What follows belongs to an exercise in optimizing a design on an open flow for small area; a production flow would make more cautious choices. Function was checked by simulation only, so behaviour that the tests miss may differ from the original. Not every run is shown, and edits may drop behaviour that the tests do not exercise. No activity file was given, so power comes from the tool's default toggle rates.

--- flow/design.v: outline only ---
// module DFlipFlop: 8 lines
// module DFlipFlop2: 10 lines
// module DFlipFlop2IN: 9 lines
// module DFlipFlop3: 10 lines
// module DFlipFlop4: 10 lines
// module DFlipFlop4IN: 12 lines
// module DFlipFlop5: 10 lines
// module DFlipFlop8IN: 12 lines
// module DFlipFlop8: 10 lines
// module DFlipFlop12: 10 lines
// module DFlipFlop14: 10 lines
// module DFlipFlop15: 10 lines
// module DFlipFlop16: 10 lines
// module DFlipFlop16IN: 12 lines
// module DFlipFlop23: 10 lines
// module DFlipFlop24: 10 lines
// module DFlipFlop32IN: 12 lines
// module DFlipFlop32: 10 lines
// module DFlipFlop63bit: 10 lines
// module DFlipFlop64: 10 lines
// module delay10_1bit_DFF: 24 lines
// module MUX_2x1: 6 lines
// module MUX2x1: 5 lines
// module MUX8bit_2x1: 13 lines
// module MUX24bit_2x1: 29 lines
// module MUX32bit_2x1: 37 lines
// module MUX_24bitShifter: 29 lines
// module MUX2x1_DFF: 7 lines
// module MUX4x1: 9 lines
// module MUX64bit_4x1: 70 lines
// module MUX64bit_16x1: 19 lines
// module blackBox: 5 lines
// module whiteBox: 6 lines
// module prefixAdder: 177 lines
// module prefixAdder8bit: 52 lines
// module prefixAdder64: 25 lines
// module fullAdder: 6 lines
// module CSA63bit: 69 lines
// module partialSum: 37 lines
// module wallaceMultiplier: 197 lines
// module Adder_Subtractor: 40 lines
// module priorityEncoder32x5: 64 lines
// module barrelShifterRotator: 329 lines
// module comparator_swap: 21 lines
// module exponent_balance: 99 lines
// module FP_SS_Adder: 57 lines
// module FF_DS_Adder: 178 lines
// module FPA: 99 lines
// module FPM: 45 lines
// module ALU: 687 lines
module ALU
	(
		A,B,OP_SELECT,
		OUT,
		clk	
	);
  // ...
==> flow/run.sh <==
#!/bin/bash
# synth_recipe.tcl (not shown) runs the flow's synth.tcl, then flattens the netlist and writes it again
# the make line also repeats each setting of config.mk as NAME=value (left out here)
make -C /OpenROAD-flow-scripts/flow DESIGN_CONFIG=/design/flow/config.mk WORK_HOME=/design/flow/orfs CLKGATE_MAP_FILE= SYNTH_SCRIPT=/design/flow/synth_recipe.tcl finish
==> flow/config.mk <==
export PLATFORM = sky130hd
export DESIGN_NAME = ALU
export DESIGN_NICKNAME = ALU
export VERILOG_FILES = /design/flow/design.v
export SDC_FILE = /design/flow/constraint.sdc
export NUM_CORES = 4
export LEC_CHECK = 0
export CAP_MARGIN = 20
export CORE_MARGIN = 2
export CORE_UTILIZATION = 40
export SLEW_MARGIN = 20
==> flow/constraint.sdc <==
create_clock -name core_clock -period 6.0 [get_ports {clk}]
set_input_delay 1.2000 -clock core_clock [delete_from_list [all_inputs] [get_ports {clk}]]
set_output_delay 1.2000 -clock core_clock [all_outputs]
set_load 0.01 [all_outputs]
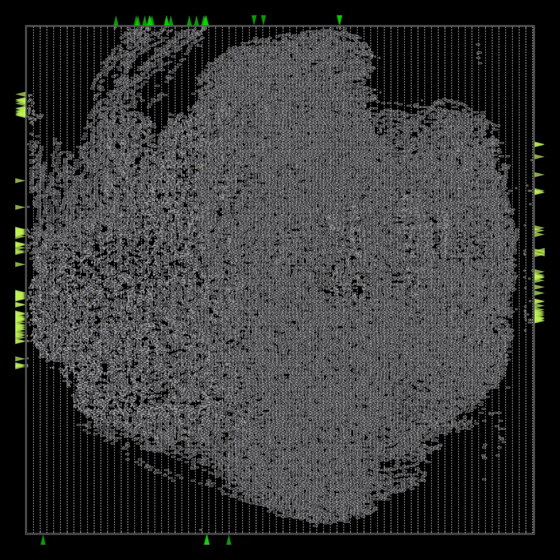
(run_1/final_placement.png)
final core occ: 47.0%
sequential cell count: 18300
placeable core region: 1070000 um2
# Taps: 14400

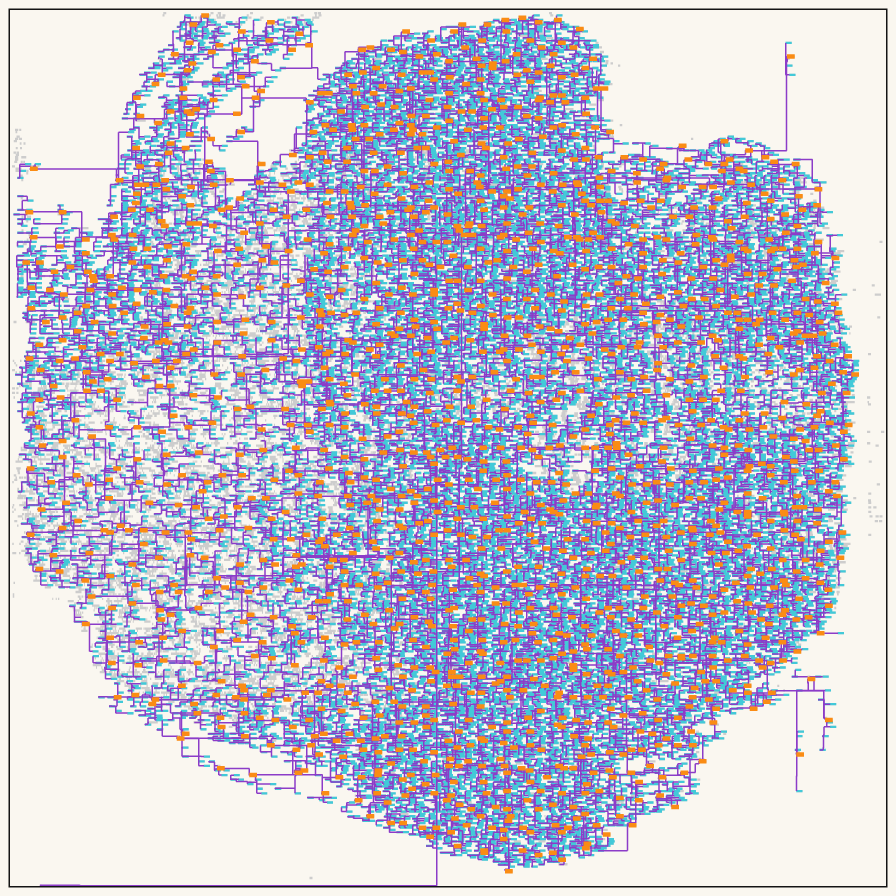
(run_1/clock_map.png)
[flip-flops] cyan | count: 18283
[clock wires] purple | length: 172 mm
[cells driving clock nets] orange | count: 1689
routed clock nets: 1690
clk pwr: 106 mW
setup clock skew after layout: 0.129 ns
fraction of power consumed by the clock network: 37.8%

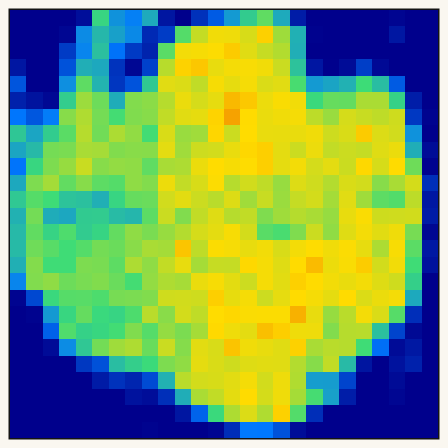
(run_1/density.png)
26 x 26 tiles, from dark blue (low) to red (high), 0 to 100% covered.
emptiest ninth of the die: lower left
nearly empty tiles: 19%
tiles over 75% full: 5.3%
initial core utilization: 40.1%

==> impl_metrics.toml, run 1 <==
[run_status]
run_status = "finished clean"

[critical_path]
cp-end-kind = "output pin"
timing_worst_setup_path_type = "flop to output pin"
crit_path_start_kind = "flop"
path_delay_family = "buffers and inverters"
worst-r2r-setup-slack_ns = 3.34
max_stage_delay_ns = 0.68
arrival_ns = 3.36
crit_path_cell_trace = "buf_4, mux4_2, clkdlybuf4s50_1"
critPathBufInv = 2
cpMaxStageDelayCell = "sky130_fd_sc_hd__mux4_2"

[drt]
dr_wl_met3_mm = 40.7
dr_vias = 166000
drt_iter0_drc = 7319
drt-total-wl_mm = 690
met2WireLength_mm = 288
drt_first_pass_iters = 7
drc_errors = 0
residual_antenna_violating_net_count_after_detailed_routing = 0

[final_layout]
nets = 29900
mostFrequentLayoutCell = "sky130_fd_sc_hd__dfxtp_1"
mostFrequentLayoutCells = "sky130_fd_sc_hd__dfxtp_1 (18300), sky130_fd_sc_hd__inv_1 (2867), sky130_fd_sc_hd__clkbuf_16 (1706)"
drive_above_1_share_pct = 11.5

[yosys]
syn_area_per_cell_um2 = 16.3
synthAdderAreaFrac_pct = 7.16
synth.most_common_cell = "sky130_fd_sc_hd__dfxtp_1"
yosys.area.top_type_share_pct = 85.0
synth.largest_area_cell = "sky130_fd_sc_hd__dfxtp_1"
synth_async_sr_flop_share_pct = 0
syn_inst = 26500
yosys_warnings = 46
post_synth_and_or_nand_nor_area_fraction_pct = 1.68

[floorplan]
floorplan.die_area_um2 = 1080000
die_width_mm = 1.04
vertical_die_dimension_mm = 1.04
fp-row-count = 381

[placed_design]
routabilityCongestion = 0.846

[clock_network]
cts_htree_levels = 7
clkSlewWorstSetupHoldPaths_ns = 0.07
cts-buffers-inserted = 1689
postCtsResizedCells = 0
cts.sinks = 18300
ctsHoldBuffers = 0

[sta]
timing.hold.ws_ns = 0.199
final-hold-violation-count = 0
final.setup.tns_ns = 0
report.final.setup_viol = 0
timing_max_transition_violations_final = 0
maxClockFrequency_mhz = 219

[power]
total_leakage_power_nw = 221

[global_route]
grt_start_max_net_pins = 113
wire_length_of_the_first_global_routing_pass_mm = 1040
globalRoute.totalOverflow = 0
grt_pass1_vias = 173000

[hold_path]
worstHoldPathType = "flop to flop"
-- run 1: report_power, final --
group	total [mW]	internal (mW)	switching, mW
sequential	156	147	8.40
combinational	18.2	7.72	10.5
clock	106	63.2	42.5
-- run 1: cell families after synthesis --
| family | Yosys count |
|---|---|
| flip-flops | 18300 |
| adder cells (fa/ha/maj) | 1812 |
| AO/OA/AOI/OAI | 603 |
| multiplexers | 555 |
| AND/OR/NAND/NOR | 1623 |
| buffers and inverters | 3293 |
| XOR/XNOR | 307 |
-- run 1: cell type report --
type	instances	area [um2]
clock inverters	545	6980
inverters	2873	10800
repair buffers	251	2070
multi-input cells	4900	51700
well taps	14400	18000
clock buffers	2439	49600
fillers	91000	569000
diodes	45	113
flip-flops and latches	18300	366000
-- run 1: stage by stage --
stage,power [mW],instance area (um2)
after global placement,176,449000
after CTS,284,505000
after detailed placement,177,449000
after floorplan,165,430000
after global routing,293,505000
final,280,505000
-- run 1: layer usage --
metal | global-route usage [%] | vias up
li1 | - | 83000
met1 | 18.2 | 77900
met2 | 18.8 | 3366
met3 | 3.10 | 1374
met4 | 3.95 | 12
met5 | 0 | -
==> run_1/met2.png <==
Cells faint in the background.
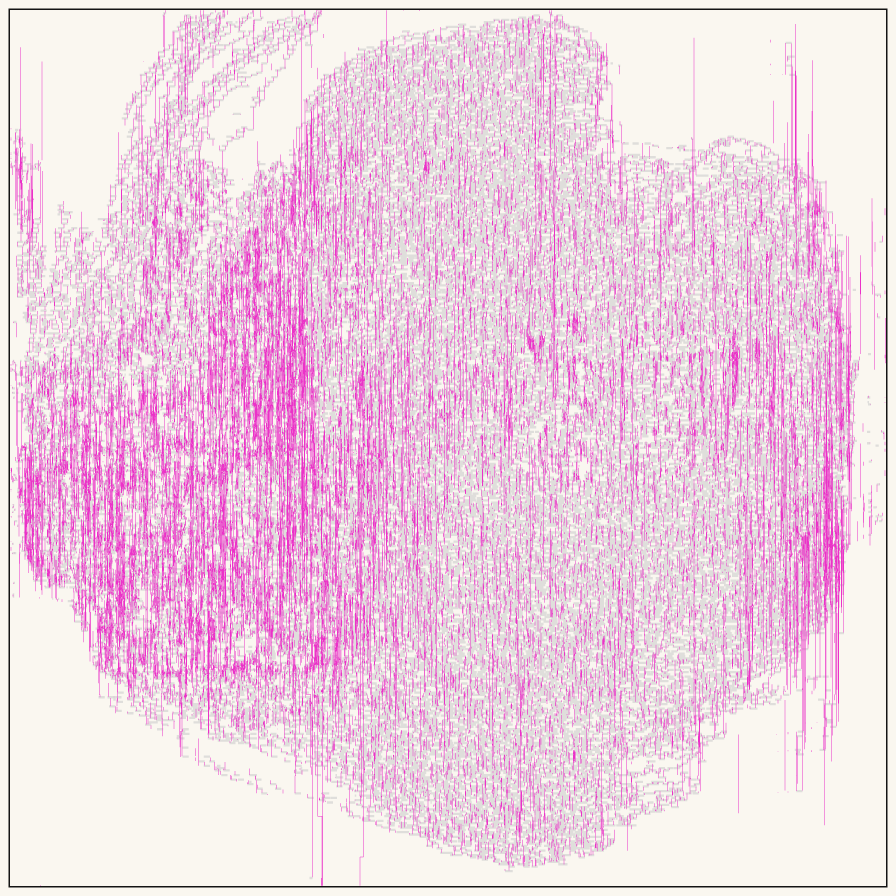

## Run 2: large edit since run 1, in outline
flow/design.v: 2646 -> 2361 lines; modules unchanged: 0
  mul32_cs: new, 1687 lines
  add64: new, 308 lines
  wallace_drop: new, 220 lines
  CSA63d: new, 9 lines
  FPA1: new, 13 lines
  FPA2: new, 15 lines
  FPM1: new, 5 lines
  FPM2: new, 7 lines
  ALU: edited, 687 -> 32 lines
  alu_stage1: new, 37 lines
  alu_stage2: new, 19 lines
  alu_core: new, 9 lines
  removed: DFlipFlop, DFlipFlop2, DFlipFlop2IN, DFlipFlop3, DFlipFlop4, DFlipFlop4IN, DFlipFlop5, DFlipFlop8IN, DFlipFlop8, DFlipFlop12, DFlipFlop14, DFlipFlop15, DFlipFlop16, DFlipFlop16IN, DFlipFlop23, DFlipFlop24, DFlipFlop32IN, DFlipFlop32, DFlipFlop63bit, DFlipFlop64, delay10_1bit_DFF, MUX_2x1, MUX2x1, MUX8bit_2x1, MUX24bit_2x1, MUX32bit_2x1, MUX_24bitShifter, MUX2x1_DFF, MUX4x1, MUX64bit_4x1 and 19 more
==> module FPA2 as of run 2 <==
module FPA2(F, SUM);
	input  [33:0] F;
	output [31:0] SUM;
	wire [24:0] v = F[24:0];
	reg [4:0] z;
	integer i;
	always @* begin
		z = 5'd1;
		for (i = 0; i < 25; i = i + 1)
			if (v[i]) z = 24 - i;
	end
	wire [24:0] n = v << z;
	wire [7:0] e = F[32:25] + 8'd1 - {3'd0, z};
	assign SUM = {F[33], e, n[23:1]};
endmodule
==> module ALU as of run 2 <==
module ALU(A, B, OP_SELECT, OUT, clk);
	input  [31:0] A, B;
	input  [3:0]  OP_SELECT;
	input         clk;
	output [63:0] OUT;
	localparam DEPTH = 35;
	reg [31:0] a, b;
	reg [3:0]  op;
	always @(posedge clk) begin
		a  <= A;
		b  <= B;
		op <= OP_SELECT;
	end
	wire [63:0] x1, y1;
	wire        d1;
	alu_stage1 s1(.a(a), .b(b), .op(op), .x(x1), .y(y1), .drop(d1));
	reg [63:0] x2, y2;
	reg        d2;
	reg [3:0]  op2;
	always @(posedge clk) begin
		x2  <= x1;
		y2  <= y1;
		d2  <= d1;
		op2 <= op;
	end
	wire [63:0] res;
	alu_stage2 s2(.x(x2), .y(y2), .drop(d2), .op(op2), .res(res));
	reg [64*DEPTH-1:0] pipe;
	always @(posedge clk)
		pipe <= {pipe[64*(DEPTH-1)-1:0], res};
	assign OUT = pipe[64*DEPTH-1:64*(DEPTH-1)];
endmodule
==> module FPM2 as of run 2 <==
module FPM2(E, MP, PRODUCT);
	input  [8:0]  E;
	input  [47:0] MP;
	output [31:0] PRODUCT;
	wire [7:0] e = E[7:0] + {7'd0, MP[47]};
	assign PRODUCT = {E[8], e, MP[47] ? MP[46:24] : MP[45:23]};
endmodule
==> module FPA1 as of run 2 <==
module FPA1(A, B, F);
	input  [31:0] A, B;
	output [33:0] F;
	wire swap = A[30:0] < B[30:0];
	wire [31:0] L = swap ? B : A;
	wire [22:0] sm = swap ? A[22:0] : B[22:0];
	wire [7:0] d = swap ? B[30:23] - A[30:23] : A[30:23] - B[30:23];
	wire sub = A[31] ^ B[31];
	wire [23:0] ma = {1'b1, L[22:0]};
	wire [23:0] mb = (|d[7:5] || (d[4] && d[3])) ? 24'd0 : ({1'b1, sm} >> d[4:0]);
	wire [24:0] r = {1'b0, ma} + {1'b0, mb ^ {24{sub}}} + {24'd0, sub};
	assign F = {L[31], L[30:23], r[24] & ~sub, r[23:0]};
endmodule
==> module alu_core as of run 2 <==
module alu_core(a, b, op, res);
	input  [31:0] a, b;
	input  [3:0]  op;
	output [63:0] res;
	wire [63:0] x, y;
	wire drop;
	alu_stage1 s1(.a(a), .b(b), .op(op), .x(x), .y(y), .drop(drop));
	alu_stage2 s2(.x(x), .y(y), .drop(drop), .op(op), .res(res));
endmodule
==> module FPM1 as of run 2 <==
module FPM1(A, B, E);
	input  [31:0] A, B;
	output [8:0]  E;
	assign E = {A[31] ^ B[31], A[30:23] + B[30:23] + 8'h81};
endmodule
==> module alu_stage2 as of run 2 <==
module alu_stage2(x, y, drop, op, res);
	input  [63:0] x, y;
	input         drop;
	input  [3:0]  op;
	output reg [63:0] res;
	wire [63:0] p;
	add64 final_add(.A(x), .B(y), .S(p));
	wire [31:0] fpa_sum, fpm_prod;
	FPA2 fpa(.F(x[33:0]), .SUM(fpa_sum));
	FPM2 fpmul(.E(x[56:48]), .MP(p[47:0]), .PRODUCT(fpm_prod));
	always @* begin
		case (op)
			4'd4:  res = {p[63] & ~drop, p[62:0]};
			4'd5, 4'd6: res = {32'd0, fpa_sum};
			4'd7:  res = {32'd0, fpm_prod};
			default: res = x;
		endcase
	end
endmodule
==> module CSA63d as of run 2 <==
module CSA63d(A,B,C,SUM,CARRY,DROP);
	input[62:0] A,B,C;
	output[62:0] SUM,CARRY;
	output DROP;
	wire[62:0] M = (A&B)|(B&C)|(C&A);
	assign SUM = A^B^C;
	assign CARRY = {M[61:0],1'b0};
	assign DROP = M[62];
endmodule
==> module alu_stage1 as of run 2 <==
module alu_stage1(a, b, op, x, y, drop);
	input  [31:0] a, b;
	input  [3:0]  op;
	output reg [63:0] x;
	output [63:0] y;
	output drop;
	wire cin   = (~op[1] & op[0]) | (op[2] & op[0]) | (~op[3] & op[1] & ~op[0]);
	wire neg_b = op[1];
	wire [31:0] ax = op[3] ? ~a : a;
	wire [31:0] bx = op[3] ? 32'd0 : (b ^ {32{neg_b}});
	wire [32:0] sum = {1'b0, ax} + {1'b0, bx} + {32'd0, cin};
	wire fpm = (op == 4'd7);
	wire [31:0] ma = fpm ? {8'd0, 1'b1, a[22:0]} : a;
	wire [31:0] mb = fpm ? {8'd0, 1'b1, b[22:0]} : b;
	wire [63:0] ra;
	mul32_cs mult(.A(ma), .B(mb), .RA(ra), .RB(y));
	wallace_drop wdrop(.A(a), .B(b), .D(drop));
	wire [33:0] fpa_f;
	wire [8:0]  fpm_e;
	FPA1 fpa(.A(a), .B({b[31] ^ neg_b, b[30:0]}), .F(fpa_f));
	FPM1 fpmul(.A(a), .B(b), .E(fpm_e));
	always @* begin
		case (op)
			4'd0, 4'd1, 4'd2, 4'd3: x = {31'd0, sum};
			4'd4:  x = ra;
			4'd5, 4'd6: x = {30'd0, fpa_f};
			4'd7:  x = {7'd0, fpm_e, ra[47:0]};
			4'd8:  x = {32'd0, a & b};
			4'd9:  x = {32'd0, a | b};
			4'd10: x = {32'd0, a ^ b};
			4'd11: x = {32'd0, ~(a & b)};
			4'd12: x = {32'd0, ~(a | b)};
			4'd13: x = {32'd0, ~(a ^ b)};
			default: x = {32'd0, sum[31:0]};
		endcase
	end
endmodule
==> module add64 as of run 2 <==
module add64(input [63:0] A, input [63:0] B, output [63:0] S);
  wire [63:0] p = A ^ B;
  wire [63:0] g = A & B;
  wire G0 = g[1] | (p[1] & g[0]);
  wire P0 = p[1] & p[0];
  wire G1 = g[3] | (p[3] & g[2]);
  wire P1 = p[3] & p[2];
  wire G2 = g[5] | (p[5] & g[4]);
  wire P2 = p[5] & p[4];
  wire G3 = g[7] | (p[7] & g[6]);
  wire P3 = p[7] & p[6];
  wire G4 = g[9] | (p[9] & g[8]);
  wire P4 = p[9] & p[8];
  wire G5 = g[11] | (p[11] & g[10]);
  wire P5 = p[11] & p[10];
  wire G6 = g[13] | (p[13] & g[12]);
  wire P6 = p[13] & p[12];
  wire G7 = g[15] | (p[15] & g[14]);
  wire P7 = p[15] & p[14];
  wire G8 = g[17] | (p[17] & g[16]);
  wire P8 = p[17] & p[16];
  wire G9 = g[19] | (p[19] & g[18]);
  wire P9 = p[19] & p[18];
  wire G10 = g[21] | (p[21] & g[20]);
  wire P10 = p[21] & p[20];
  wire G11 = g[23] | (p[23] & g[22]);
  wire P11 = p[23] & p[22];
  wire G12 = g[25] | (p[25] & g[24]);
  wire P12 = p[25] & p[24];
  wire G13 = g[27] | (p[27] & g[26]);
  wire P13 = p[27] & p[26];
  wire G14 = g[29] | (p[29] & g[28]);
  wire P14 = p[29] & p[28];
  wire G15 = g[31] | (p[31] & g[30]);
  wire P15 = p[31] & p[30];
  wire G16 = g[33] | (p[33] & g[32]);
  wire P16 = p[33] & p[32];
  wire G17 = g[35] | (p[35] & g[34]);
  wire P17 = p[35] & p[34];
  wire G18 = g[37] | (p[37] & g[36]);
  wire P18 = p[37] & p[36];
  wire G19 = g[39] | (p[39] & g[38]);
  wire P19 = p[39] & p[38];
  wire G20 = g[41] | (p[41] & g[40]);
  wire P20 = p[41] & p[40];
  wire G21 = g[43] | (p[43] & g[42]);
  wire P21 = p[43] & p[42];
  wire G22 = g[45] | (p[45] & g[44]);
  wire P22 = p[45] & p[44];
  wire G23 = g[47] | (p[47] & g[46]);
  wire P23 = p[47] & p[46];
  wire G24 = g[49] | (p[49] & g[48]);
  wire P24 = p[49] & p[48];
  wire G25 = g[51] | (p[51] & g[50]);
  wire P25 = p[51] & p[50];
  wire G26 = g[53] | (p[53] & g[52]);
  wire P26 = p[53] & p[52];
  wire G27 = g[55] | (p[55] & g[54]);
  wire P27 = p[55] & p[54];
  wire G28 = g[57] | (p[57] & g[56]);
  wire P28 = p[57] & p[56];
  wire G29 = g[59] | (p[59] & g[58]);
  wire P29 = p[59] & p[58];
  wire G30 = g[61] | (p[61] & g[60]);
  wire P30 = p[61] & p[60];
  wire G31 = g[63] | (p[63] & g[62]);
  wire P31 = p[63] & p[62];
  wire G32 = G1 | (P1 & G0);
  wire P32 = P1 & P0;
  wire G33 = G3 | (P3 & G2);
  wire P33 = P3 & P2;
  wire G34 = G5 | (P5 & G4);
  wire P34 = P5 & P4;
  wire G35 = G7 | (P7 & G6);
  wire P35 = P7 & P6;
  wire G36 = G9 | (P9 & G8);
  wire P36 = P9 & P8;
  wire G37 = G11 | (P11 & G10);
  wire P37 = P11 & P10;
  wire G38 = G13 | (P13 & G12);
  wire P38 = P13 & P12;
  wire G39 = G15 | (P15 & G14);
  wire P39 = P15 & P14;
  wire G40 = G17 | (P17 & G16);
  wire P40 = P17 & P16;
  wire G41 = G19 | (P19 & G18);
  wire P41 = P19 & P18;
  wire G42 = G21 | (P21 & G20);
  wire P42 = P21 & P20;
  wire G43 = G23 | (P23 & G22);
  wire P43 = P23 & P22;
  wire G44 = G25 | (P25 & G24);
  wire P44 = P25 & P24;
  wire G45 = G27 | (P27 & G26);
  wire P45 = P27 & P26;
  wire G46 = G29 | (P29 & G28);
  wire P46 = P29 & P28;
  wire G47 = G31 | (P31 & G30);
  wire P47 = P31 & P30;
  wire G48 = G33 | (P33 & G32);
  wire P48 = P33 & P32;
  wire G49 = G35 | (P35 & G34);
  wire P49 = P35 & P34;
  wire G50 = G37 | (P37 & G36);
  wire P50 = P37 & P36;
  wire G51 = G39 | (P39 & G38);
  wire P51 = P39 & P38;
  wire G52 = G41 | (P41 & G40);
  wire P52 = P41 & P40;
  wire G53 = G43 | (P43 & G42);
  wire P53 = P43 & P42;
  wire G54 = G45 | (P45 & G44);
  wire P54 = P45 & P44;
  wire G55 = G47 | (P47 & G46);
  wire P55 = P47 & P46;
  wire G56 = G49 | (P49 & G48);
  wire P56 = P49 & P48;
  wire G57 = G51 | (P51 & G50);
  wire P57 = P51 & P50;
  wire G58 = G53 | (P53 & G52);
  wire P58 = P53 & P52;
  wire G59 = G55 | (P55 & G54);
  wire P59 = P55 & P54;
  wire G60 = G57 | (P57 & G56);
  wire P60 = P57 & P56;
  wire G61 = G59 | (P59 & G58);
  wire P61 = P59 & P58;
  wire G62 = G61 | (P61 & G60);
  wire P62 = P61 & P60;
  wire G63 = G58 | (P58 & G60);
  wire P63 = P58 & P60;
  wire G64 = G50 | (P50 & G56);
  wire P64 = P50 & P56;
  wire G65 = G52 | (P52 & G60);
  wire P65 = P52 & P60;
  wire G66 = G54 | (P54 & G63);
  wire P66 = P54 & P63;
  wire G67 = G34 | (P34 & G48);
  wire P67 = P34 & P48;
  wire G68 = G36 | (P36 & G56);
  wire P68 = P36 & P56;
  wire G69 = G38 | (P38 & G64);
  wire P69 = P38 & P64;
  wire G70 = G40 | (P40 & G60);
  wire P70 = P40 & P60;
  wire G71 = G42 | (P42 & G65);
  wire P71 = P42 & P65;
  wire G72 = G44 | (P44 & G63);
  wire P72 = P44 & P63;
  wire G73 = G46 | (P46 & G66);
  wire P73 = P46 & P66;
  wire G74 = G2 | (P2 & G32);
  wire P74 = P2 & P32;
  wire G75 = G4 | (P4 & G48);
  wire P75 = P4 & P48;
  wire G76 = G6 | (P6 & G67);
  wire P76 = P6 & P67;
  wire G77 = G8 | (P8 & G56);
  wire P77 = P8 & P56;
  wire G78 = G10 | (P10 & G68);
  wire P78 = P10 & P68;
  wire G79 = G12 | (P12 & G64);
  wire P79 = P12 & P64;
  wire G80 = G14 | (P14 & G69);
  wire P80 = P14 & P69;
  wire G81 = G16 | (P16 & G60);
  wire P81 = P16 & P60;
  wire G82 = G18 | (P18 & G70);
  wire P82 = P18 & P70;
  wire G83 = G20 | (P20 & G65);
  wire P83 = P20 & P65;
  wire G84 = G22 | (P22 & G71);
  wire P84 = P22 & P71;
  wire G85 = G24 | (P24 & G63);
  wire P85 = P24 & P63;
  wire G86 = G26 | (P26 & G72);
  wire P86 = P26 & P72;
  wire G87 = G28 | (P28 & G66);
  wire P87 = P28 & P66;
  wire G88 = G30 | (P30 & G73);
  wire P88 = P30 & P73;
  wire G89 = g[2] | (p[2] & G0);
  wire P89 = p[2] & P0;
  wire G90 = g[4] | (p[4] & G32);
  wire P90 = p[4] & P32;
  wire G91 = g[6] | (p[6] & G74);
  wire P91 = p[6] & P74;
  wire G92 = g[8] | (p[8] & G48);
  wire P92 = p[8] & P48;
  wire G93 = g[10] | (p[10] & G75);
  wire P93 = p[10] & P75;
  wire G94 = g[12] | (p[12] & G67);
  wire P94 = p[12] & P67;
  wire G95 = g[14] | (p[14] & G76);
  wire P95 = p[14] & P76;
  wire G96 = g[16] | (p[16] & G56);
  wire P96 = p[16] & P56;
  wire G97 = g[18] | (p[18] & G77);
  wire P97 = p[18] & P77;
  wire G98 = g[20] | (p[20] & G68);
  wire P98 = p[20] & P68;
  wire G99 = g[22] | (p[22] & G78);
  wire P99 = p[22] & P78;
  wire G100 = g[24] | (p[24] & G64);
  wire P100 = p[24] & P64;
  wire G101 = g[26] | (p[26] & G79);
  wire P101 = p[26] & P79;
  wire G102 = g[28] | (p[28] & G69);
  wire P102 = p[28] & P69;
  wire G103 = g[30] | (p[30] & G80);
  wire P103 = p[30] & P80;
  wire G104 = g[32] | (p[32] & G60);
  wire P104 = p[32] & P60;
  wire G105 = g[34] | (p[34] & G81);
  wire P105 = p[34] & P81;
  wire G106 = g[36] | (p[36] & G70);
  wire P106 = p[36] & P70;
  wire G107 = g[38] | (p[38] & G82);
  wire P107 = p[38] & P82;
  wire G108 = g[40] | (p[40] & G65);
  wire P108 = p[40] & P65;
  wire G109 = g[42] | (p[42] & G83);
  wire P109 = p[42] & P83;
  wire G110 = g[44] | (p[44] & G71);
  wire P110 = p[44] & P71;
  wire G111 = g[46] | (p[46] & G84);
  wire P111 = p[46] & P84;
  wire G112 = g[48] | (p[48] & G63);
  wire P112 = p[48] & P63;
  wire G113 = g[50] | (p[50] & G85);
  wire P113 = p[50] & P85;
  wire G114 = g[52] | (p[52] & G72);
  wire P114 = p[52] & P72;
  wire G115 = g[54] | (p[54] & G86);
  wire P115 = p[54] & P86;
  wire G116 = g[56] | (p[56] & G66);
  wire P116 = p[56] & P66;
  wire G117 = g[58] | (p[58] & G87);
  wire P117 = p[58] & P87;
  wire G118 = g[60] | (p[60] & G73);
  wire P118 = p[60] & P73;
  wire G119 = g[62] | (p[62] & G88);
  wire P119 = p[62] & P88;
  assign S[0] = p[0];
  assign S[1] = p[1] ^ g[0];
  assign S[2] = p[2] ^ G0;
  assign S[3] = p[3] ^ G89;
  assign S[4] = p[4] ^ G32;
  assign S[5] = p[5] ^ G90;
  assign S[6] = p[6] ^ G74;
  assign S[7] = p[7] ^ G91;
  assign S[8] = p[8] ^ G48;
  assign S[9] = p[9] ^ G92;
  assign S[10] = p[10] ^ G75;
  assign S[11] = p[11] ^ G93;
  assign S[12] = p[12] ^ G67;
  assign S[13] = p[13] ^ G94;
  assign S[14] = p[14] ^ G76;
  assign S[15] = p[15] ^ G95;
  assign S[16] = p[16] ^ G56;
  assign S[17] = p[17] ^ G96;
  assign S[18] = p[18] ^ G77;
  assign S[19] = p[19] ^ G97;
  assign S[20] = p[20] ^ G68;
  assign S[21] = p[21] ^ G98;
  assign S[22] = p[22] ^ G78;
  assign S[23] = p[23] ^ G99;
  assign S[24] = p[24] ^ G64;
  assign S[25] = p[25] ^ G100;
  assign S[26] = p[26] ^ G79;
  assign S[27] = p[27] ^ G101;
  assign S[28] = p[28] ^ G69;
  assign S[29] = p[29] ^ G102;
  assign S[30] = p[30] ^ G80;
  assign S[31] = p[31] ^ G103;
  assign S[32] = p[32] ^ G60;
  assign S[33] = p[33] ^ G104;
  assign S[34] = p[34] ^ G81;
  assign S[35] = p[35] ^ G105;
  assign S[36] = p[36] ^ G70;
  assign S[37] = p[37] ^ G106;
  assign S[38] = p[38] ^ G82;
  assign S[39] = p[39] ^ G107;
  assign S[40] = p[40] ^ G65;
  assign S[41] = p[41] ^ G108;
  assign S[42] = p[42] ^ G83;
  assign S[43] = p[43] ^ G109;
  assign S[44] = p[44] ^ G71;
  assign S[45] = p[45] ^ G110;
  assign S[46] = p[46] ^ G84;
  assign S[47] = p[47] ^ G111;
  assign S[48] = p[48] ^ G63;
  assign S[49] = p[49] ^ G112;
  assign S[50] = p[50] ^ G85;
  assign S[51] = p[51] ^ G113;
  assign S[52] = p[52] ^ G72;
  assign S[53] = p[53] ^ G114;
  assign S[54] = p[54] ^ G86;
  assign S[55] = p[55] ^ G115;
  assign S[56] = p[56] ^ G66;
  assign S[57] = p[57] ^ G116;
  assign S[58] = p[58] ^ G87;
  assign S[59] = p[59] ^ G117;
  assign S[60] = p[60] ^ G73;
  assign S[61] = p[61] ^ G118;
  assign S[62] = p[62] ^ G88;
  assign S[63] = p[63] ^ G119;
endmodule
--- a/flow/config.mk
+++ b/flow/config.mk
@@ -6,4 +6,5 @@
 export NUM_CORES = 4
 export LEC_CHECK = 0
+export ABC_AREA = 1
 export CAP_MARGIN = 20
 export CORE_MARGIN = 2
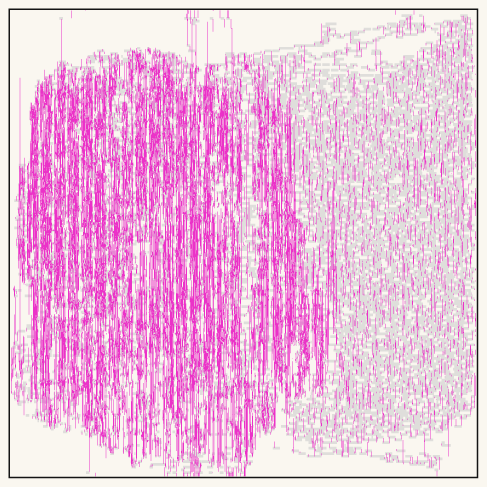
(run_2/met2.png)
Drawn at 1 px/um. Cells faint in the background.
nets with wire on the layer: 7385
longest straight run: 294 um
main direction: vertical
Post-Route WL: 257 mm
DR vias: 55800
GR met2 Demand/Resource: 37.7%

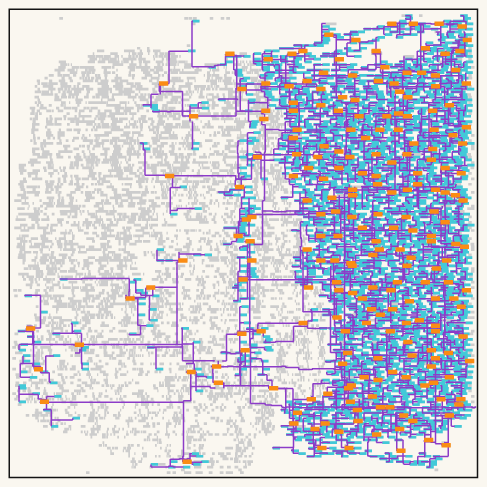
(run_2/clock_map.png)
Drawn at 1 px/um.
insertion delay of the later-clocked pin in the worst-skew pair: 0.84 ns
setup clock skew after layout: 0.0865 ns
clk pwr: 13.8 mW

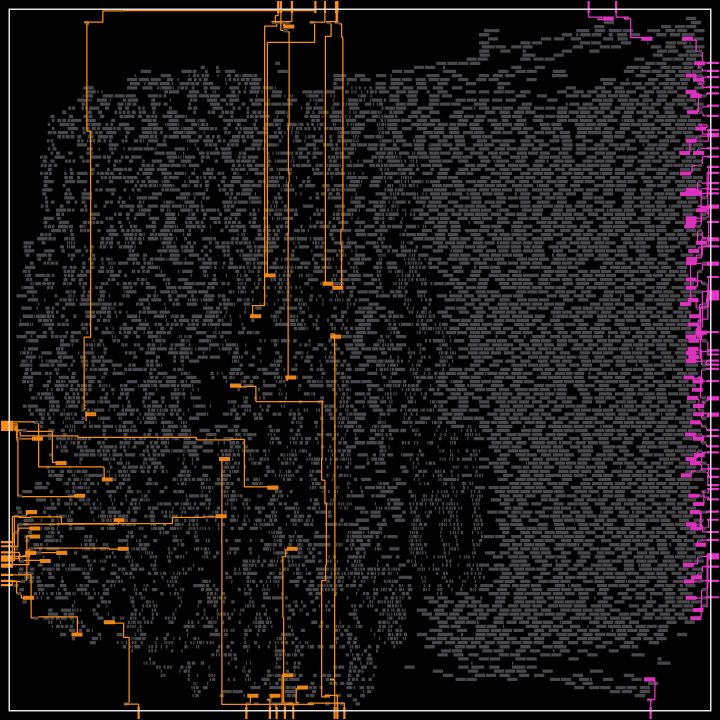
(run_2/port_nets.png)
Drawn at 1.5 px/um.
| port | color | bits | direction | end cells | buffers | wire |
|---|---|---|---|---|---|---|
| `B` | orange | 32 | input | 32 | 32 | 3690 um |
| `OUT` | magenta | 64 | output | 64 | 64 | 1100 um |
count of port buffers added during placement: 132
ports placed on the boundary: 133

==> run 2 against run 1 <==
- total power fell by 79%
- highest routed layer unchanged
- critical endpoint is now x2[27]$_DFF_P_
- clock skew fell by 0.042 ns
- design area fell by 80%
==> impl_metrics.toml, run 2 <==
[run_status]
run_status = "finished clean"

[final_layout]
post-route-util_pct = 47.7
mostFrequentLayoutCells = "sky130_fd_sc_hd__dfxtp_1 (2439), sky130_fd_sc_hd__nand2_1 (792), sky130_fd_sc_hd__inv_1 (667)"
layout.non_clock_buffers = 751
multi_input_combinational_cell_area_um2 = 32500
final.fill_count = 19200
share_of_cell_area_taken_by_multi_input_logic_gates_pct = 32.1
inv_count = 704
buffer_area_share_pct = 6.12
nets = 9001
stdcell_area_um2 = 101000
mostFrequentLayoutCell = "sky130_fd_sc_hd__dfxtp_1"
layout.sequential_cells = 2440
final-clk-cell-share_pct = 7.41
drive_above_1_share_pct = 13.2
sh_seq_area_pct = 48.2
nMultiInputCombCells = 4025
largest_cell_class = "sequential cells"

[critical_path]
arrival_ns = 6.62
critPathBufInv = 5
path_delay_family = "adder cells"
cpMaxStageDelayCell = "sky130_fd_sc_hd__a2111oi_1"
worst-r2r-setup-slack_ns = 0.09

[yosys]
syn_inst = 7594
yosys.area.top_type_share_pct = 57.1
synth_async_sr_flop_share_pct = 0
synthAdderAreaFrac_pct = 15.9
syn_area_per_cell_um2 = 11.3
synth.most_common_cell = "sky130_fd_sc_hd__dfxtp_1"
yosys_warnings = 5

[drt]
drt_iter0_drc = 4625
dr_wl_met3_mm = 19.6
drt_first_pass_iters = 8
drc_errors = 0
residual_antenna_violating_net_count_after_detailed_routing = 0
met2WireLength_mm = 117

[sta]
final.setup.tns_ns = 0
timing.hold.ws_ns = 0.246
final-hold-violation-count = 0
timing_max_transition_violations_final = 0
report.final.setup_viol = 0

[floorplan]
fp.coreArea_um2 = 213000
die_width_um = 467
floorplan.tapcells = 2821
floorplan.initialDensity_pct = 40.3

[global_route]
grt_pass1_vias = 56200
busiest_layer = "met2"
grtUsageMet3_pct = 4.95
wire_length_of_the_first_global_routing_pass_mm = 373
grt_start_max_net_pins = 55
global_route_track_usage_on_met1_pct = 29.0

[clock_network]
clkSlewWorstSetupHoldPaths_ns = 0.06
cts-buffers-inserted = 218
cts.sinks = 2440

[hold_path]
worstHoldPathType = "flop to flop"

[power]
total_power_mw = 60.0
total_leakage_power_nw = 44.5

[placed_design]
detailed_place.area_um2 = 93500
run 2: cell count changes in the layout (fill, tap and decap cells not counted), moves of 370 or more:
| cell | before | now |
|---|---|---|
| sky130_fd_sc_hd__fa_1 | 1083 | 495 |
| sky130_fd_sc_hd__clkbuf_8 | 418 | 48 |
| sky130_fd_sc_hd__dfxtp_1 | 18274 | 2439 |
| sky130_fd_sc_hd__mux2_2 | 421 | 0 |
| sky130_fd_sc_hd__clkbuf_16 | 1706 | 218 |
| sky130_fd_sc_hd__buf_4 | 120 | 595 |
| sky130_fd_sc_hd__a21o_1 | 381 | 8 |
| sky130_fd_sc_hd__ha_1 | 729 | 295 |
| sky130_fd_sc_hd__o22ai_1 | 1 | 515 |
| sky130_fd_sc_hd__xor2_1 | 157 | 605 |
| sky130_fd_sc_hd__inv_1 | 2867 | 667 |
run 2: where the power goes:
part	leakage (nW)	internal [mW]	switching (mW)
combinational	20.6	8.59	14.2
clock	3.67	7.89	5.93
sequential	20.2	21.9	1.47
run 2: repair_timing:
item                       in CTS  in global routing
pin swaps                       0                  6
hold buffers                    0                  0
setup buffers                   0                  2
setup endpoints to repair       5                 22
gates resized for setup         7                 55
==> run_2/density.png <==
23 x 23 tiles, from dark blue (low) to red (high), 0 to 100% covered.
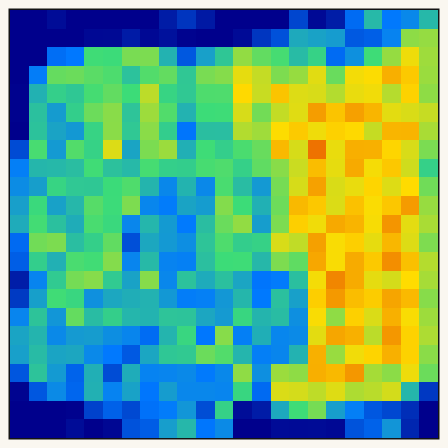

==> inputs of run 3 (changes only) <==
--- a/flow/design.v
+++ b/flow/design.v
@@ -2224,5 +2224,8 @@
 endmodule
-module FPA1(A, B, F);
+module FPA1(A, B, FS, FE, MX, MY, FSUB);
 	input  [31:0] A, B;
-	output [33:0] F;
+	output FS;
+	output [7:0] FE;
+	output [24:0] MX, MY;
+	output FSUB;
 	wire swap = A[30:0] < B[30:0];
@@ -2234,9 +2237,15 @@
 	wire [23:0] mb = (|d[7:5] || (d[4] && d[3])) ? 24'd0 : ({1'b1, sm} >> d[4:0]);
-	wire [24:0] r = {1'b0, ma} + {1'b0, mb ^ {24{sub}}} + {24'd0, sub};
-	assign F = {L[31], L[30:23], r[24] & ~sub, r[23:0]};
-endmodule
-module FPA2(F, SUM);
-	input  [33:0] F;
+	assign MX = {ma, sub};
+	assign MY = {mb ^ {24{sub}}, sub};
+	assign FS = L[31];
+	assign FE = L[30:23];
+	assign FSUB = sub;
+endmodule
+module FPA2(FS, FE, R, FSUB, SUM);
+	input  FS;
+	input  [7:0] FE;
+	input  [24:0] R;
+	input  FSUB;
 	output [31:0] SUM;
-	wire [24:0] v = F[24:0];
+	wire [24:0] v = {R[24] & ~FSUB, R[23:0]};
 	reg [4:0] z;
@@ -2249,4 +2258,4 @@
 	wire [24:0] n = v << z;
-	wire [7:0] e = F[32:25] + 8'd1 - {3'd0, z};
-	assign SUM = {F[33], e, n[23:1]};
+	wire [7:0] e = FE + 8'd1 - {3'd0, z};
+	assign SUM = {FS, e, n[23:1]};
 endmodule
@@ -2300,3 +2309,3 @@
 	output reg [63:0] x;
-	output [63:0] y;
+	output reg [63:0] y;
 	output drop;
@@ -2306,3 +2315,2 @@
 	wire [31:0] bx = op[3] ? 32'd0 : (b ^ {32{neg_b}});
-	wire [32:0] sum = {1'b0, ax} + {1'b0, bx} + {32'd0, cin};
 	wire fpm = (op == 4'd7);
@@ -2310,8 +2318,10 @@
 	wire [31:0] mb = fpm ? {8'd0, 1'b1, b[22:0]} : b;
-	wire [63:0] ra;
-	mul32_cs mult(.A(ma), .B(mb), .RA(ra), .RB(y));
+	wire [63:0] ra, rb;
+	mul32_cs mult(.A(ma), .B(mb), .RA(ra), .RB(rb));
 	wallace_drop wdrop(.A(a), .B(b), .D(drop));
-	wire [33:0] fpa_f;
+	wire fs, fsub;
+	wire [7:0] fe;
+	wire [24:0] fmx, fmy;
 	wire [8:0]  fpm_e;
-	FPA1 fpa(.A(a), .B({b[31] ^ neg_b, b[30:0]}), .F(fpa_f));
+	FPA1 fpa(.A(a), .B({b[31] ^ neg_b, b[30:0]}), .FS(fs), .FE(fe), .MX(fmx), .MY(fmy), .FSUB(fsub));
 	FPM1 fpmul(.A(a), .B(b), .E(fpm_e));
@@ -2319,5 +2329,4 @@
 		case (op)
-			4'd0, 4'd1, 4'd2, 4'd3: x = {31'd0, sum};
 			4'd4:  x = ra;
-			4'd5, 4'd6: x = {30'd0, fpa_f};
+			4'd5, 4'd6: x = {28'd0, fs, fe, fsub, 1'b0, fmx};
 			4'd7:  x = {7'd0, fpm_e, ra[47:0]};
@@ -2329,3 +2338,8 @@
 			4'd13: x = {32'd0, ~(a ^ b)};
-			default: x = {32'd0, sum[31:0]};
+			default: x = {31'd0, ax, cin};
+		endcase
+		case (op)
+			4'd4, 4'd7: y = rb;
+			4'd5, 4'd6: y = {39'd0, fmy};
+			default: y = {31'd0, bx, cin};
 		endcase
@@ -2341,3 +2355,3 @@
 	wire [31:0] fpa_sum, fpm_prod;
-	FPA2 fpa(.F(x[33:0]), .SUM(fpa_sum));
+	FPA2 fpa(.FS(x[35]), .FE(x[34:27]), .FSUB(x[26]), .R(p[25:1]), .SUM(fpa_sum));
 	FPM2 fpmul(.E(x[56:48]), .MP(p[47:0]), .PRODUCT(fpm_prod));
@@ -2348,2 +2362,4 @@
 			4'd7:  res = {32'd0, fpm_prod};
+			4'd0, 4'd1, 4'd2, 4'd3: res = {31'd0, p[33:1]};
+			4'd14, 4'd15: res = {32'd0, p[32:1]};
 			default: res = x;
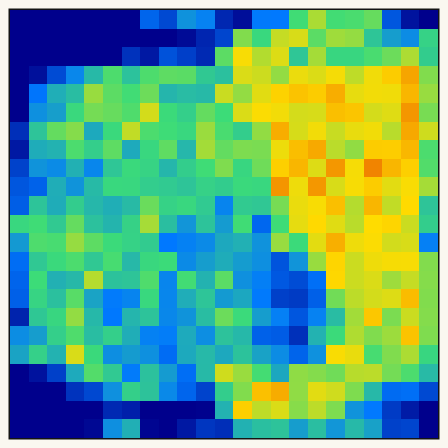
(run_3/density.png)
23 x 23 tiles, from dark blue (low) to red (high), 0 to 100% covered.
fullest tile: 85%
nearly empty tiles: 9.1%
densest ninth of the die: middle right
tiles over 75% full: 7.6%
mean over tiles: 44%
placeable core region: 207000 um2
final core occ: 46.7%
initial core utilization: 40.2%

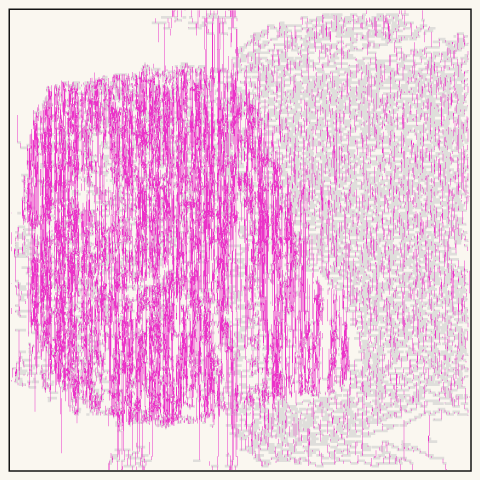
(run_3/met2.png)
Drawn at 1 px/um. Cells faint in the background.
DR vias: 52100
Post-Route WL: 232 mm
GR met2 Demand/Resource: 34.3%

==> run 3 against run 2 <==
- die area decreased by 2.7%
- design area is 4.6% lower
- fmax rose by 2.5%
- routed wire length down 9.8%
- non-clock buffer count shrank 288
- combinational power decreased by 12%
- total power decreased by 5.9%
- critical path type unchanged
- highest routed layer unchanged
==> impl_metrics.toml, run 3 <==
[run_status]
run_status = "finished clean"

[drt]
drc_errors = 0
residual_antenna_violating_net_count_after_detailed_routing = 0
dr_wl_met3_mm = 18.6
drt_first_pass_iters = 7
drt_iter0_drc = 4791
avgRoutedWirePerCell_um = 22.5
met2WireLength_mm = 105

[global_route]
busiest_layer = "met2"
grt_pass1_vias = 52100
grt_antenna_before_repair = 13
global_route_track_usage_on_met1_pct = 27.1
wire_length_of_the_first_global_routing_pass_mm = 340
grtUsageMet3_pct = 4.65
grt_start_max_net_pins = 38

[power]
total_power_mw = 56.5
power.share.combinational_pct = 35.5
seq_power_share_pct = 39.4
internal_power_mw = 37.4
power-top-group = "sequential cells"
netSwitchingFraction_pct = 33.8
p_switching_mw = 19.1
powerSeq_mw = 22.3
powerComb_mw = 20.1
total_leakage_power_nw = 40.9

[sta]
final-hold-violation-count = 0
final.setup.tns_ns = 0
period_minus_slack_ns = 5.77
timing_max_transition_violations_final = 0
report.final.setup_viol = 0

[critical_path]
cpMaxStageDelayCell = "sky130_fd_sc_hd__fa_1"
timing_worst_setup_path_type = "flop to flop"
worst-r2r-setup-slack_ns = 0.23
critPathBufInv = 8
number_of_cells_on_the_worst_reg_to_reg_path = 19
arrival_ns = 6.49
path_delay_family = "adder cells"

[final_layout]
final.fill_count = 18700
nets = 8146
drive_above_1_share_pct = 10.7

[clock_network]
post_cts_buffers = 0
cts.sinks = 2441
postCtsResizedCells = 0
cts_htree_levels = 4
cts-buffers-inserted = 220
root_cell_of_the_clock_tree = "sky130_fd_sc_hd__clkbuf_16"
ctsHoldBuffers = 0

[yosys]
synth_async_sr_flop_share_pct = 0
yosys_warnings = 5
yosys.area.top_type_share_pct = 58.7
syn_inst = 7107
syn_area_per_cell_um2 = 11.7
synth.most_common_cell = "sky130_fd_sc_hd__dfxtp_1"

[job]
timing.max_cap.violations = 0

[hold_path]
worstHoldPathType = "flop to flop"

[floorplan]
die_width_um = 460
ioPinCount = 133

[placed_design]
io_buffer_count = 132
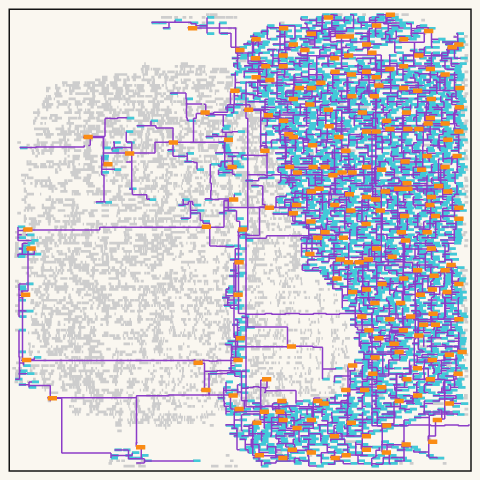
(run_3/clock_map.png)
Drawn at 1 px/um.
[clock wires] purple | length: 24.7 mm
[flip-flops] cyan | count: 2441
[cells driving clock nets] orange | count: 220
routed clock nets: 221
setup clock skew after layout: 0.132 ns
insertion delay of the later-clocked pin in the worst-skew pair: 0.89 ns
clk pwr: 14.2 mW
fraction of power consumed by the clock network: 25.1%

==> run 3: changes by cell type in the layout (fill, tap and decap cells not counted), sizes merged, moves of 35 or more <==
cell,delta
buf,-287
ha,-55
inv,-202
nand2,-162
o21ai,-58
o22ai,+35
xor2,-71
==> run 3: through the flow <==
stage / hold WS (ns) / area [um2]
2_1_floorplan: 0.310 / 83300
3_3_place_gp: 0.309 / 88800
3_5_place_dp: 0.312 / 88900
4_1_cts: 0.239 / 96600
5_1_grt: 0.246 / 96700
6_report: 0.245 / 96700
==> run 3: kinds of logic after synthesis <==
group / Yosys count / synth area share [%]
mux: 1 / 0.0120
flops: 2441 / 58.7
compound gates: 1081 / 8.16
xor+xnor: 587 / 6.17
buf+inv: 956 / 4.77
simple gates: 1306 / 6.70
fa+ha+maj: 735 / 15.5
==> run 3: area by class of cell <==
type,count,area (um2),share of cell area (%)
timing repair buffer,463,4070,4.21
sequential,2441,48900,50.6
inverter,506,1920,1.98
antenna,11,27.5,0.0285
multi-input combinational,3710,30600,31.6
clock inverter,80,1150,1.19
tap,2788,3490,3.61
clock buffer,324,6570,6.79
==> run_3/final_placement.png <==
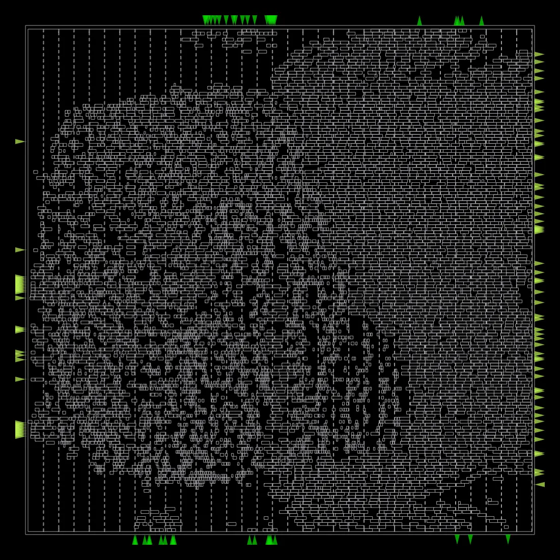

==> inputs of run 4 (changes only) <==
--- a/flow/design.v
+++ b/flow/design.v
@@ -2308,4 +2308,4 @@
 	input  [3:0]  op;
-	output reg [63:0] x;
-	output reg [63:0] y;
+	output [63:0] x;
+	output [63:0] y;
 	output drop;
@@ -2313,4 +2313,7 @@
 	wire neg_b = op[1];
-	wire [31:0] ax = op[3] ? ~a : a;
-	wire [31:0] bx = op[3] ? 32'd0 : (b ^ {32{neg_b}});
+	wire mulop = (op == 4'd4) | (op == 4'd7);
+	wire fpaop = (op == 4'd5) | (op == 4'd6);
+	wire nota  = op[3] & op[2] & op[1];   
+	wire [31:0] ax = nota ? ~a : a;
+	wire [31:0] bx = nota ? 32'd0 : (b ^ {32{neg_b & ~op[3]}});
 	wire fpm = (op == 4'd7);
@@ -2327,21 +2330,8 @@
 	FPM1 fpmul(.A(a), .B(b), .E(fpm_e));
-	always @* begin
-		case (op)
-			4'd4:  x = ra;
-			4'd5, 4'd6: x = {28'd0, fs, fe, fsub, 1'b0, fmx};
-			4'd7:  x = {7'd0, fpm_e, ra[47:0]};
-			4'd8:  x = {32'd0, a & b};
-			4'd9:  x = {32'd0, a | b};
-			4'd10: x = {32'd0, a ^ b};
-			4'd11: x = {32'd0, ~(a & b)};
-			4'd12: x = {32'd0, ~(a | b)};
-			4'd13: x = {32'd0, ~(a ^ b)};
-			default: x = {31'd0, ax, cin};
-		endcase
-		case (op)
-			4'd4, 4'd7: y = rb;
-			4'd5, 4'd6: y = {39'd0, fmy};
-			default: y = {31'd0, bx, cin};
-		endcase
-	end
+	assign x = mulop ? {fpm ? {7'd0, fpm_e} : ra[63:48], ra[47:0]} :
+	           fpaop ? {28'd0, fs, fe, fsub, 1'b0, fmx} :
+	                   {31'd0, ax, cin};
+	assign y = mulop ? rb :
+	           fpaop ? {39'd0, fmy} :
+	                   {31'd0, bx, cin};
 endmodule
@@ -2357,2 +2347,7 @@
 	FPM2 fpmul(.E(x[56:48]), .MP(p[47:0]), .PRODUCT(fpm_prod));
+	wire [31:0] la = x[32:1], lb = y[32:1];
+	wire use_g = (op[2:0] == 3'd0) | (op[2:0] == 3'd1) | (op[2:0] == 3'd3) | (op[2:0] == 3'd4);
+	wire use_t = (op[2:0] == 3'd1) | (op[2:0] == 3'd2) | (op[2:0] == 3'd4) | (op[2:0] == 3'd5);
+	wire inv   = (op[2:0] == 3'd3) | (op[2:0] == 3'd4) | (op[2:0] == 3'd5);
+	wire [31:0] lres = (((la & lb) & {32{use_g}}) | ((la ^ lb) & {32{use_t}})) ^ {32{inv}};
 	always @* begin
@@ -2364,3 +2359,3 @@
 			4'd14, 4'd15: res = {32'd0, p[32:1]};
-			default: res = x;
+			default: res = {32'd0, lres};
 		endcase
--- a/flow/config.mk
+++ b/flow/config.mk
@@ -10,3 +10,5 @@
 export CORE_MARGIN = 2
-export CORE_UTILIZATION = 40
+export CORE_UTILIZATION = 65
+export CTS_CLUSTER_DIAMETER = 100
+export CTS_CLUSTER_SIZE = 24
 export SLEW_MARGIN = 20
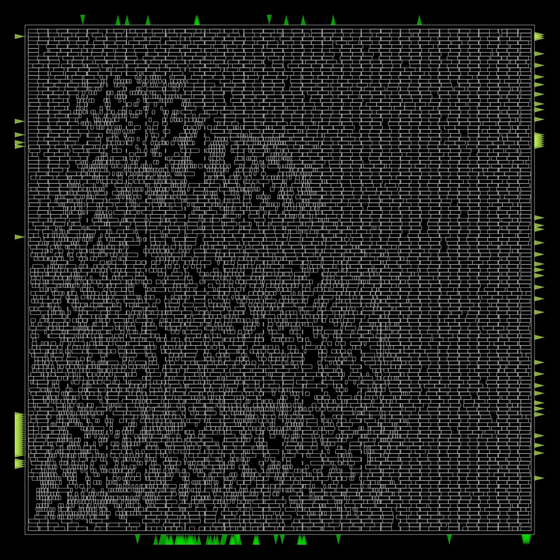
(run_4/final_placement.png)
# Taps: 1650
post-layout instance count excluding filler cells: 8733

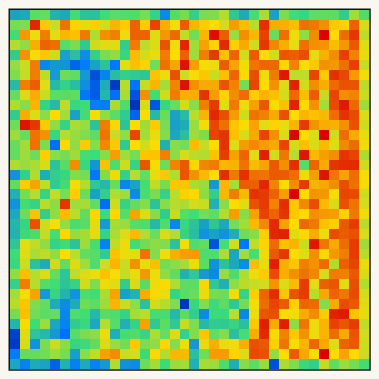
(run_4/density.png)
Drawn at 1 px/um. 36 x 36 tiles, from dark blue (low) to red (high), 0 to 100% covered.
tiles over 75% full: 39%
mean over tiles: 67%
fullest tile: 100%
final core occ: 71.0%
placeable core region: 125000 um2

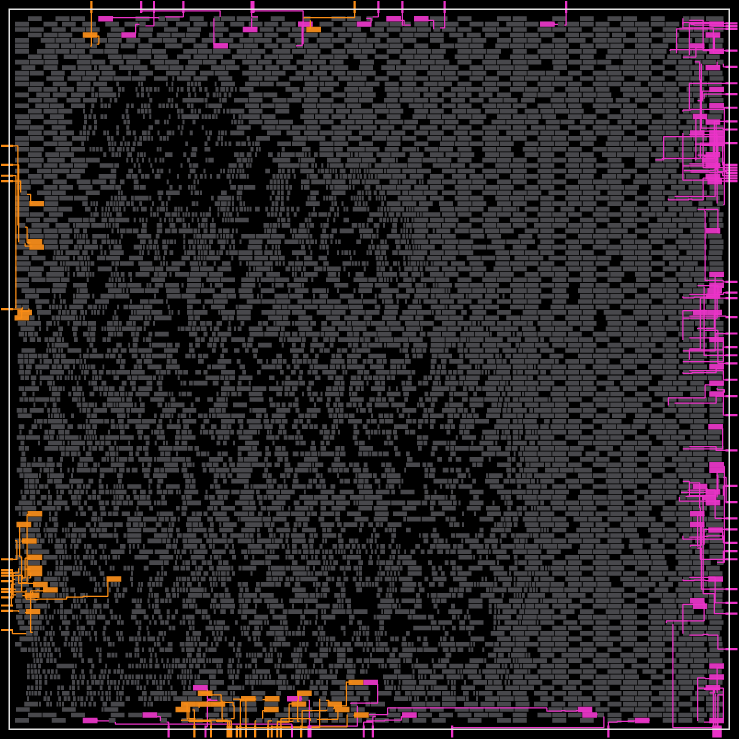
(run_4/port_nets.png)
Drawn at 2 px/um.
| port | color | bits | direction | end cells | buffers | wire |
|---|---|---|---|---|---|---|
| `OUT` | magenta | 64 | output | 64 | 64 | 3240 um |
| `B` | orange | 32 | input | 32 | 32 | 992 um |

==> run 4 against run 3 <==
- critical endpoint is now y2[32]$_DFF_P_
- global-route usage up 14 points
- synthesized cell count down 1.7%
- die area shrank 39%
- still clean on timing, DRC and antenna
- routed wire length is 0.23% lower
- highest routed layer unchanged
- critical path depth down 6
- core utilization is 24 points higher
- hold slack improved by 0.061 ns
- via count down 0.90%
- first-iteration DRC count is 32% higher
==> impl_metrics.toml, run 4 <==
[clock_network]
cts-buffers-inserted = 115
clk_latency_ns = 0.78
cts_htree_levels = 3
root_cell_of_the_clock_tree = "sky130_fd_sc_hd__clkbuf_16"
cts.sinks = 2441

[sta]
final.setup.tns_ns = 0
timing.hold.ws_ns = 0.306

[yosys]
synthAdderAreaFrac_pct = 14.9
synth.area.mux_share_pct = 0
fraction_of_synthesized_cell_area_in_xor_and_xnor_cells_pct = 6.54
synth.most_common_cell = "sky130_fd_sc_hd__dfxtp_1"
post_synthesis_compound_gate_area_fraction_pct = 7.69
syn_area_per_cell_um2 = 11.7

[drt]
dr_vias = 51700
residual_antenna_violating_net_count_after_detailed_routing = 0
drt_iter0_drc = 6347

[final_layout]
antenna_cells_inserted = 6
layout.sequential_cells = 2441
clock_buffers = 115
final.fill_count = 8558
inv_count = 582
stdcell_area_um2 = 89000
final-clk-cell-share_pct = 3.59
largest_cell_class = "sequential cells"
nets = 7813
layout.non_clock_buffers = 393

[floorplan]
ioPinCount = 133

[global_route]
use_met2_pct = 54.6
busiest_layer = "met2"
wire_length_of_the_first_global_routing_pass_mm = 342
grtUsageMet3_pct = 11.7

[power]
total_power_mw = 50.8
total_leakage_power_nw = 38.3

[run_status]
run_status = "finished clean"

[critical_path]
path_delay_family = "adder cells"

[hold_path]
worstHoldPathType = "flop to flop"
==> run 4: cell count changes after synthesis, moves of 16 or more <==
| cell | delta |
|---|---|
| sky130_fd_sc_hd__a22oi_1 | +25 |
| sky130_fd_sc_hd__xor2_1 | +56 |
| sky130_fd_sc_hd__nand3_1 | +16 |
| sky130_fd_sc_hd__inv_1 | +78 |
| sky130_fd_sc_hd__xnor2_1 | -30 |
| sky130_fd_sc_hd__a32oi_1 | -22 |
| sky130_fd_sc_hd__nor2_1 | -18 |
| sky130_fd_sc_hd__o211ai_1 | +29 |
| sky130_fd_sc_hd__nand2_1 | -91 |
| sky130_fd_sc_hd__clkbuf_1 | -19 |
| sky130_fd_sc_hd__o2111ai_1 | -29 |
| sky130_fd_sc_hd__a21oi_1 | +24 |
| sky130_fd_sc_hd__ha_1 | -55 |
==> run 4: repair_timing <==
item | CTS | global route
endpoints found under the setup margin | 0 | 5
gates resized for setup | 0 | 8
hold buffers | 0 | 0
setup buffers | 0 | 3
==> run 4: where the power goes <==
group / leakage (nW) / internal (mW) / switching, mW
combinational: 16.6 / 7.78 / 12.2
clock: 1.56 / 3.56 / 4.95
sequential: 20.1 / 20.7 / 1.63
total: 38.3 / 32.1 / 18.7
==> run_4/met2.png <==
Drawn at 1.5 px/um. Cells faint in the background.
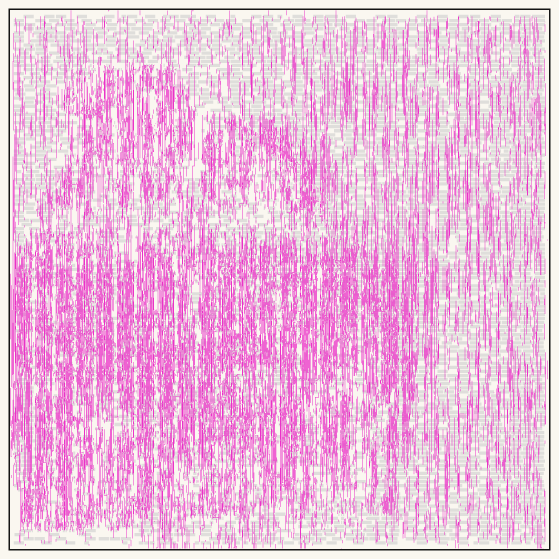

==> inputs of run 5 (changes only) <==
--- a/flow/config.mk
+++ b/flow/config.mk
@@ -11,4 +11,4 @@
 export CORE_UTILIZATION = 65
-export CTS_CLUSTER_DIAMETER = 100
-export CTS_CLUSTER_SIZE = 24
+export CTS_CLUSTER_DIAMETER = 105
+export CTS_CLUSTER_SIZE = 27
 export SLEW_MARGIN = 20
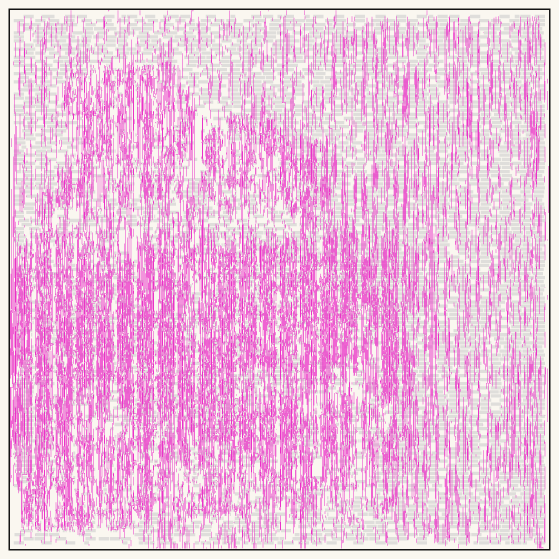
(run_5/met2.png)
Drawn at 1.5 px/um. Cells faint in the background.
DR vias: 51800
Post-Route WL: 229 mm

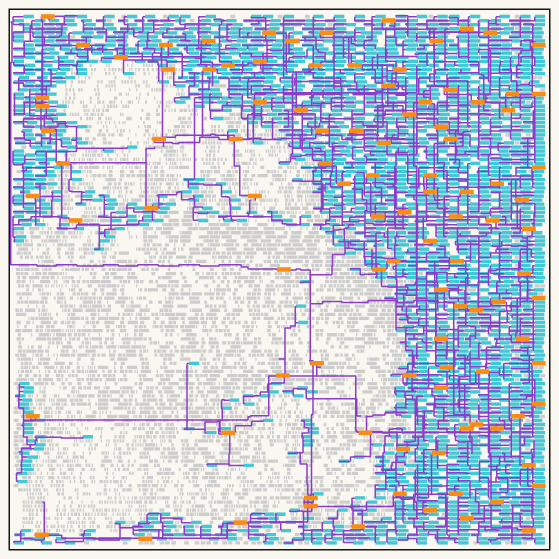
(run_5/clock_map.png)
Drawn at 1.5 px/um.
insertion delay of the later-clocked pin in the worst-skew pair: 0.78 ns
clk pwr: 8.02 mW
setup clock skew after layout: 0.0473 ns

==> run 5 against run 4 <==
- count of clock-buffer cells in the layout down 11
- hold slack worse by 0.0020 ns
- design area decreased by 0.36%
- die area unchanged
- still clean on timing, DRC and antenna
- total power is 1.2% lower
- first-iteration DRC count is 2.3% lower
- fmax shrank 0.77%
- highest routed layer unchanged
==> impl_metrics.toml, run 5 <==
[run_status]
run_status = "finished clean"

[yosys]
yosys.area.top_type_share_pct = 59.6
post_synthesis_compound_gate_area_fraction_pct = 7.69
synthAdderAreaFrac_pct = 14.9
synth.area.mux_share_pct = 0
synth.most_common_cell = "sky130_fd_sc_hd__dfxtp_1"
fraction_of_synthesized_cell_area_in_xor_and_xnor_cells_pct = 6.54
syn_area_per_cell_um2 = 11.7
yosys_warnings = 4
ys_seq_elements = 2441

[power]
p_switching_mw = 18.5
powerComb_mw = 19.8
clock_power_share_pct = 16.0
netSwitchingFraction_pct = 36.9
total_power_mw = 50.2
seq_power_share_pct = 44.5
power.share.combinational_pct = 39.5
internal_power_mw = 31.7
total_leakage_power_nw = 38.2
power-top-group = "sequential cells"
powerSeq_mw = 22.3

[critical_path]
worst-r2r-setup-slack_ns = 0.23
path_delay_family = "adder cells"

[sta]
final.setup.tns_ns = 0
timing_max_transition_violations_final = 0

[drt]
drt_iter0_drc = 6198
highest_layer = "met5"
dr_wl_met3_mm = 26.3

[clock_network]
cts_htree_levels = 3
ctsHoldBuffers = 0
cts.sinks = 2441
root_cell_of_the_clock_tree = "sky130_fd_sc_hd__clkbuf_16"
cts-buffers-inserted = 103

[global_route]
grtUsageMet3_pct = 11.0
use_met2_pct = 54.2
wire_length_of_the_first_global_routing_pass_mm = 339
busiest_layer = "met2"

[job]
timing.max_cap.violations = 0

[hold_path]
worstHoldPathType = "flop to flop"

[floorplan]
ioPinCount = 133
fp.coreArea_um2 = 125000

[final_layout]
nets = 7801
final-instance-count-excl-fill = 8719
final.fill_count = 8554

[placed_design]
hpwlAfterDp_mm = 150
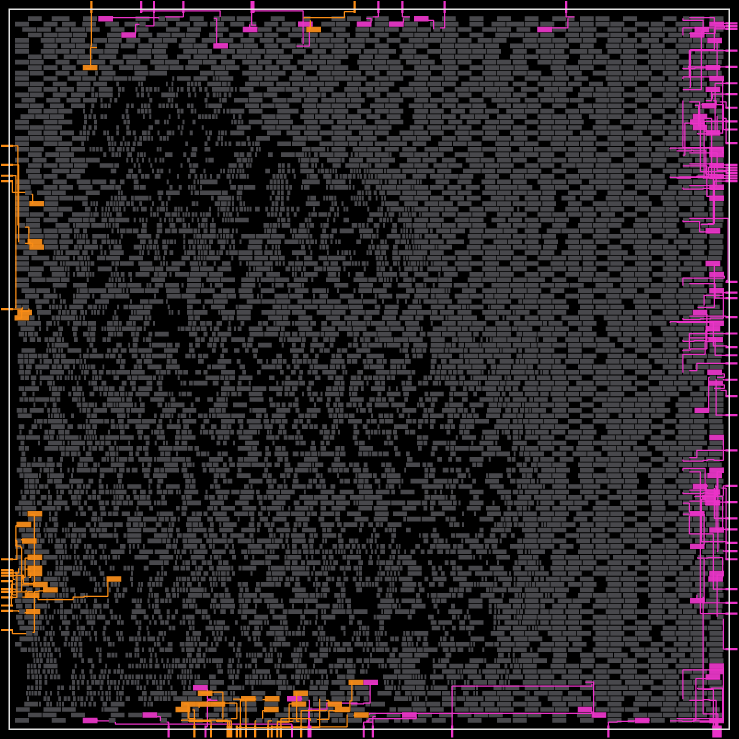
(run_5/port_nets.png)
Drawn at 2 px/um.
| port | color | bits | direction | end cells | buffers | wire |
|---|---|---|---|---|---|---|
| `B` | orange | 32 | input | 32 | 32 | 1000 um |
| `OUT` | magenta | 64 | output | 64 | 64 | 3260 um |

run 5: per-stage QoR:
step | setup slack (ns) | cell area, um2 | hold WS [ns]
2_1_floorplan | 0.639 | 82100 | 0.310
3_3_place_gp | 0.193 | 85800 | 0.309
3_5_place_dp | 0.211 | 85800 | 0.312
4_1_cts | 0.178 | 88600 | 0.304
5_1_grt | 0.0260 | 88700 | 0.305
6_report | 0.231 | 88700 | 0.304
run 5: area by class of cell:
| cell class | count | share of cell area [%] |
|---|---|---|
| antenna | 5 | 0.0141 |
| clock buffer | 104 | 2.91 |
| clock inverter | 13 | 0.339 |
| inverter | 582 | 2.47 |
| multi-input combinational | 3531 | 32.9 |
| sequential | 2441 | 55.1 |
| tap | 1650 | 2.33 |
| timing repair buffer | 393 | 3.98 |
run 5: logic make-up (layout without fill, tap and decap cells):
group,Yosys count,after routing
buffers and inverters,1016,1092
other,0,5
adders and majority gates,680,680
DFF,2441,2441
AOI/OAI and AO/OA,1041,1041
and+or+nand+nor,1197,1197
xor gates and xnor gates,613,613
run 5: timing repair:
item,4_1_cts,5_1_grt
setup endpoints to repair,0,5
gates resized for setup,0,8
buffers inserted,0,3
hold endpoints to repair,0,0
==> run_5/final_placement.png <==
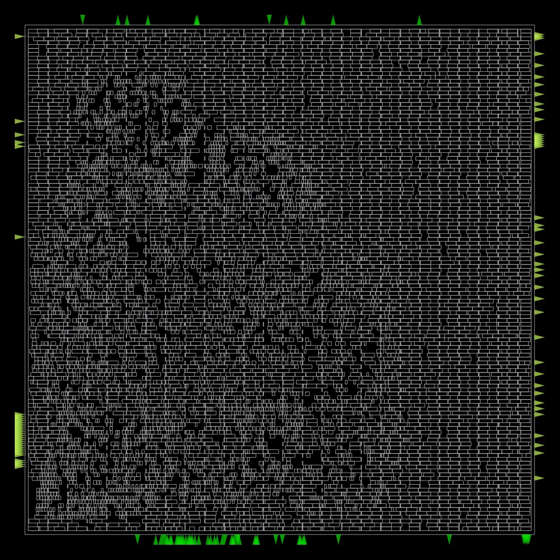

==> inputs of run 6 (changes only) <==
==> flow/flow/run.sh (new file) <==
#!/bin/bash
# The standard layout (standard.sh, unchanged synthesis), with two
# changes to how the layout is made:
#  - clock tree synthesis adds no dummy loads and clusters up to 24 sinks
#    per leaf buffer, so the clock tree uses fewer buffers;
#  - the port buffers are buf_2 cells instead of the resizer's pick.
# standard.sh's full output goes to standard.log in this folder; ORFS's own
# per-step logs are under orfs/logs/.
set -euo pipefail
export CTS_ARGS="-sink_clustering_enable -repair_clock_nets -dont_use_dummy_load -sink_clustering_size 24 -sink_clustering_max_diameter 100"
export BUFFER_PORTS_ARGS="-buffer_cell sky130_fd_sc_hd__buf_2"
bash standard.sh > standard.log 2>&1
==> flow/standard.sh (new file) <==
#!/bin/bash
# synth_recipe.tcl (not shown) runs the flow's synth.tcl, then flattens the netlist and writes it again
# the make line also repeats each setting of config.mk as NAME=value (left out here)
make -C /OpenROAD-flow-scripts/flow DESIGN_CONFIG=/design/flow/config.mk WORK_HOME=/design/flow/orfs CLKGATE_MAP_FILE= SYNTH_SCRIPT=/design/flow/synth_recipe.tcl "${@:-finish}"
--- a/flow/config.mk
+++ b/flow/config.mk
@@ -11,4 +11,2 @@
 export CORE_UTILIZATION = 65
-export CTS_CLUSTER_DIAMETER = 105
-export CTS_CLUSTER_SIZE = 27
 export SLEW_MARGIN = 20
removed: flow/run.sh
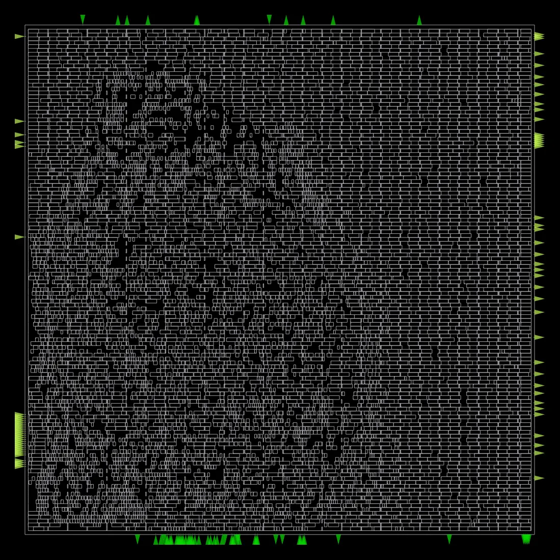
(run_6/final_placement.png)
Core Rows: 130
final core occ: 70.2%
sequential cell count: 2441

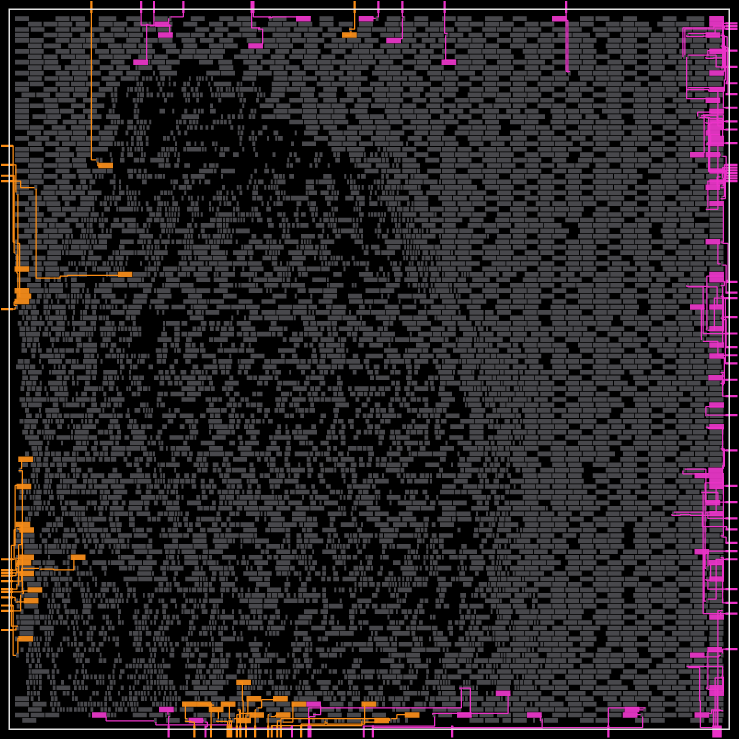
(run_6/port_nets.png)
Drawn at 2 px/um.
| port | color | bits | direction | end cells | buffers | wire |
|---|---|---|---|---|---|---|
| `OUT` | magenta | 64 | output | 64 | 64 | 2750 um |
| `B` | orange | 32 | input | 32 | 32 | 1120 um |

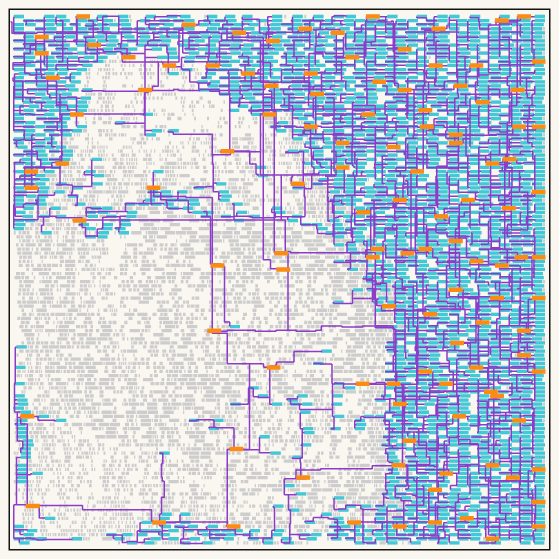
(run_6/clock_map.png)
Drawn at 1.5 px/um.
[clock wires] purple | length: 22.0 mm
[flip-flops] cyan | count: 2441
[cells driving clock nets] orange | count: 115
routed clock nets: 116
flops lie: all over the die
insertion delay of the later-clocked pin in the worst-skew pair: 0.74 ns
clk pwr: 8.12 mW

==> run 6 against run 5 <==
- now fails the layout checks on antenna rules
- die area unchanged
- global-route usage barely moved
- synthesized cell count did not move
- hold slack worse by 0.024 ns
- via count decreased by 0.14%
- critical path depth grew 5
- register-to-register slack hardly changed
- design area down 0.70%
- count of clock-buffer cells in the layout is 11 higher
- total power decreased by 1.3%
- core utilization shrank 0.49 points
- sequential power about the same
- critical endpoint is now y2[36]$_SDFF_PP0_
- largest cell class unchanged
- largest power group unchanged
==> impl_metrics.toml, run 6 <==
[yosys]
yosys_warnings = 4
syn_area_per_cell_um2 = 11.7
fraction_of_synthesized_cell_area_in_xor_and_xnor_cells_pct = 6.54
synthAdderAreaFrac_pct = 14.9
synth.area.mux_share_pct = 0
synth.most_common_cell = "sky130_fd_sc_hd__dfxtp_1"

[critical_path]
worst-r2r-setup-slack_ns = 0.22

[power]
powerComb_mw = 19.1
clock_power_share_pct = 16.4
power.share.combinational_pct = 38.5
total_leakage_power_nw = 38.3
total_power_mw = 49.5
power-top-group = "sequential cells"
internal_power_mw = 31.6

[drt]
residual_antenna_violating_net_count_after_detailed_routing = 1
drt-total-wl_mm = 230
dr_vias = 51700

[clock_network]
cts_htree_levels = 3
cts-buffers-inserted = 115
cts.sinks = 2441

[global_route]
wire_length_of_the_first_global_routing_pass_mm = 339

[sta]
finClkSkew_ns = 0.0715
final.setup.tns_ns = 0

[run_status]
checkFailReasons = "antenna rules"
run_status = "failed layout checks"

[placed_design]
detailed_place.area_um2 = 85200

[final_layout]
stdcell_area_um2 = 88100
-- run 6: changes by cell type in the layout (fill, tap and decap cells not counted), sizes merged --
cell           change
buf              +156
clkdlybuf4s50    -132
clkbuf            +11
clkinv             -9
inv                -4
diode              +3
-- run 6: timing repair --
item | 4_1_cts | 5_1_grt
setup buffers | 0 | 0
hold buffers | 0 | 0
gates resized for setup | 0 | 3
endpoints found under the setup margin | 0 | 3
-- run 6: per-layer routing --
metal	track usage (%)	vias to the layer above	share of wire (%)
li1	-	22600	-
met1	44.6	24900	37
met2	53.4	3278	43
met3	10.5	919	11
met4	23.8	2	8.4
met5	0	-	0.0057
-- run 6: layout make-up --
| type | instances | area [um2] |
|---|---|---|
| flip-flops and latches | 2441 | 48900 |
| multi-input cells | 3531 | 29100 |
| repair buffers | 417 | 2930 |
| diodes | 8 | 20.0 |
| fillers | 8520 | 37300 |
| well taps | 1650 | 2060 |
| inverters | 582 | 2190 |
| clock buffers | 115 | 2880 |
-- run 6: kinds of logic (layout without fill, tap and decap cells) --
kind of cell	count (synthesis)	in the layout
xor+xnor	613	613
flops	2441	2441
buf+inv	1016	1114
other cells	0	8
compound gates	1041	1041
fa+ha+maj	680	680
simple gates	1197	1197
==> run_6/density.png <==
Drawn at 1 px/um. 36 x 36 tiles, from dark blue (low) to red (high), 0 to 100% covered.
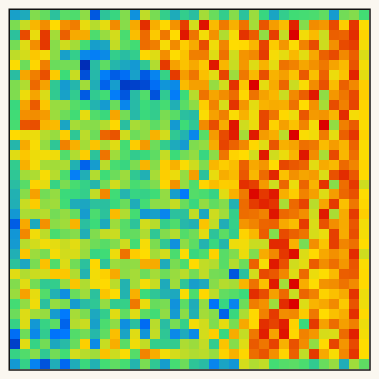

==> inputs of run 7 (changes only) <==
--- a/flow/config.mk
+++ b/flow/config.mk
@@ -10,3 +10,3 @@
 export CORE_MARGIN = 2
-export CORE_UTILIZATION = 65
+export CORE_UTILIZATION = 64
 export SLEW_MARGIN = 20
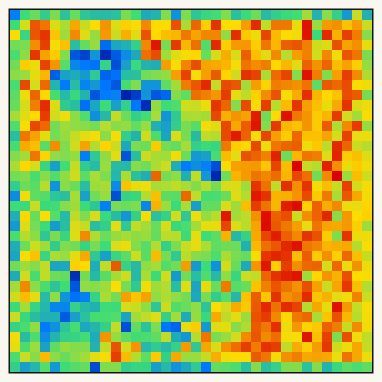
(run_7/density.png)
Drawn at 1 px/um. 36 x 36 tiles, from dark blue (low) to red (high), 0 to 100% covered.
fullest tile: 100%
mean over tiles: 66%
tiles over 75% full: 35%
placeable core region: 127000 um2
final core occ: 69.3%

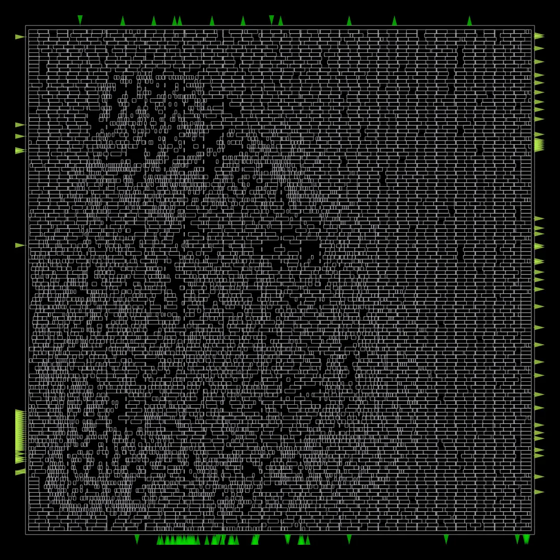
(run_7/final_placement.png)
fraction of area in registers: 55.4%
post-layout instance count excluding filler cells: 8755
number of fill cells: 8667
Core Rows: 131

==> run 7 against run 6 <==
- now clean on timing, DRC and antenna
- via count decreased by 1.4%
- clock power decreased by 0.6%
- die area increased by 1.5%
- worst setup slack improved by 0.025 ns
==> impl_metrics.toml, run 7 <==
[global_route]
grt_start_max_net_pins = 62
wire_length_of_the_first_global_routing_pass_mm = 334
grt_pass1_vias = 53400

[yosys]
syn_area_per_cell_um2 = 11.7
yosys.cell_types.count = 55
yosys_warnings = 4
synth-seq-area-share_pct = 59.6
mappedNetlistArea_um2 = 82100
synth_enable_flop_cells = 0
synth.most_common_cell = "sky130_fd_sc_hd__dfxtp_1"
synth_async_sr_flop_share_pct = 0
syn_inst = 6988
synth.largest_area_cell = "sky130_fd_sc_hd__dfxtp_1"
synth_top_cells_by_area = "sky130_fd_sc_hd__dfxtp_1 (60%), sky130_fd_sc_hd__fa_1 (12%), sky130_fd_sc_hd__xor2_1 (6.3%)"

[sta]
relSlewSlack_pct = 28.5
timing.hold.ws_ns = 0.242
final_cycle_utilization_of_the_critical_path_pct = 95.9

[placed_design]
io_buffer_count = 132

[power]
total_leakage_power_nw = 38.4
p_switching_mw = 18.0
power.share.combinational_pct = 39.0
seq_power_share_pct = 44.8
netSwitchingFraction_pct = 36.3
internal_power_mw = 31.7

[final_layout]
layout.sequential_cells = 2441
largest_cell_class = "sequential cells"
layout-area-overhead-vs-synth_pct = 7.49
final-clk-cell-share_pct = 3.26
largest_reg_flops = 2240
buffer_area_share_pct = 3.44
nets = 7843
clock_buffers = 115
share_of_cell_area_taken_by_multi_input_logic_gates_pct = 33.1
inv_count = 582
nMultiInputCombCells = 3531
antenna_cells_inserted = 1
multi_input_combinational_cell_area_um2 = 29200
sequential_cell_area_um2 = 48900
layout.non_clock_buffers = 423
mostFrequentLayoutCells = "sky130_fd_sc_hd__dfxtp_1 (2441), sky130_fd_sc_hd__xor2_1 (592), sky130_fd_sc_hd__o22ai_1 (546)"

[clock_network]
cts_htree_levels = 3
cts.sinks = 2441
postCtsResizedCells = 0
cts-buffers-inserted = 115
tritoncts = "done"
post_cts_buffers = 0
ctsHoldBuffers = 0

[floorplan]
floorplan.tapcells = 1662

[critical_path]
cp.required_ns = 6.54
critPathBufInv = 6
worst-r2r-setup-slack_ns = 0.25
path_delay_family = "adder cells"
cp-end-kind = "flop"

[drt]
detail_route.vias_per_cell = 5.83
drt_iter0_drc = 5646
drt-total-wl_mm = 224
dr_vias = 51000
residual_antenna_violating_net_count_after_detailed_routing = 0

[hold_path]
worstHoldPathCells = 0

[run_status]
run_status = "finished clean"
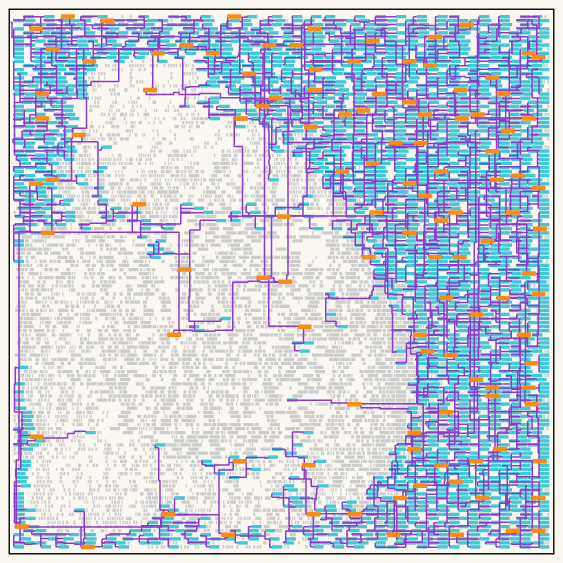
(run_7/clock_map.png)
Drawn at 1.5 px/um.
[flip-flops] cyan | count: 2441
[cells driving clock nets] orange | count: 115
[clock wires] purple | length: 21.6 mm
flops lie: all over the die
routed clock nets: 116
setup clock skew after layout: 0.148 ns
fraction of power consumed by the clock network: 16.2%
insertion delay of the later-clocked pin in the worst-skew pair: 0.78 ns
clk pwr: 8.07 mW

## run 7: stage by stage
stage	power, mW	instances	TNS [ns]	worst slack (ns)	cell area, um2
final	49.8	8755	0	0.246	88200
after global routing	53.0	8754	-0.0498	-0.0254	88200
after CTS	49.8	8752	0	0.0812	88200
after detailed placement	41.3	8637	0	0.106	85300
after global placement	40.8	8637	0	0.241	85300
after floorplan	34.6	6988	0	0.639	82100
## run 7: power by group through the flow
stage | Sequential (mW) | Clock (mW) | Combinational (mW)
after floorplan | 21.7 | 0 | 12.9
after global placement | 22.2 | 0 | 18.5
after detailed placement | 22.5 | 0 | 18.7
after CTS | 22.4 | 8.26 | 19.1
after global routing | 22.6 | 8.78 | 21.6
final | 22.3 | 8.07 | 19.4
## run 7: routing by layer
layer,track usage (%),wire [um]
met1,42.1,83100
met2,53.5,100000
met3,8.77,22800
met4,23.3,18400
met5,0,36
## run 7: kinds of logic after synthesis
family,count (synthesis),share of synthesized area [%]
xor gates and xnor gates,613,6.54
AOI/OAI and AO/OA,1041,7.69
and+or+nand+nor,1197,6.26
DFF,2441,59.6
adders and majority gates,680,14.9
buffers and inverters,1016,5.07
==> inputs of run 8 (changes only) <==
--- a/flow/config.mk
+++ b/flow/config.mk
@@ -10,3 +10,3 @@
 export CORE_MARGIN = 2
-export CORE_UTILIZATION = 64
+export CORE_UTILIZATION = 72
 export SLEW_MARGIN = 20
==> run 8 against run 7 <==
- the flow now stops in global routing
- synthesized area is the same
- synthesized cell count is the same
==> impl_metrics.toml, run 8 <==
[yosys]
yosys.cell_types.count = 55
ys_seq_elements = 2441
synth.most_common_cell = "sky130_fd_sc_hd__dfxtp_1"
syn_inst = 6988
synth_enable_flop_cells = 0
synth_async_sr_flop_share_pct = 0
yosys.area.top_type_share_pct = 59.6
synth_ff_type = "sky130_fd_sc_hd__dfxtp_1"
synth.largest_area_cell = "sky130_fd_sc_hd__dfxtp_1"
net_count_synth = 7737
synth_top_cells_by_area = "sky130_fd_sc_hd__dfxtp_1 (60%), sky130_fd_sc_hd__fa_1 (12%), sky130_fd_sc_hd__xor2_1 (6.3%)"
syn_area_per_cell_um2 = 11.7
synth-seq-area-share_pct = 59.6
synth_common_cells = "sky130_fd_sc_hd__dfxtp_1 (2441), sky130_fd_sc_hd__xor2_1 (592), sky130_fd_sc_hd__o22ai_1 (546), sky130_fd_sc_hd__nand2_1 (539), sky130_fd_sc_hd__inv_1 (536)"
yosys_warnings = 4
mappedNetlistArea_um2 = 82100

[clock_network]
cts-buffers-inserted = 112
cts.sinks = 2441
root_cell_of_the_clock_tree = "sky130_fd_sc_hd__clkbuf_16"
clockBufferDepth = 3
ctsHoldBuffers = 0
post_cts_buffers = 0
cts_htree_levels = 3

[floorplan]
vertical_die_dimension_um = 342
floorplan.initialDensity_pct = 72.7
fp-row-count = 123
ioPinCount = 133
die_width_um = 342

[global_route]
grt_start_max_net_pins = 67
track_usage_pct = 66.5
globalRoute.totalOverflow = 92
grt_antenna_before_repair = 64

[placed_design]
place_ws_ns = -0.196
routabilityCongestion = 1.03
hpwlAfterDp_mm = 168
io_buffer_count = 132
placed_cells = 8447
detailed_place.area_um2 = 84800

[run_status]
run_status = "did not finish"
stop_stage = "global routing"
tool_error_message = "[ERROR GRT-0232] Routing congestion too high. Check the congestion heatmap in the GUI."

[sta]
worst-ep-kind = "register input"
[run 8: logic make-up after synthesis]
family                   share of synthesized area (%)
flip-flops                                        59.6
AND/OR/NAND/NOR                                   6.26
AO/OA/AOI/OAI                                     7.69
buffers and inverters                             5.07
adder cells (fa/ha/maj)                           14.9
XOR/XNOR                                          6.54
[run 8: timing repair]
action / in CTS
pin swaps: 2
setup endpoints to repair: 9
resized for setup: 12
[run 8: power groups by stage]
stage          combinational [mW]  sequential (mW)  clock, mW
2_1_floorplan                12.9             21.7          0
3_3_place_gp                 18.1             22.2          0
3_5_place_dp                 19.2             22.7          0
4_1_cts                      20.3             22.7       8.23
[run 8: metal layers]
layer / GRT overflow / GRT usage, %
met1: 8 / 68.2
met2: 40 / 82.9
met3: 12 / 52.9
met4: 29 / 56.3
met5: 3 / 34.9
==> inputs of run 9 (changes only) <==
==> flow/flow/run.sh (replaced) <==
#!/bin/bash
# The standard layout (standard.sh, unchanged synthesis), with two
# changes to how the layout is made:
#  - clock tree synthesis adds no dummy loads and clusters up to 27 sinks
#    per leaf buffer, so the clock tree uses fewer buffers;
#  - the port buffers are buf_2 cells instead of the resizer's pick.
# standard.sh's full output goes to standard.log in this folder; ORFS's own
# per-step logs are under orfs/logs/.
set -euo pipefail
export CTS_ARGS="-sink_clustering_enable -repair_clock_nets -dont_use_dummy_load -sink_clustering_size 27 -sink_clustering_max_diameter 105"
export BUFFER_PORTS_ARGS="-buffer_cell sky130_fd_sc_hd__buf_2"
bash standard.sh > standard.log 2>&1
--- a/flow/config.mk
+++ b/flow/config.mk
@@ -10,3 +10,3 @@
 export CORE_MARGIN = 2
-export CORE_UTILIZATION = 72
+export CORE_UTILIZATION = 64
 export SLEW_MARGIN = 20
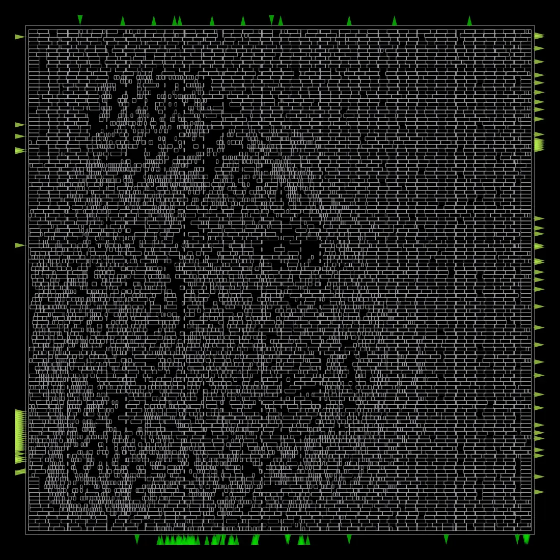
(run_9/final_placement.png)
number of fill cells: 8718
post-layout instance count excluding filler cells: 8749

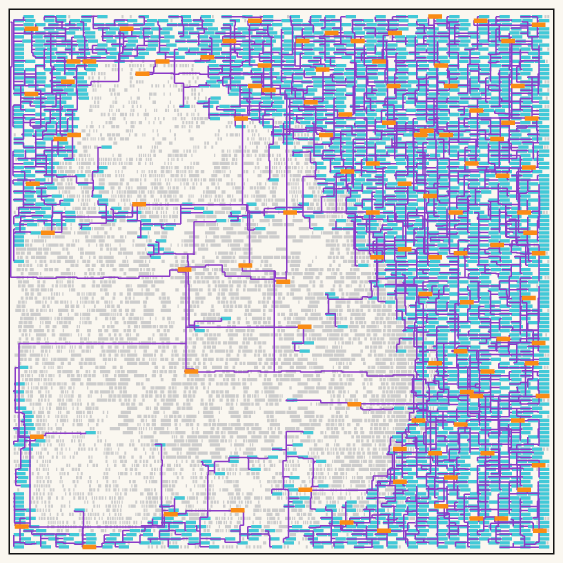
(run_9/clock_map.png)
Drawn at 1.5 px/um.
setup clock skew after layout: 0.0862 ns
insertion delay of the later-clocked pin in the worst-skew pair: 0.76 ns

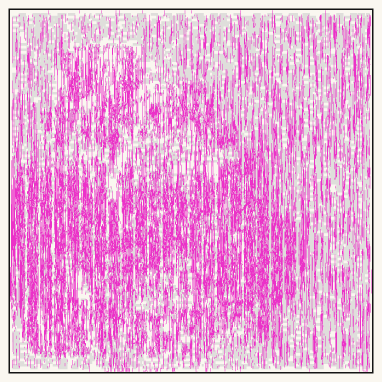
(run_9/met2.png)
Drawn at 1 px/um. Cells faint in the background.
nets with wire on the layer: 6786
share of all routed wire: 45%
main direction: vertical
longest straight run: 133 um
GR met2 Demand/Resource: 53.9%
DR vias: 51000
Post-Route WL: 225 mm

==> run 9 against run 8 <==
- synthesized area unchanged
- the run now finishes clean
- synthesized cell count unchanged
==> impl_metrics.toml, run 9 <==
[clock_network]
cts.sinks = 2441
post_cts_buffers = 0
clockBufferDepth = 3
cts_htree_levels = 3
cts-buffers-inserted = 103
postCtsResizedCells = 0
root_cell_of_the_clock_tree = "sky130_fd_sc_hd__clkbuf_16"
ctsHoldBuffers = 0

[yosys]
mappedNetlistArea_um2 = 82100
syn_inst = 6988
synth_async_sr_flop_share_pct = 0
syn_area_per_cell_um2 = 11.7
synth.area.mux_share_pct = 0
synth.largest_area_cell = "sky130_fd_sc_hd__dfxtp_1"
synth-seq-area-share_pct = 59.6
ys_seq_elements = 2441
synth.most_common_cell = "sky130_fd_sc_hd__dfxtp_1"
yosys.cell_types.count = 55
synthAdderAreaFrac_pct = 14.9
synth_ff_type = "sky130_fd_sc_hd__dfxtp_1"
synth_top_cells_by_area = "sky130_fd_sc_hd__dfxtp_1 (60%), sky130_fd_sc_hd__fa_1 (12%), sky130_fd_sc_hd__xor2_1 (6.3%)"
post_synthesis_compound_gate_area_fraction_pct = 7.69
net_count_synth = 7737
yosys_warnings = 4
fraction_of_synthesized_cell_area_in_xor_and_xnor_cells_pct = 6.54
largest_family_of_logic_cells_by_synthesized_area = "adder cells"
synth_common_cells = "sky130_fd_sc_hd__dfxtp_1 (2441), sky130_fd_sc_hd__xor2_1 (592), sky130_fd_sc_hd__o22ai_1 (546), sky130_fd_sc_hd__nand2_1 (539), sky130_fd_sc_hd__inv_1 (536)"
post_synth_and_or_nand_nor_area_fraction_pct = 6.26
yosys.area.top_type_share_pct = 59.6
synth_enable_flop_cells = 0

[sta]
timing.hold.ws_ns = 0.265
period_minus_slack_ns = 5.76
report.final.setup_viol = 0
relSlewSlack_pct = 28.6

[global_route]
grt_antenna_before_repair = 6
globalRoute.totalOverflow = 0
grt_start_max_net_pins = 62
track_usage_pct = 34.4

[power]
seq_power_share_pct = 45.1
internal_power_mw = 31.4
pwr_cell_area_nw_per_um2 = 563
power-top-group = "sequential cells"
total_leakage_power_nw = 38.2

[run_status]
run_status = "finished clean"

[critical_path]
total_stage_count_of_the_critical_path = 19

[drt]
residual_antenna_violating_net_count_after_detailed_routing = 0

[final_layout]
mostFrequentLayoutCells = "sky130_fd_sc_hd__dfxtp_1 (2441), sky130_fd_sc_hd__xor2_1 (592), sky130_fd_sc_hd__o22ai_1 (546)"
largest_reg_flops = 2240
mostFrequentLayoutCell = "sky130_fd_sc_hd__dfxtp_1"

[placed_design]
placed_cells = 8637
io_buffer_count = 132
routabilityCongestion = 0.992
hpwlAfterDp_mm = 152

[job]
timing.max_cap.violations = 0

[floorplan]
die_width_um = 362
floorplan.die_area_um2 = 131000
floorplan.initialDensity_pct = 64.4
vertical_die_dimension_um = 362
fp-row-count = 131
ioPinCount = 133
[run 9: cell counts after synthesis]
Identical to the previous run, type by type.
[run 9: cell type report]
cell class / instances / area share (%)
clock buffers: 103 / 2.93
flip-flops and latches: 2441 / 55.6
repair buffers: 423 / 3.45
diodes: 7 / 0.0199
inverters: 582 / 2.49
well taps: 1662 / 2.37
multi-input cells: 3531 / 33.2
[run 9: cells by family after synthesis]
family / Yosys count
AOI/OAI and AO/OA: 1041
xor gates and xnor gates: 613
adders and majority gates: 680
buffers and inverters: 1016
DFF: 2441
and+or+nand+nor: 1197
[run 9: metrics by stage]
stage	cell area [um2]	worst slack [ns]	utilization [%]
finish	87900	0.244	69.0
floorplan	82100	0.639	-
global route	87900	-0.0229	69.0
CTS	87900	0.0772	69.0
detailed placement	85300	0.106	67.0
global placement	85300	0.241	67.0
[run 9: metal layers]
metal / track usage, % / vias to the layer above / share of wire [%]
met1: 42.6 / 24600 / 38
met2: 53.9 / 2896 / 45
met4: 22.4 / 4 / 8.0
li1: - / 22600 / -
met5: 0 / - / 0.012
met3: 8.64 / 922 / 9.7
==> run_9/port_nets.png <==
Drawn at 2 px/um.
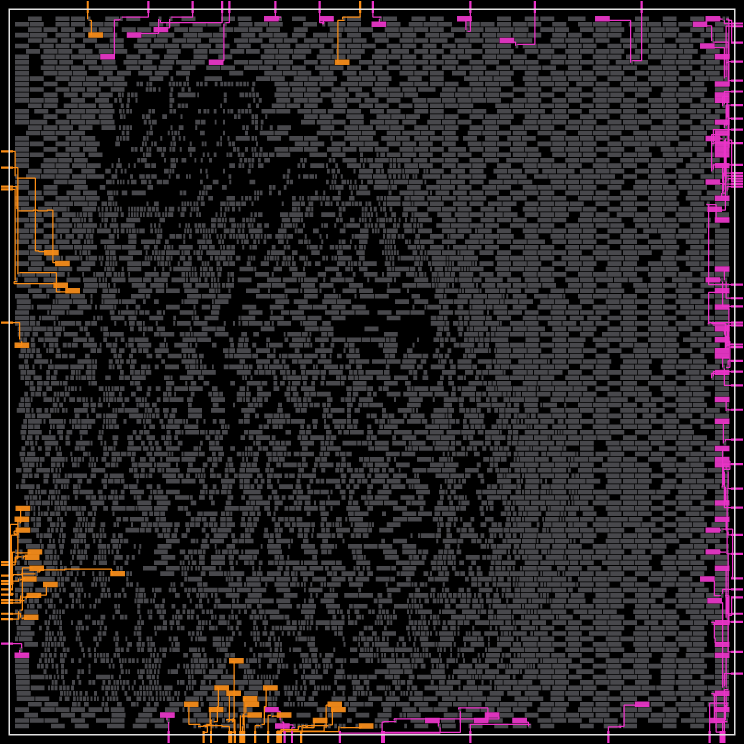

==> inputs of run 10 (changes only) <==
==> flow/flow/run.sh (replaced) <==
#!/bin/bash
# The standard layout (standard.sh, unchanged synthesis), with two
# changes to how the layout is made:
#  - clock tree synthesis adds no dummy loads and clusters up to 29 sinks
#    per leaf buffer, so the clock tree uses fewer buffers;
#  - the port buffers are buf_2 cells instead of the resizer's pick.
# standard.sh's full output goes to standard.log in this folder; ORFS's own
# per-step logs are under orfs/logs/.
set -euo pipefail
export CTS_ARGS="-sink_clustering_enable -repair_clock_nets -dont_use_dummy_load -sink_clustering_size 29 -sink_clustering_max_diameter 110"
export BUFFER_PORTS_ARGS="-buffer_cell sky130_fd_sc_hd__buf_2"
bash standard.sh > standard.log 2>&1
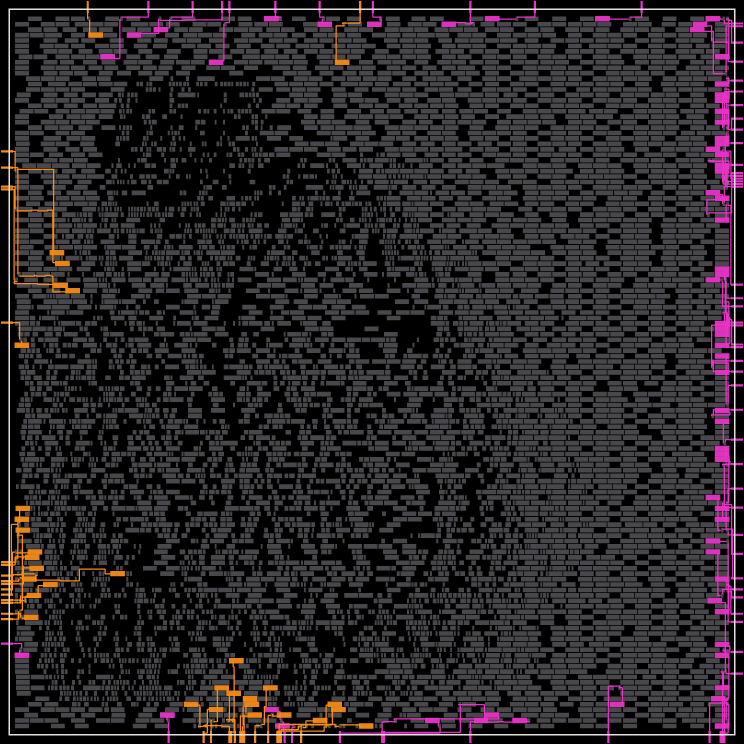
(run_10/port_nets.png)
Drawn at 2 px/um.
| port | color | bits | direction | end cells | buffers | wire |
|---|---|---|---|---|---|---|
| `OUT` | magenta | 64 | output | 64 | 64 | 1840 um |
| `B` | orange | 32 | input | 32 | 32 | 1030 um |

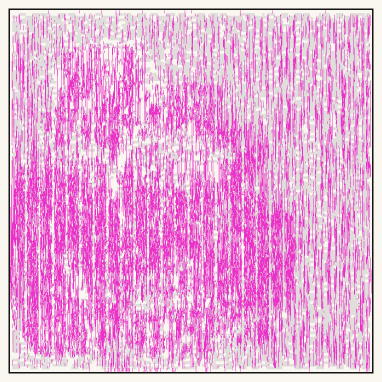
(run_10/met2.png)
Drawn at 1 px/um. Cells faint in the background.
nets with wire on the layer: 6783
main direction: vertical
longest straight run: 105 um
share of all routed wire: 45%
DR vias: 50800
Post-Route WL: 223 mm
GR met2 Demand/Resource: 53.1%

==> run 10 against run 9 <==
- still clean on timing, DRC and antenna
- register-to-register slack got worse by 0.02 ns
- global-route usage is 0.35 points lower
- largest cell class unchanged
- count of clock-buffer cells in the layout fell by 5
- clock power fell by 3%
- die area unchanged
- design area is 0.16% lower
- combinational power about the same
==> impl_metrics.toml, run 10 <==
[clock_network]
post_cts_buffers = 0
clockBufferDepth = 3
cts-buffers-inserted = 98
clk_latency_ns = 0.75
postCtsResizedCells = 0
ctsHoldBuffers = 0
cts.sinks = 2441

[power]
total_leakage_power_nw = 38.2
power-top-group = "sequential cells"
pwr_cell_area_nw_per_um2 = 560
seq_power_share_pct = 45.3
internal_power_mw = 31.2

[placed_design]
routabilityCongestion = 0.992
place_ws_ns = 0.106
detailed_place.area_um2 = 85300
placed_cells = 8637
hpwlAfterDp_mm = 152
io_buffer_count = 132

[floorplan]
ioPinCount = 133
fp-row-count = 131
vertical_die_dimension_um = 362
die_width_um = 362
floorplan.die_area_um2 = 131000

[global_route]
globalRoute.totalOverflow = 0
grt_start_max_net_pins = 62
track_usage_pct = 34.1
grt_antenna_before_repair = 12

[final_layout]
mostFrequentLayoutCell = "sky130_fd_sc_hd__dfxtp_1"
stdcell_area_um2 = 87800
largest_reg_flops = 2240
mostFrequentLayoutCells = "sky130_fd_sc_hd__dfxtp_1 (2441), sky130_fd_sc_hd__xor2_1 (592), sky130_fd_sc_hd__o22ai_1 (546)"
final.fill_count = 8771

[yosys]
ys_seq_elements = 2441
syn_inst = 6988
synth_async_sr_flop_share_pct = 0
yosys_warnings = 4
synth_common_cells = "sky130_fd_sc_hd__dfxtp_1 (2441), sky130_fd_sc_hd__xor2_1 (592), sky130_fd_sc_hd__o22ai_1 (546), sky130_fd_sc_hd__nand2_1 (539), sky130_fd_sc_hd__inv_1 (536)"
net_count_synth = 7737
synth_ff_type = "sky130_fd_sc_hd__dfxtp_1"
yosys.cell_types.count = 55
synth-seq-area-share_pct = 59.6
yosys.area.top_type_share_pct = 59.6
syn_area_per_cell_um2 = 11.7
synth_top_cells_by_area = "sky130_fd_sc_hd__dfxtp_1 (60%), sky130_fd_sc_hd__fa_1 (12%), sky130_fd_sc_hd__xor2_1 (6.3%)"
synth.most_common_cell = "sky130_fd_sc_hd__dfxtp_1"

[hold_path]
worstHoldPathType = "flop to flop"

[critical_path]
crit_path_cell_trace = "inv_1, nor2_1, inv_2, nor3_2, buf_4, nor2_1, inv_1, o22ai_1, xor2_1, fa_1, inv_1, fa_1, inv_1, fa_1, fa_1, fa_1, fa_1, nor2_1"
cp-end-kind = "flop"
timing_worst_setup_path_type = "flop to flop"

[job]
timing.max_cap.violations = 0

[sta]
period_minus_slack_ns = 5.78
report.final.setup_viol = 0
finClkSkew_ns = 0.119
relSlewSlack_pct = 29.1
post_route_setup_slack_ns = 0.222

[run_status]
run_status = "finished clean"

[drt]
drt_first_pass_iters = 8
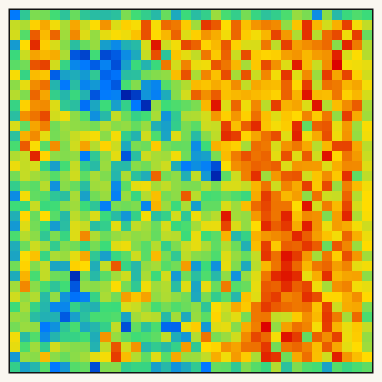
(run_10/density.png)
Drawn at 1 px/um. 36 x 36 tiles, from dark blue (low) to red (high), 0 to 100% covered.
initial core utilization: 64.4%
final core occ: 68.9%

==> run 10: logic make-up (layout without fill, tap and decap cells) <==
group                    count (synthesis)  count (layout)  synth area share [%]
AO/OA/AOI/OAI                         1041            1041                  7.69
XOR/XNOR                               613             613                  6.54
adder cells (fa/ha/maj)                680             680                  14.9
buffers and inverters                 1016            1103                  5.07
flip-flops                            2441            2441                  59.6
other                                    0               1                     0
AND/OR/NAND/NOR                       1197            1197                  6.26
==> run 10: layout make-up <==
cell class	instances	area, um2	area share [%]
Sequential cell	2441	48900	55.7
Multi-Input combinational cell	3531	29200	33.2
Timing Repair Buffer	423	3030	3.46
Clock buffer	98	2450	2.79
Inverter	582	2190	2.49
Tap cell	1662	2080	2.37
Antenna cell	1	2.50	0.00285
==> run 10: worst max-delay path: cells and delay by family, from the launching register on <==
kind            cells  cell delay, ns
simple gates        4            0.42
buf+inv             6            1.19
flops               1            0.47
compound gates      1            0.21
fa+ha+maj           6            3.00
xor+xnor            1            0.21
==> run 10: routing by layer <==
layer	GRT usage [%]	wire, um	up-vias
met5	0	81	-
li1	-	-	22600
met3	8.87	22100	847
met1	41.8	83500	24500
met4	23.1	17900	14
met2	53.1	99300	2845

==> gallery <==
Wires at chosen ports, followed through buffers.
Plate I
Drawn at 2 px/um.
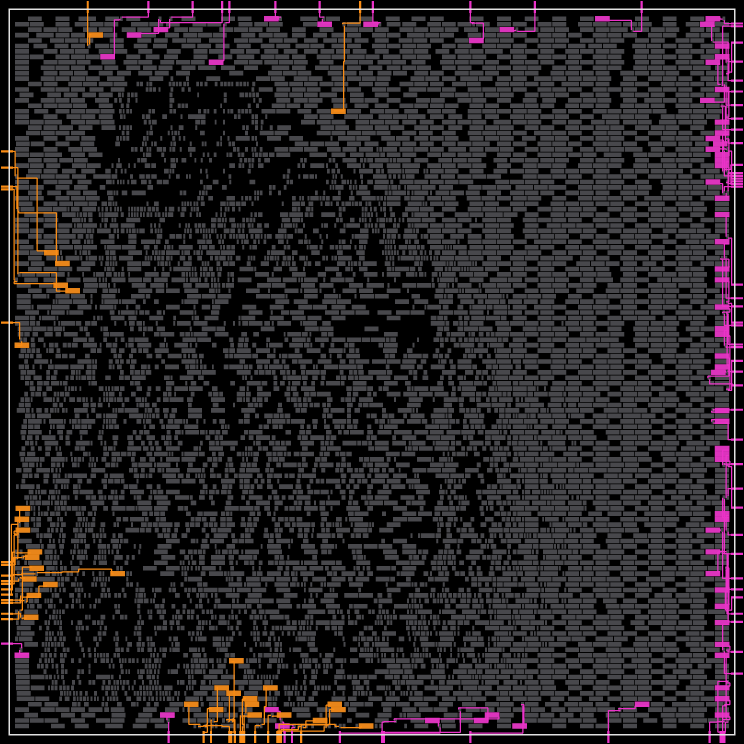
Plate II
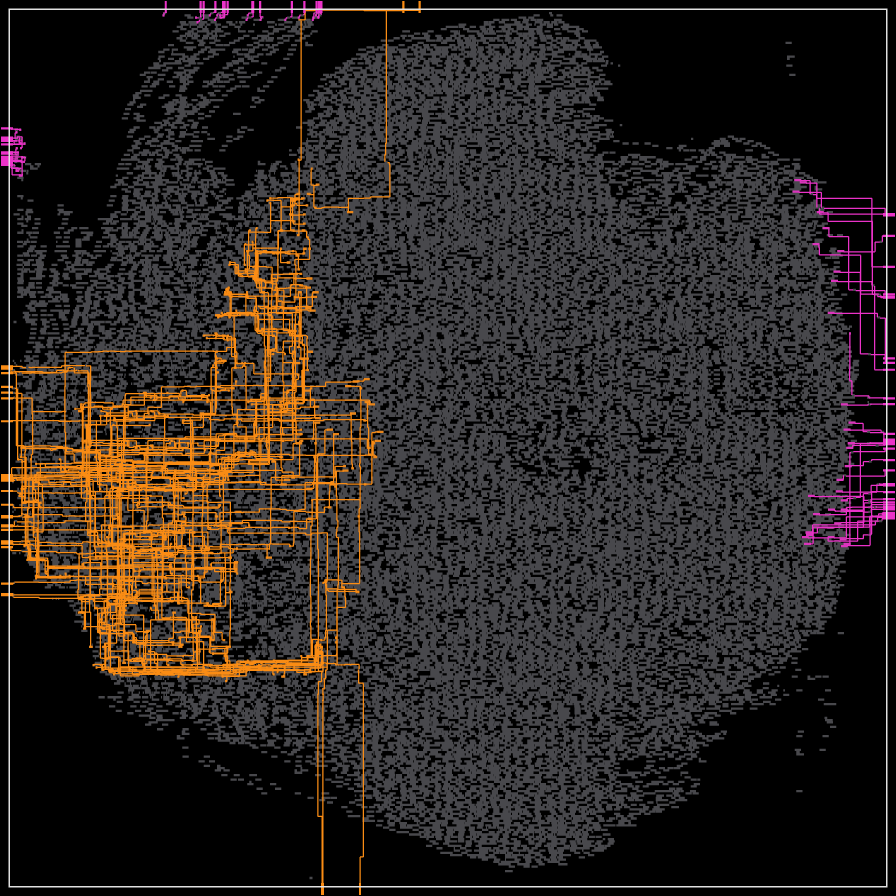
Plate III
Drawn at 1.5 px/um.
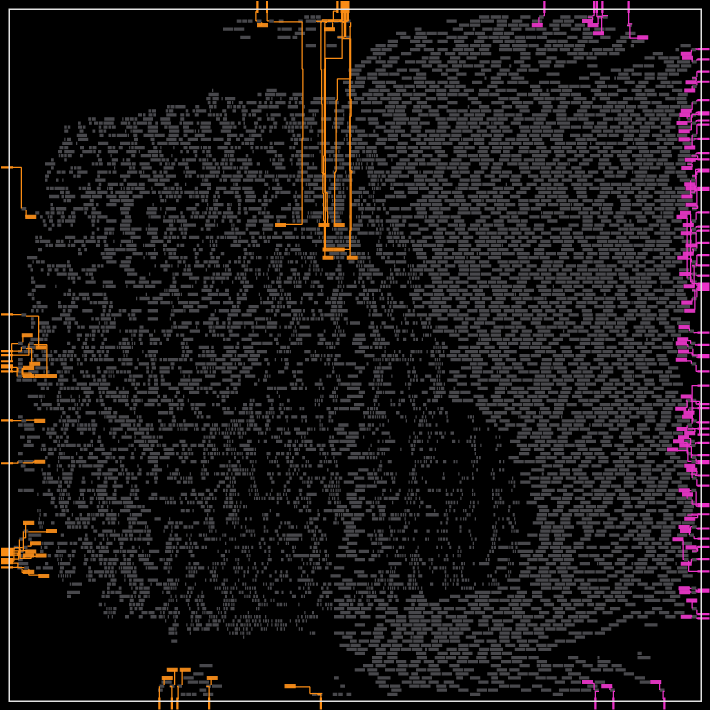
Plate I -> run 7
Plate III -> run 3
Plate II -> run 1
The one with the largest die is Plate II.
The one with the fewest cells is Plate I.

Key to Plate III:
| port | color | bits | direction | end cells | buffers | wire |
|---|---|---|---|---|---|---|
| `B` | orange | 32 | input | 32 | 32 | 1760 um |
| `OUT` | magenta | 64 | output | 64 | 64 | 831 um |

[port drivers added, routing unchanged]
The results above use ideal ports. As a check the final layouts listed here were re-extracted and re-timed, cells and wires unchanged.
Step 1 sets driving cells, clkbuf_16 on the clock port and buf_2 on the other inputs (assumed; they add their load-dependent delay and slew).
Step 2, shift: input delay + t, output delay - t, t = (earliest + latest rising clock arrival at the registers) / 2. This alone moves slack from input paths to output paths.
Three values: no drivers, after step 1, after step 2; two values: the first two.
run | t, ns | setup WS [ns] | clock arrival spread, ns
run 1 | 1.348 | 1.439 / 1.298 / 2.253 | 0.198 / 0.198
run 2 | 0.898 | 0.091 / 0.091 / 0.091 | 0.117 / 0.116
run 3 | 0.914 | 0.234 / 0.234 / 0.234 | 0.132 / 0.132
run 4 | 0.843 | 0.275 / 0.275 / 0.275 | 0.044 / 0.044
run 5 | 0.841 | 0.231 / 0.231 / 0.231 | 0.087 / 0.087
run 6 | 0.801 | 0.221 / 0.221 / 0.221 | 0.102 / 0.102
run 7 | 0.787 | 0.246 / 0.246 / 0.246 | 0.151 / 0.150
run 9 | 0.803 | 0.244 / 0.244 / 0.244 | 0.091 / 0.090
run 10 | 0.773 | 0.222 / 0.222 / 0.222 | 0.141 / 0.141
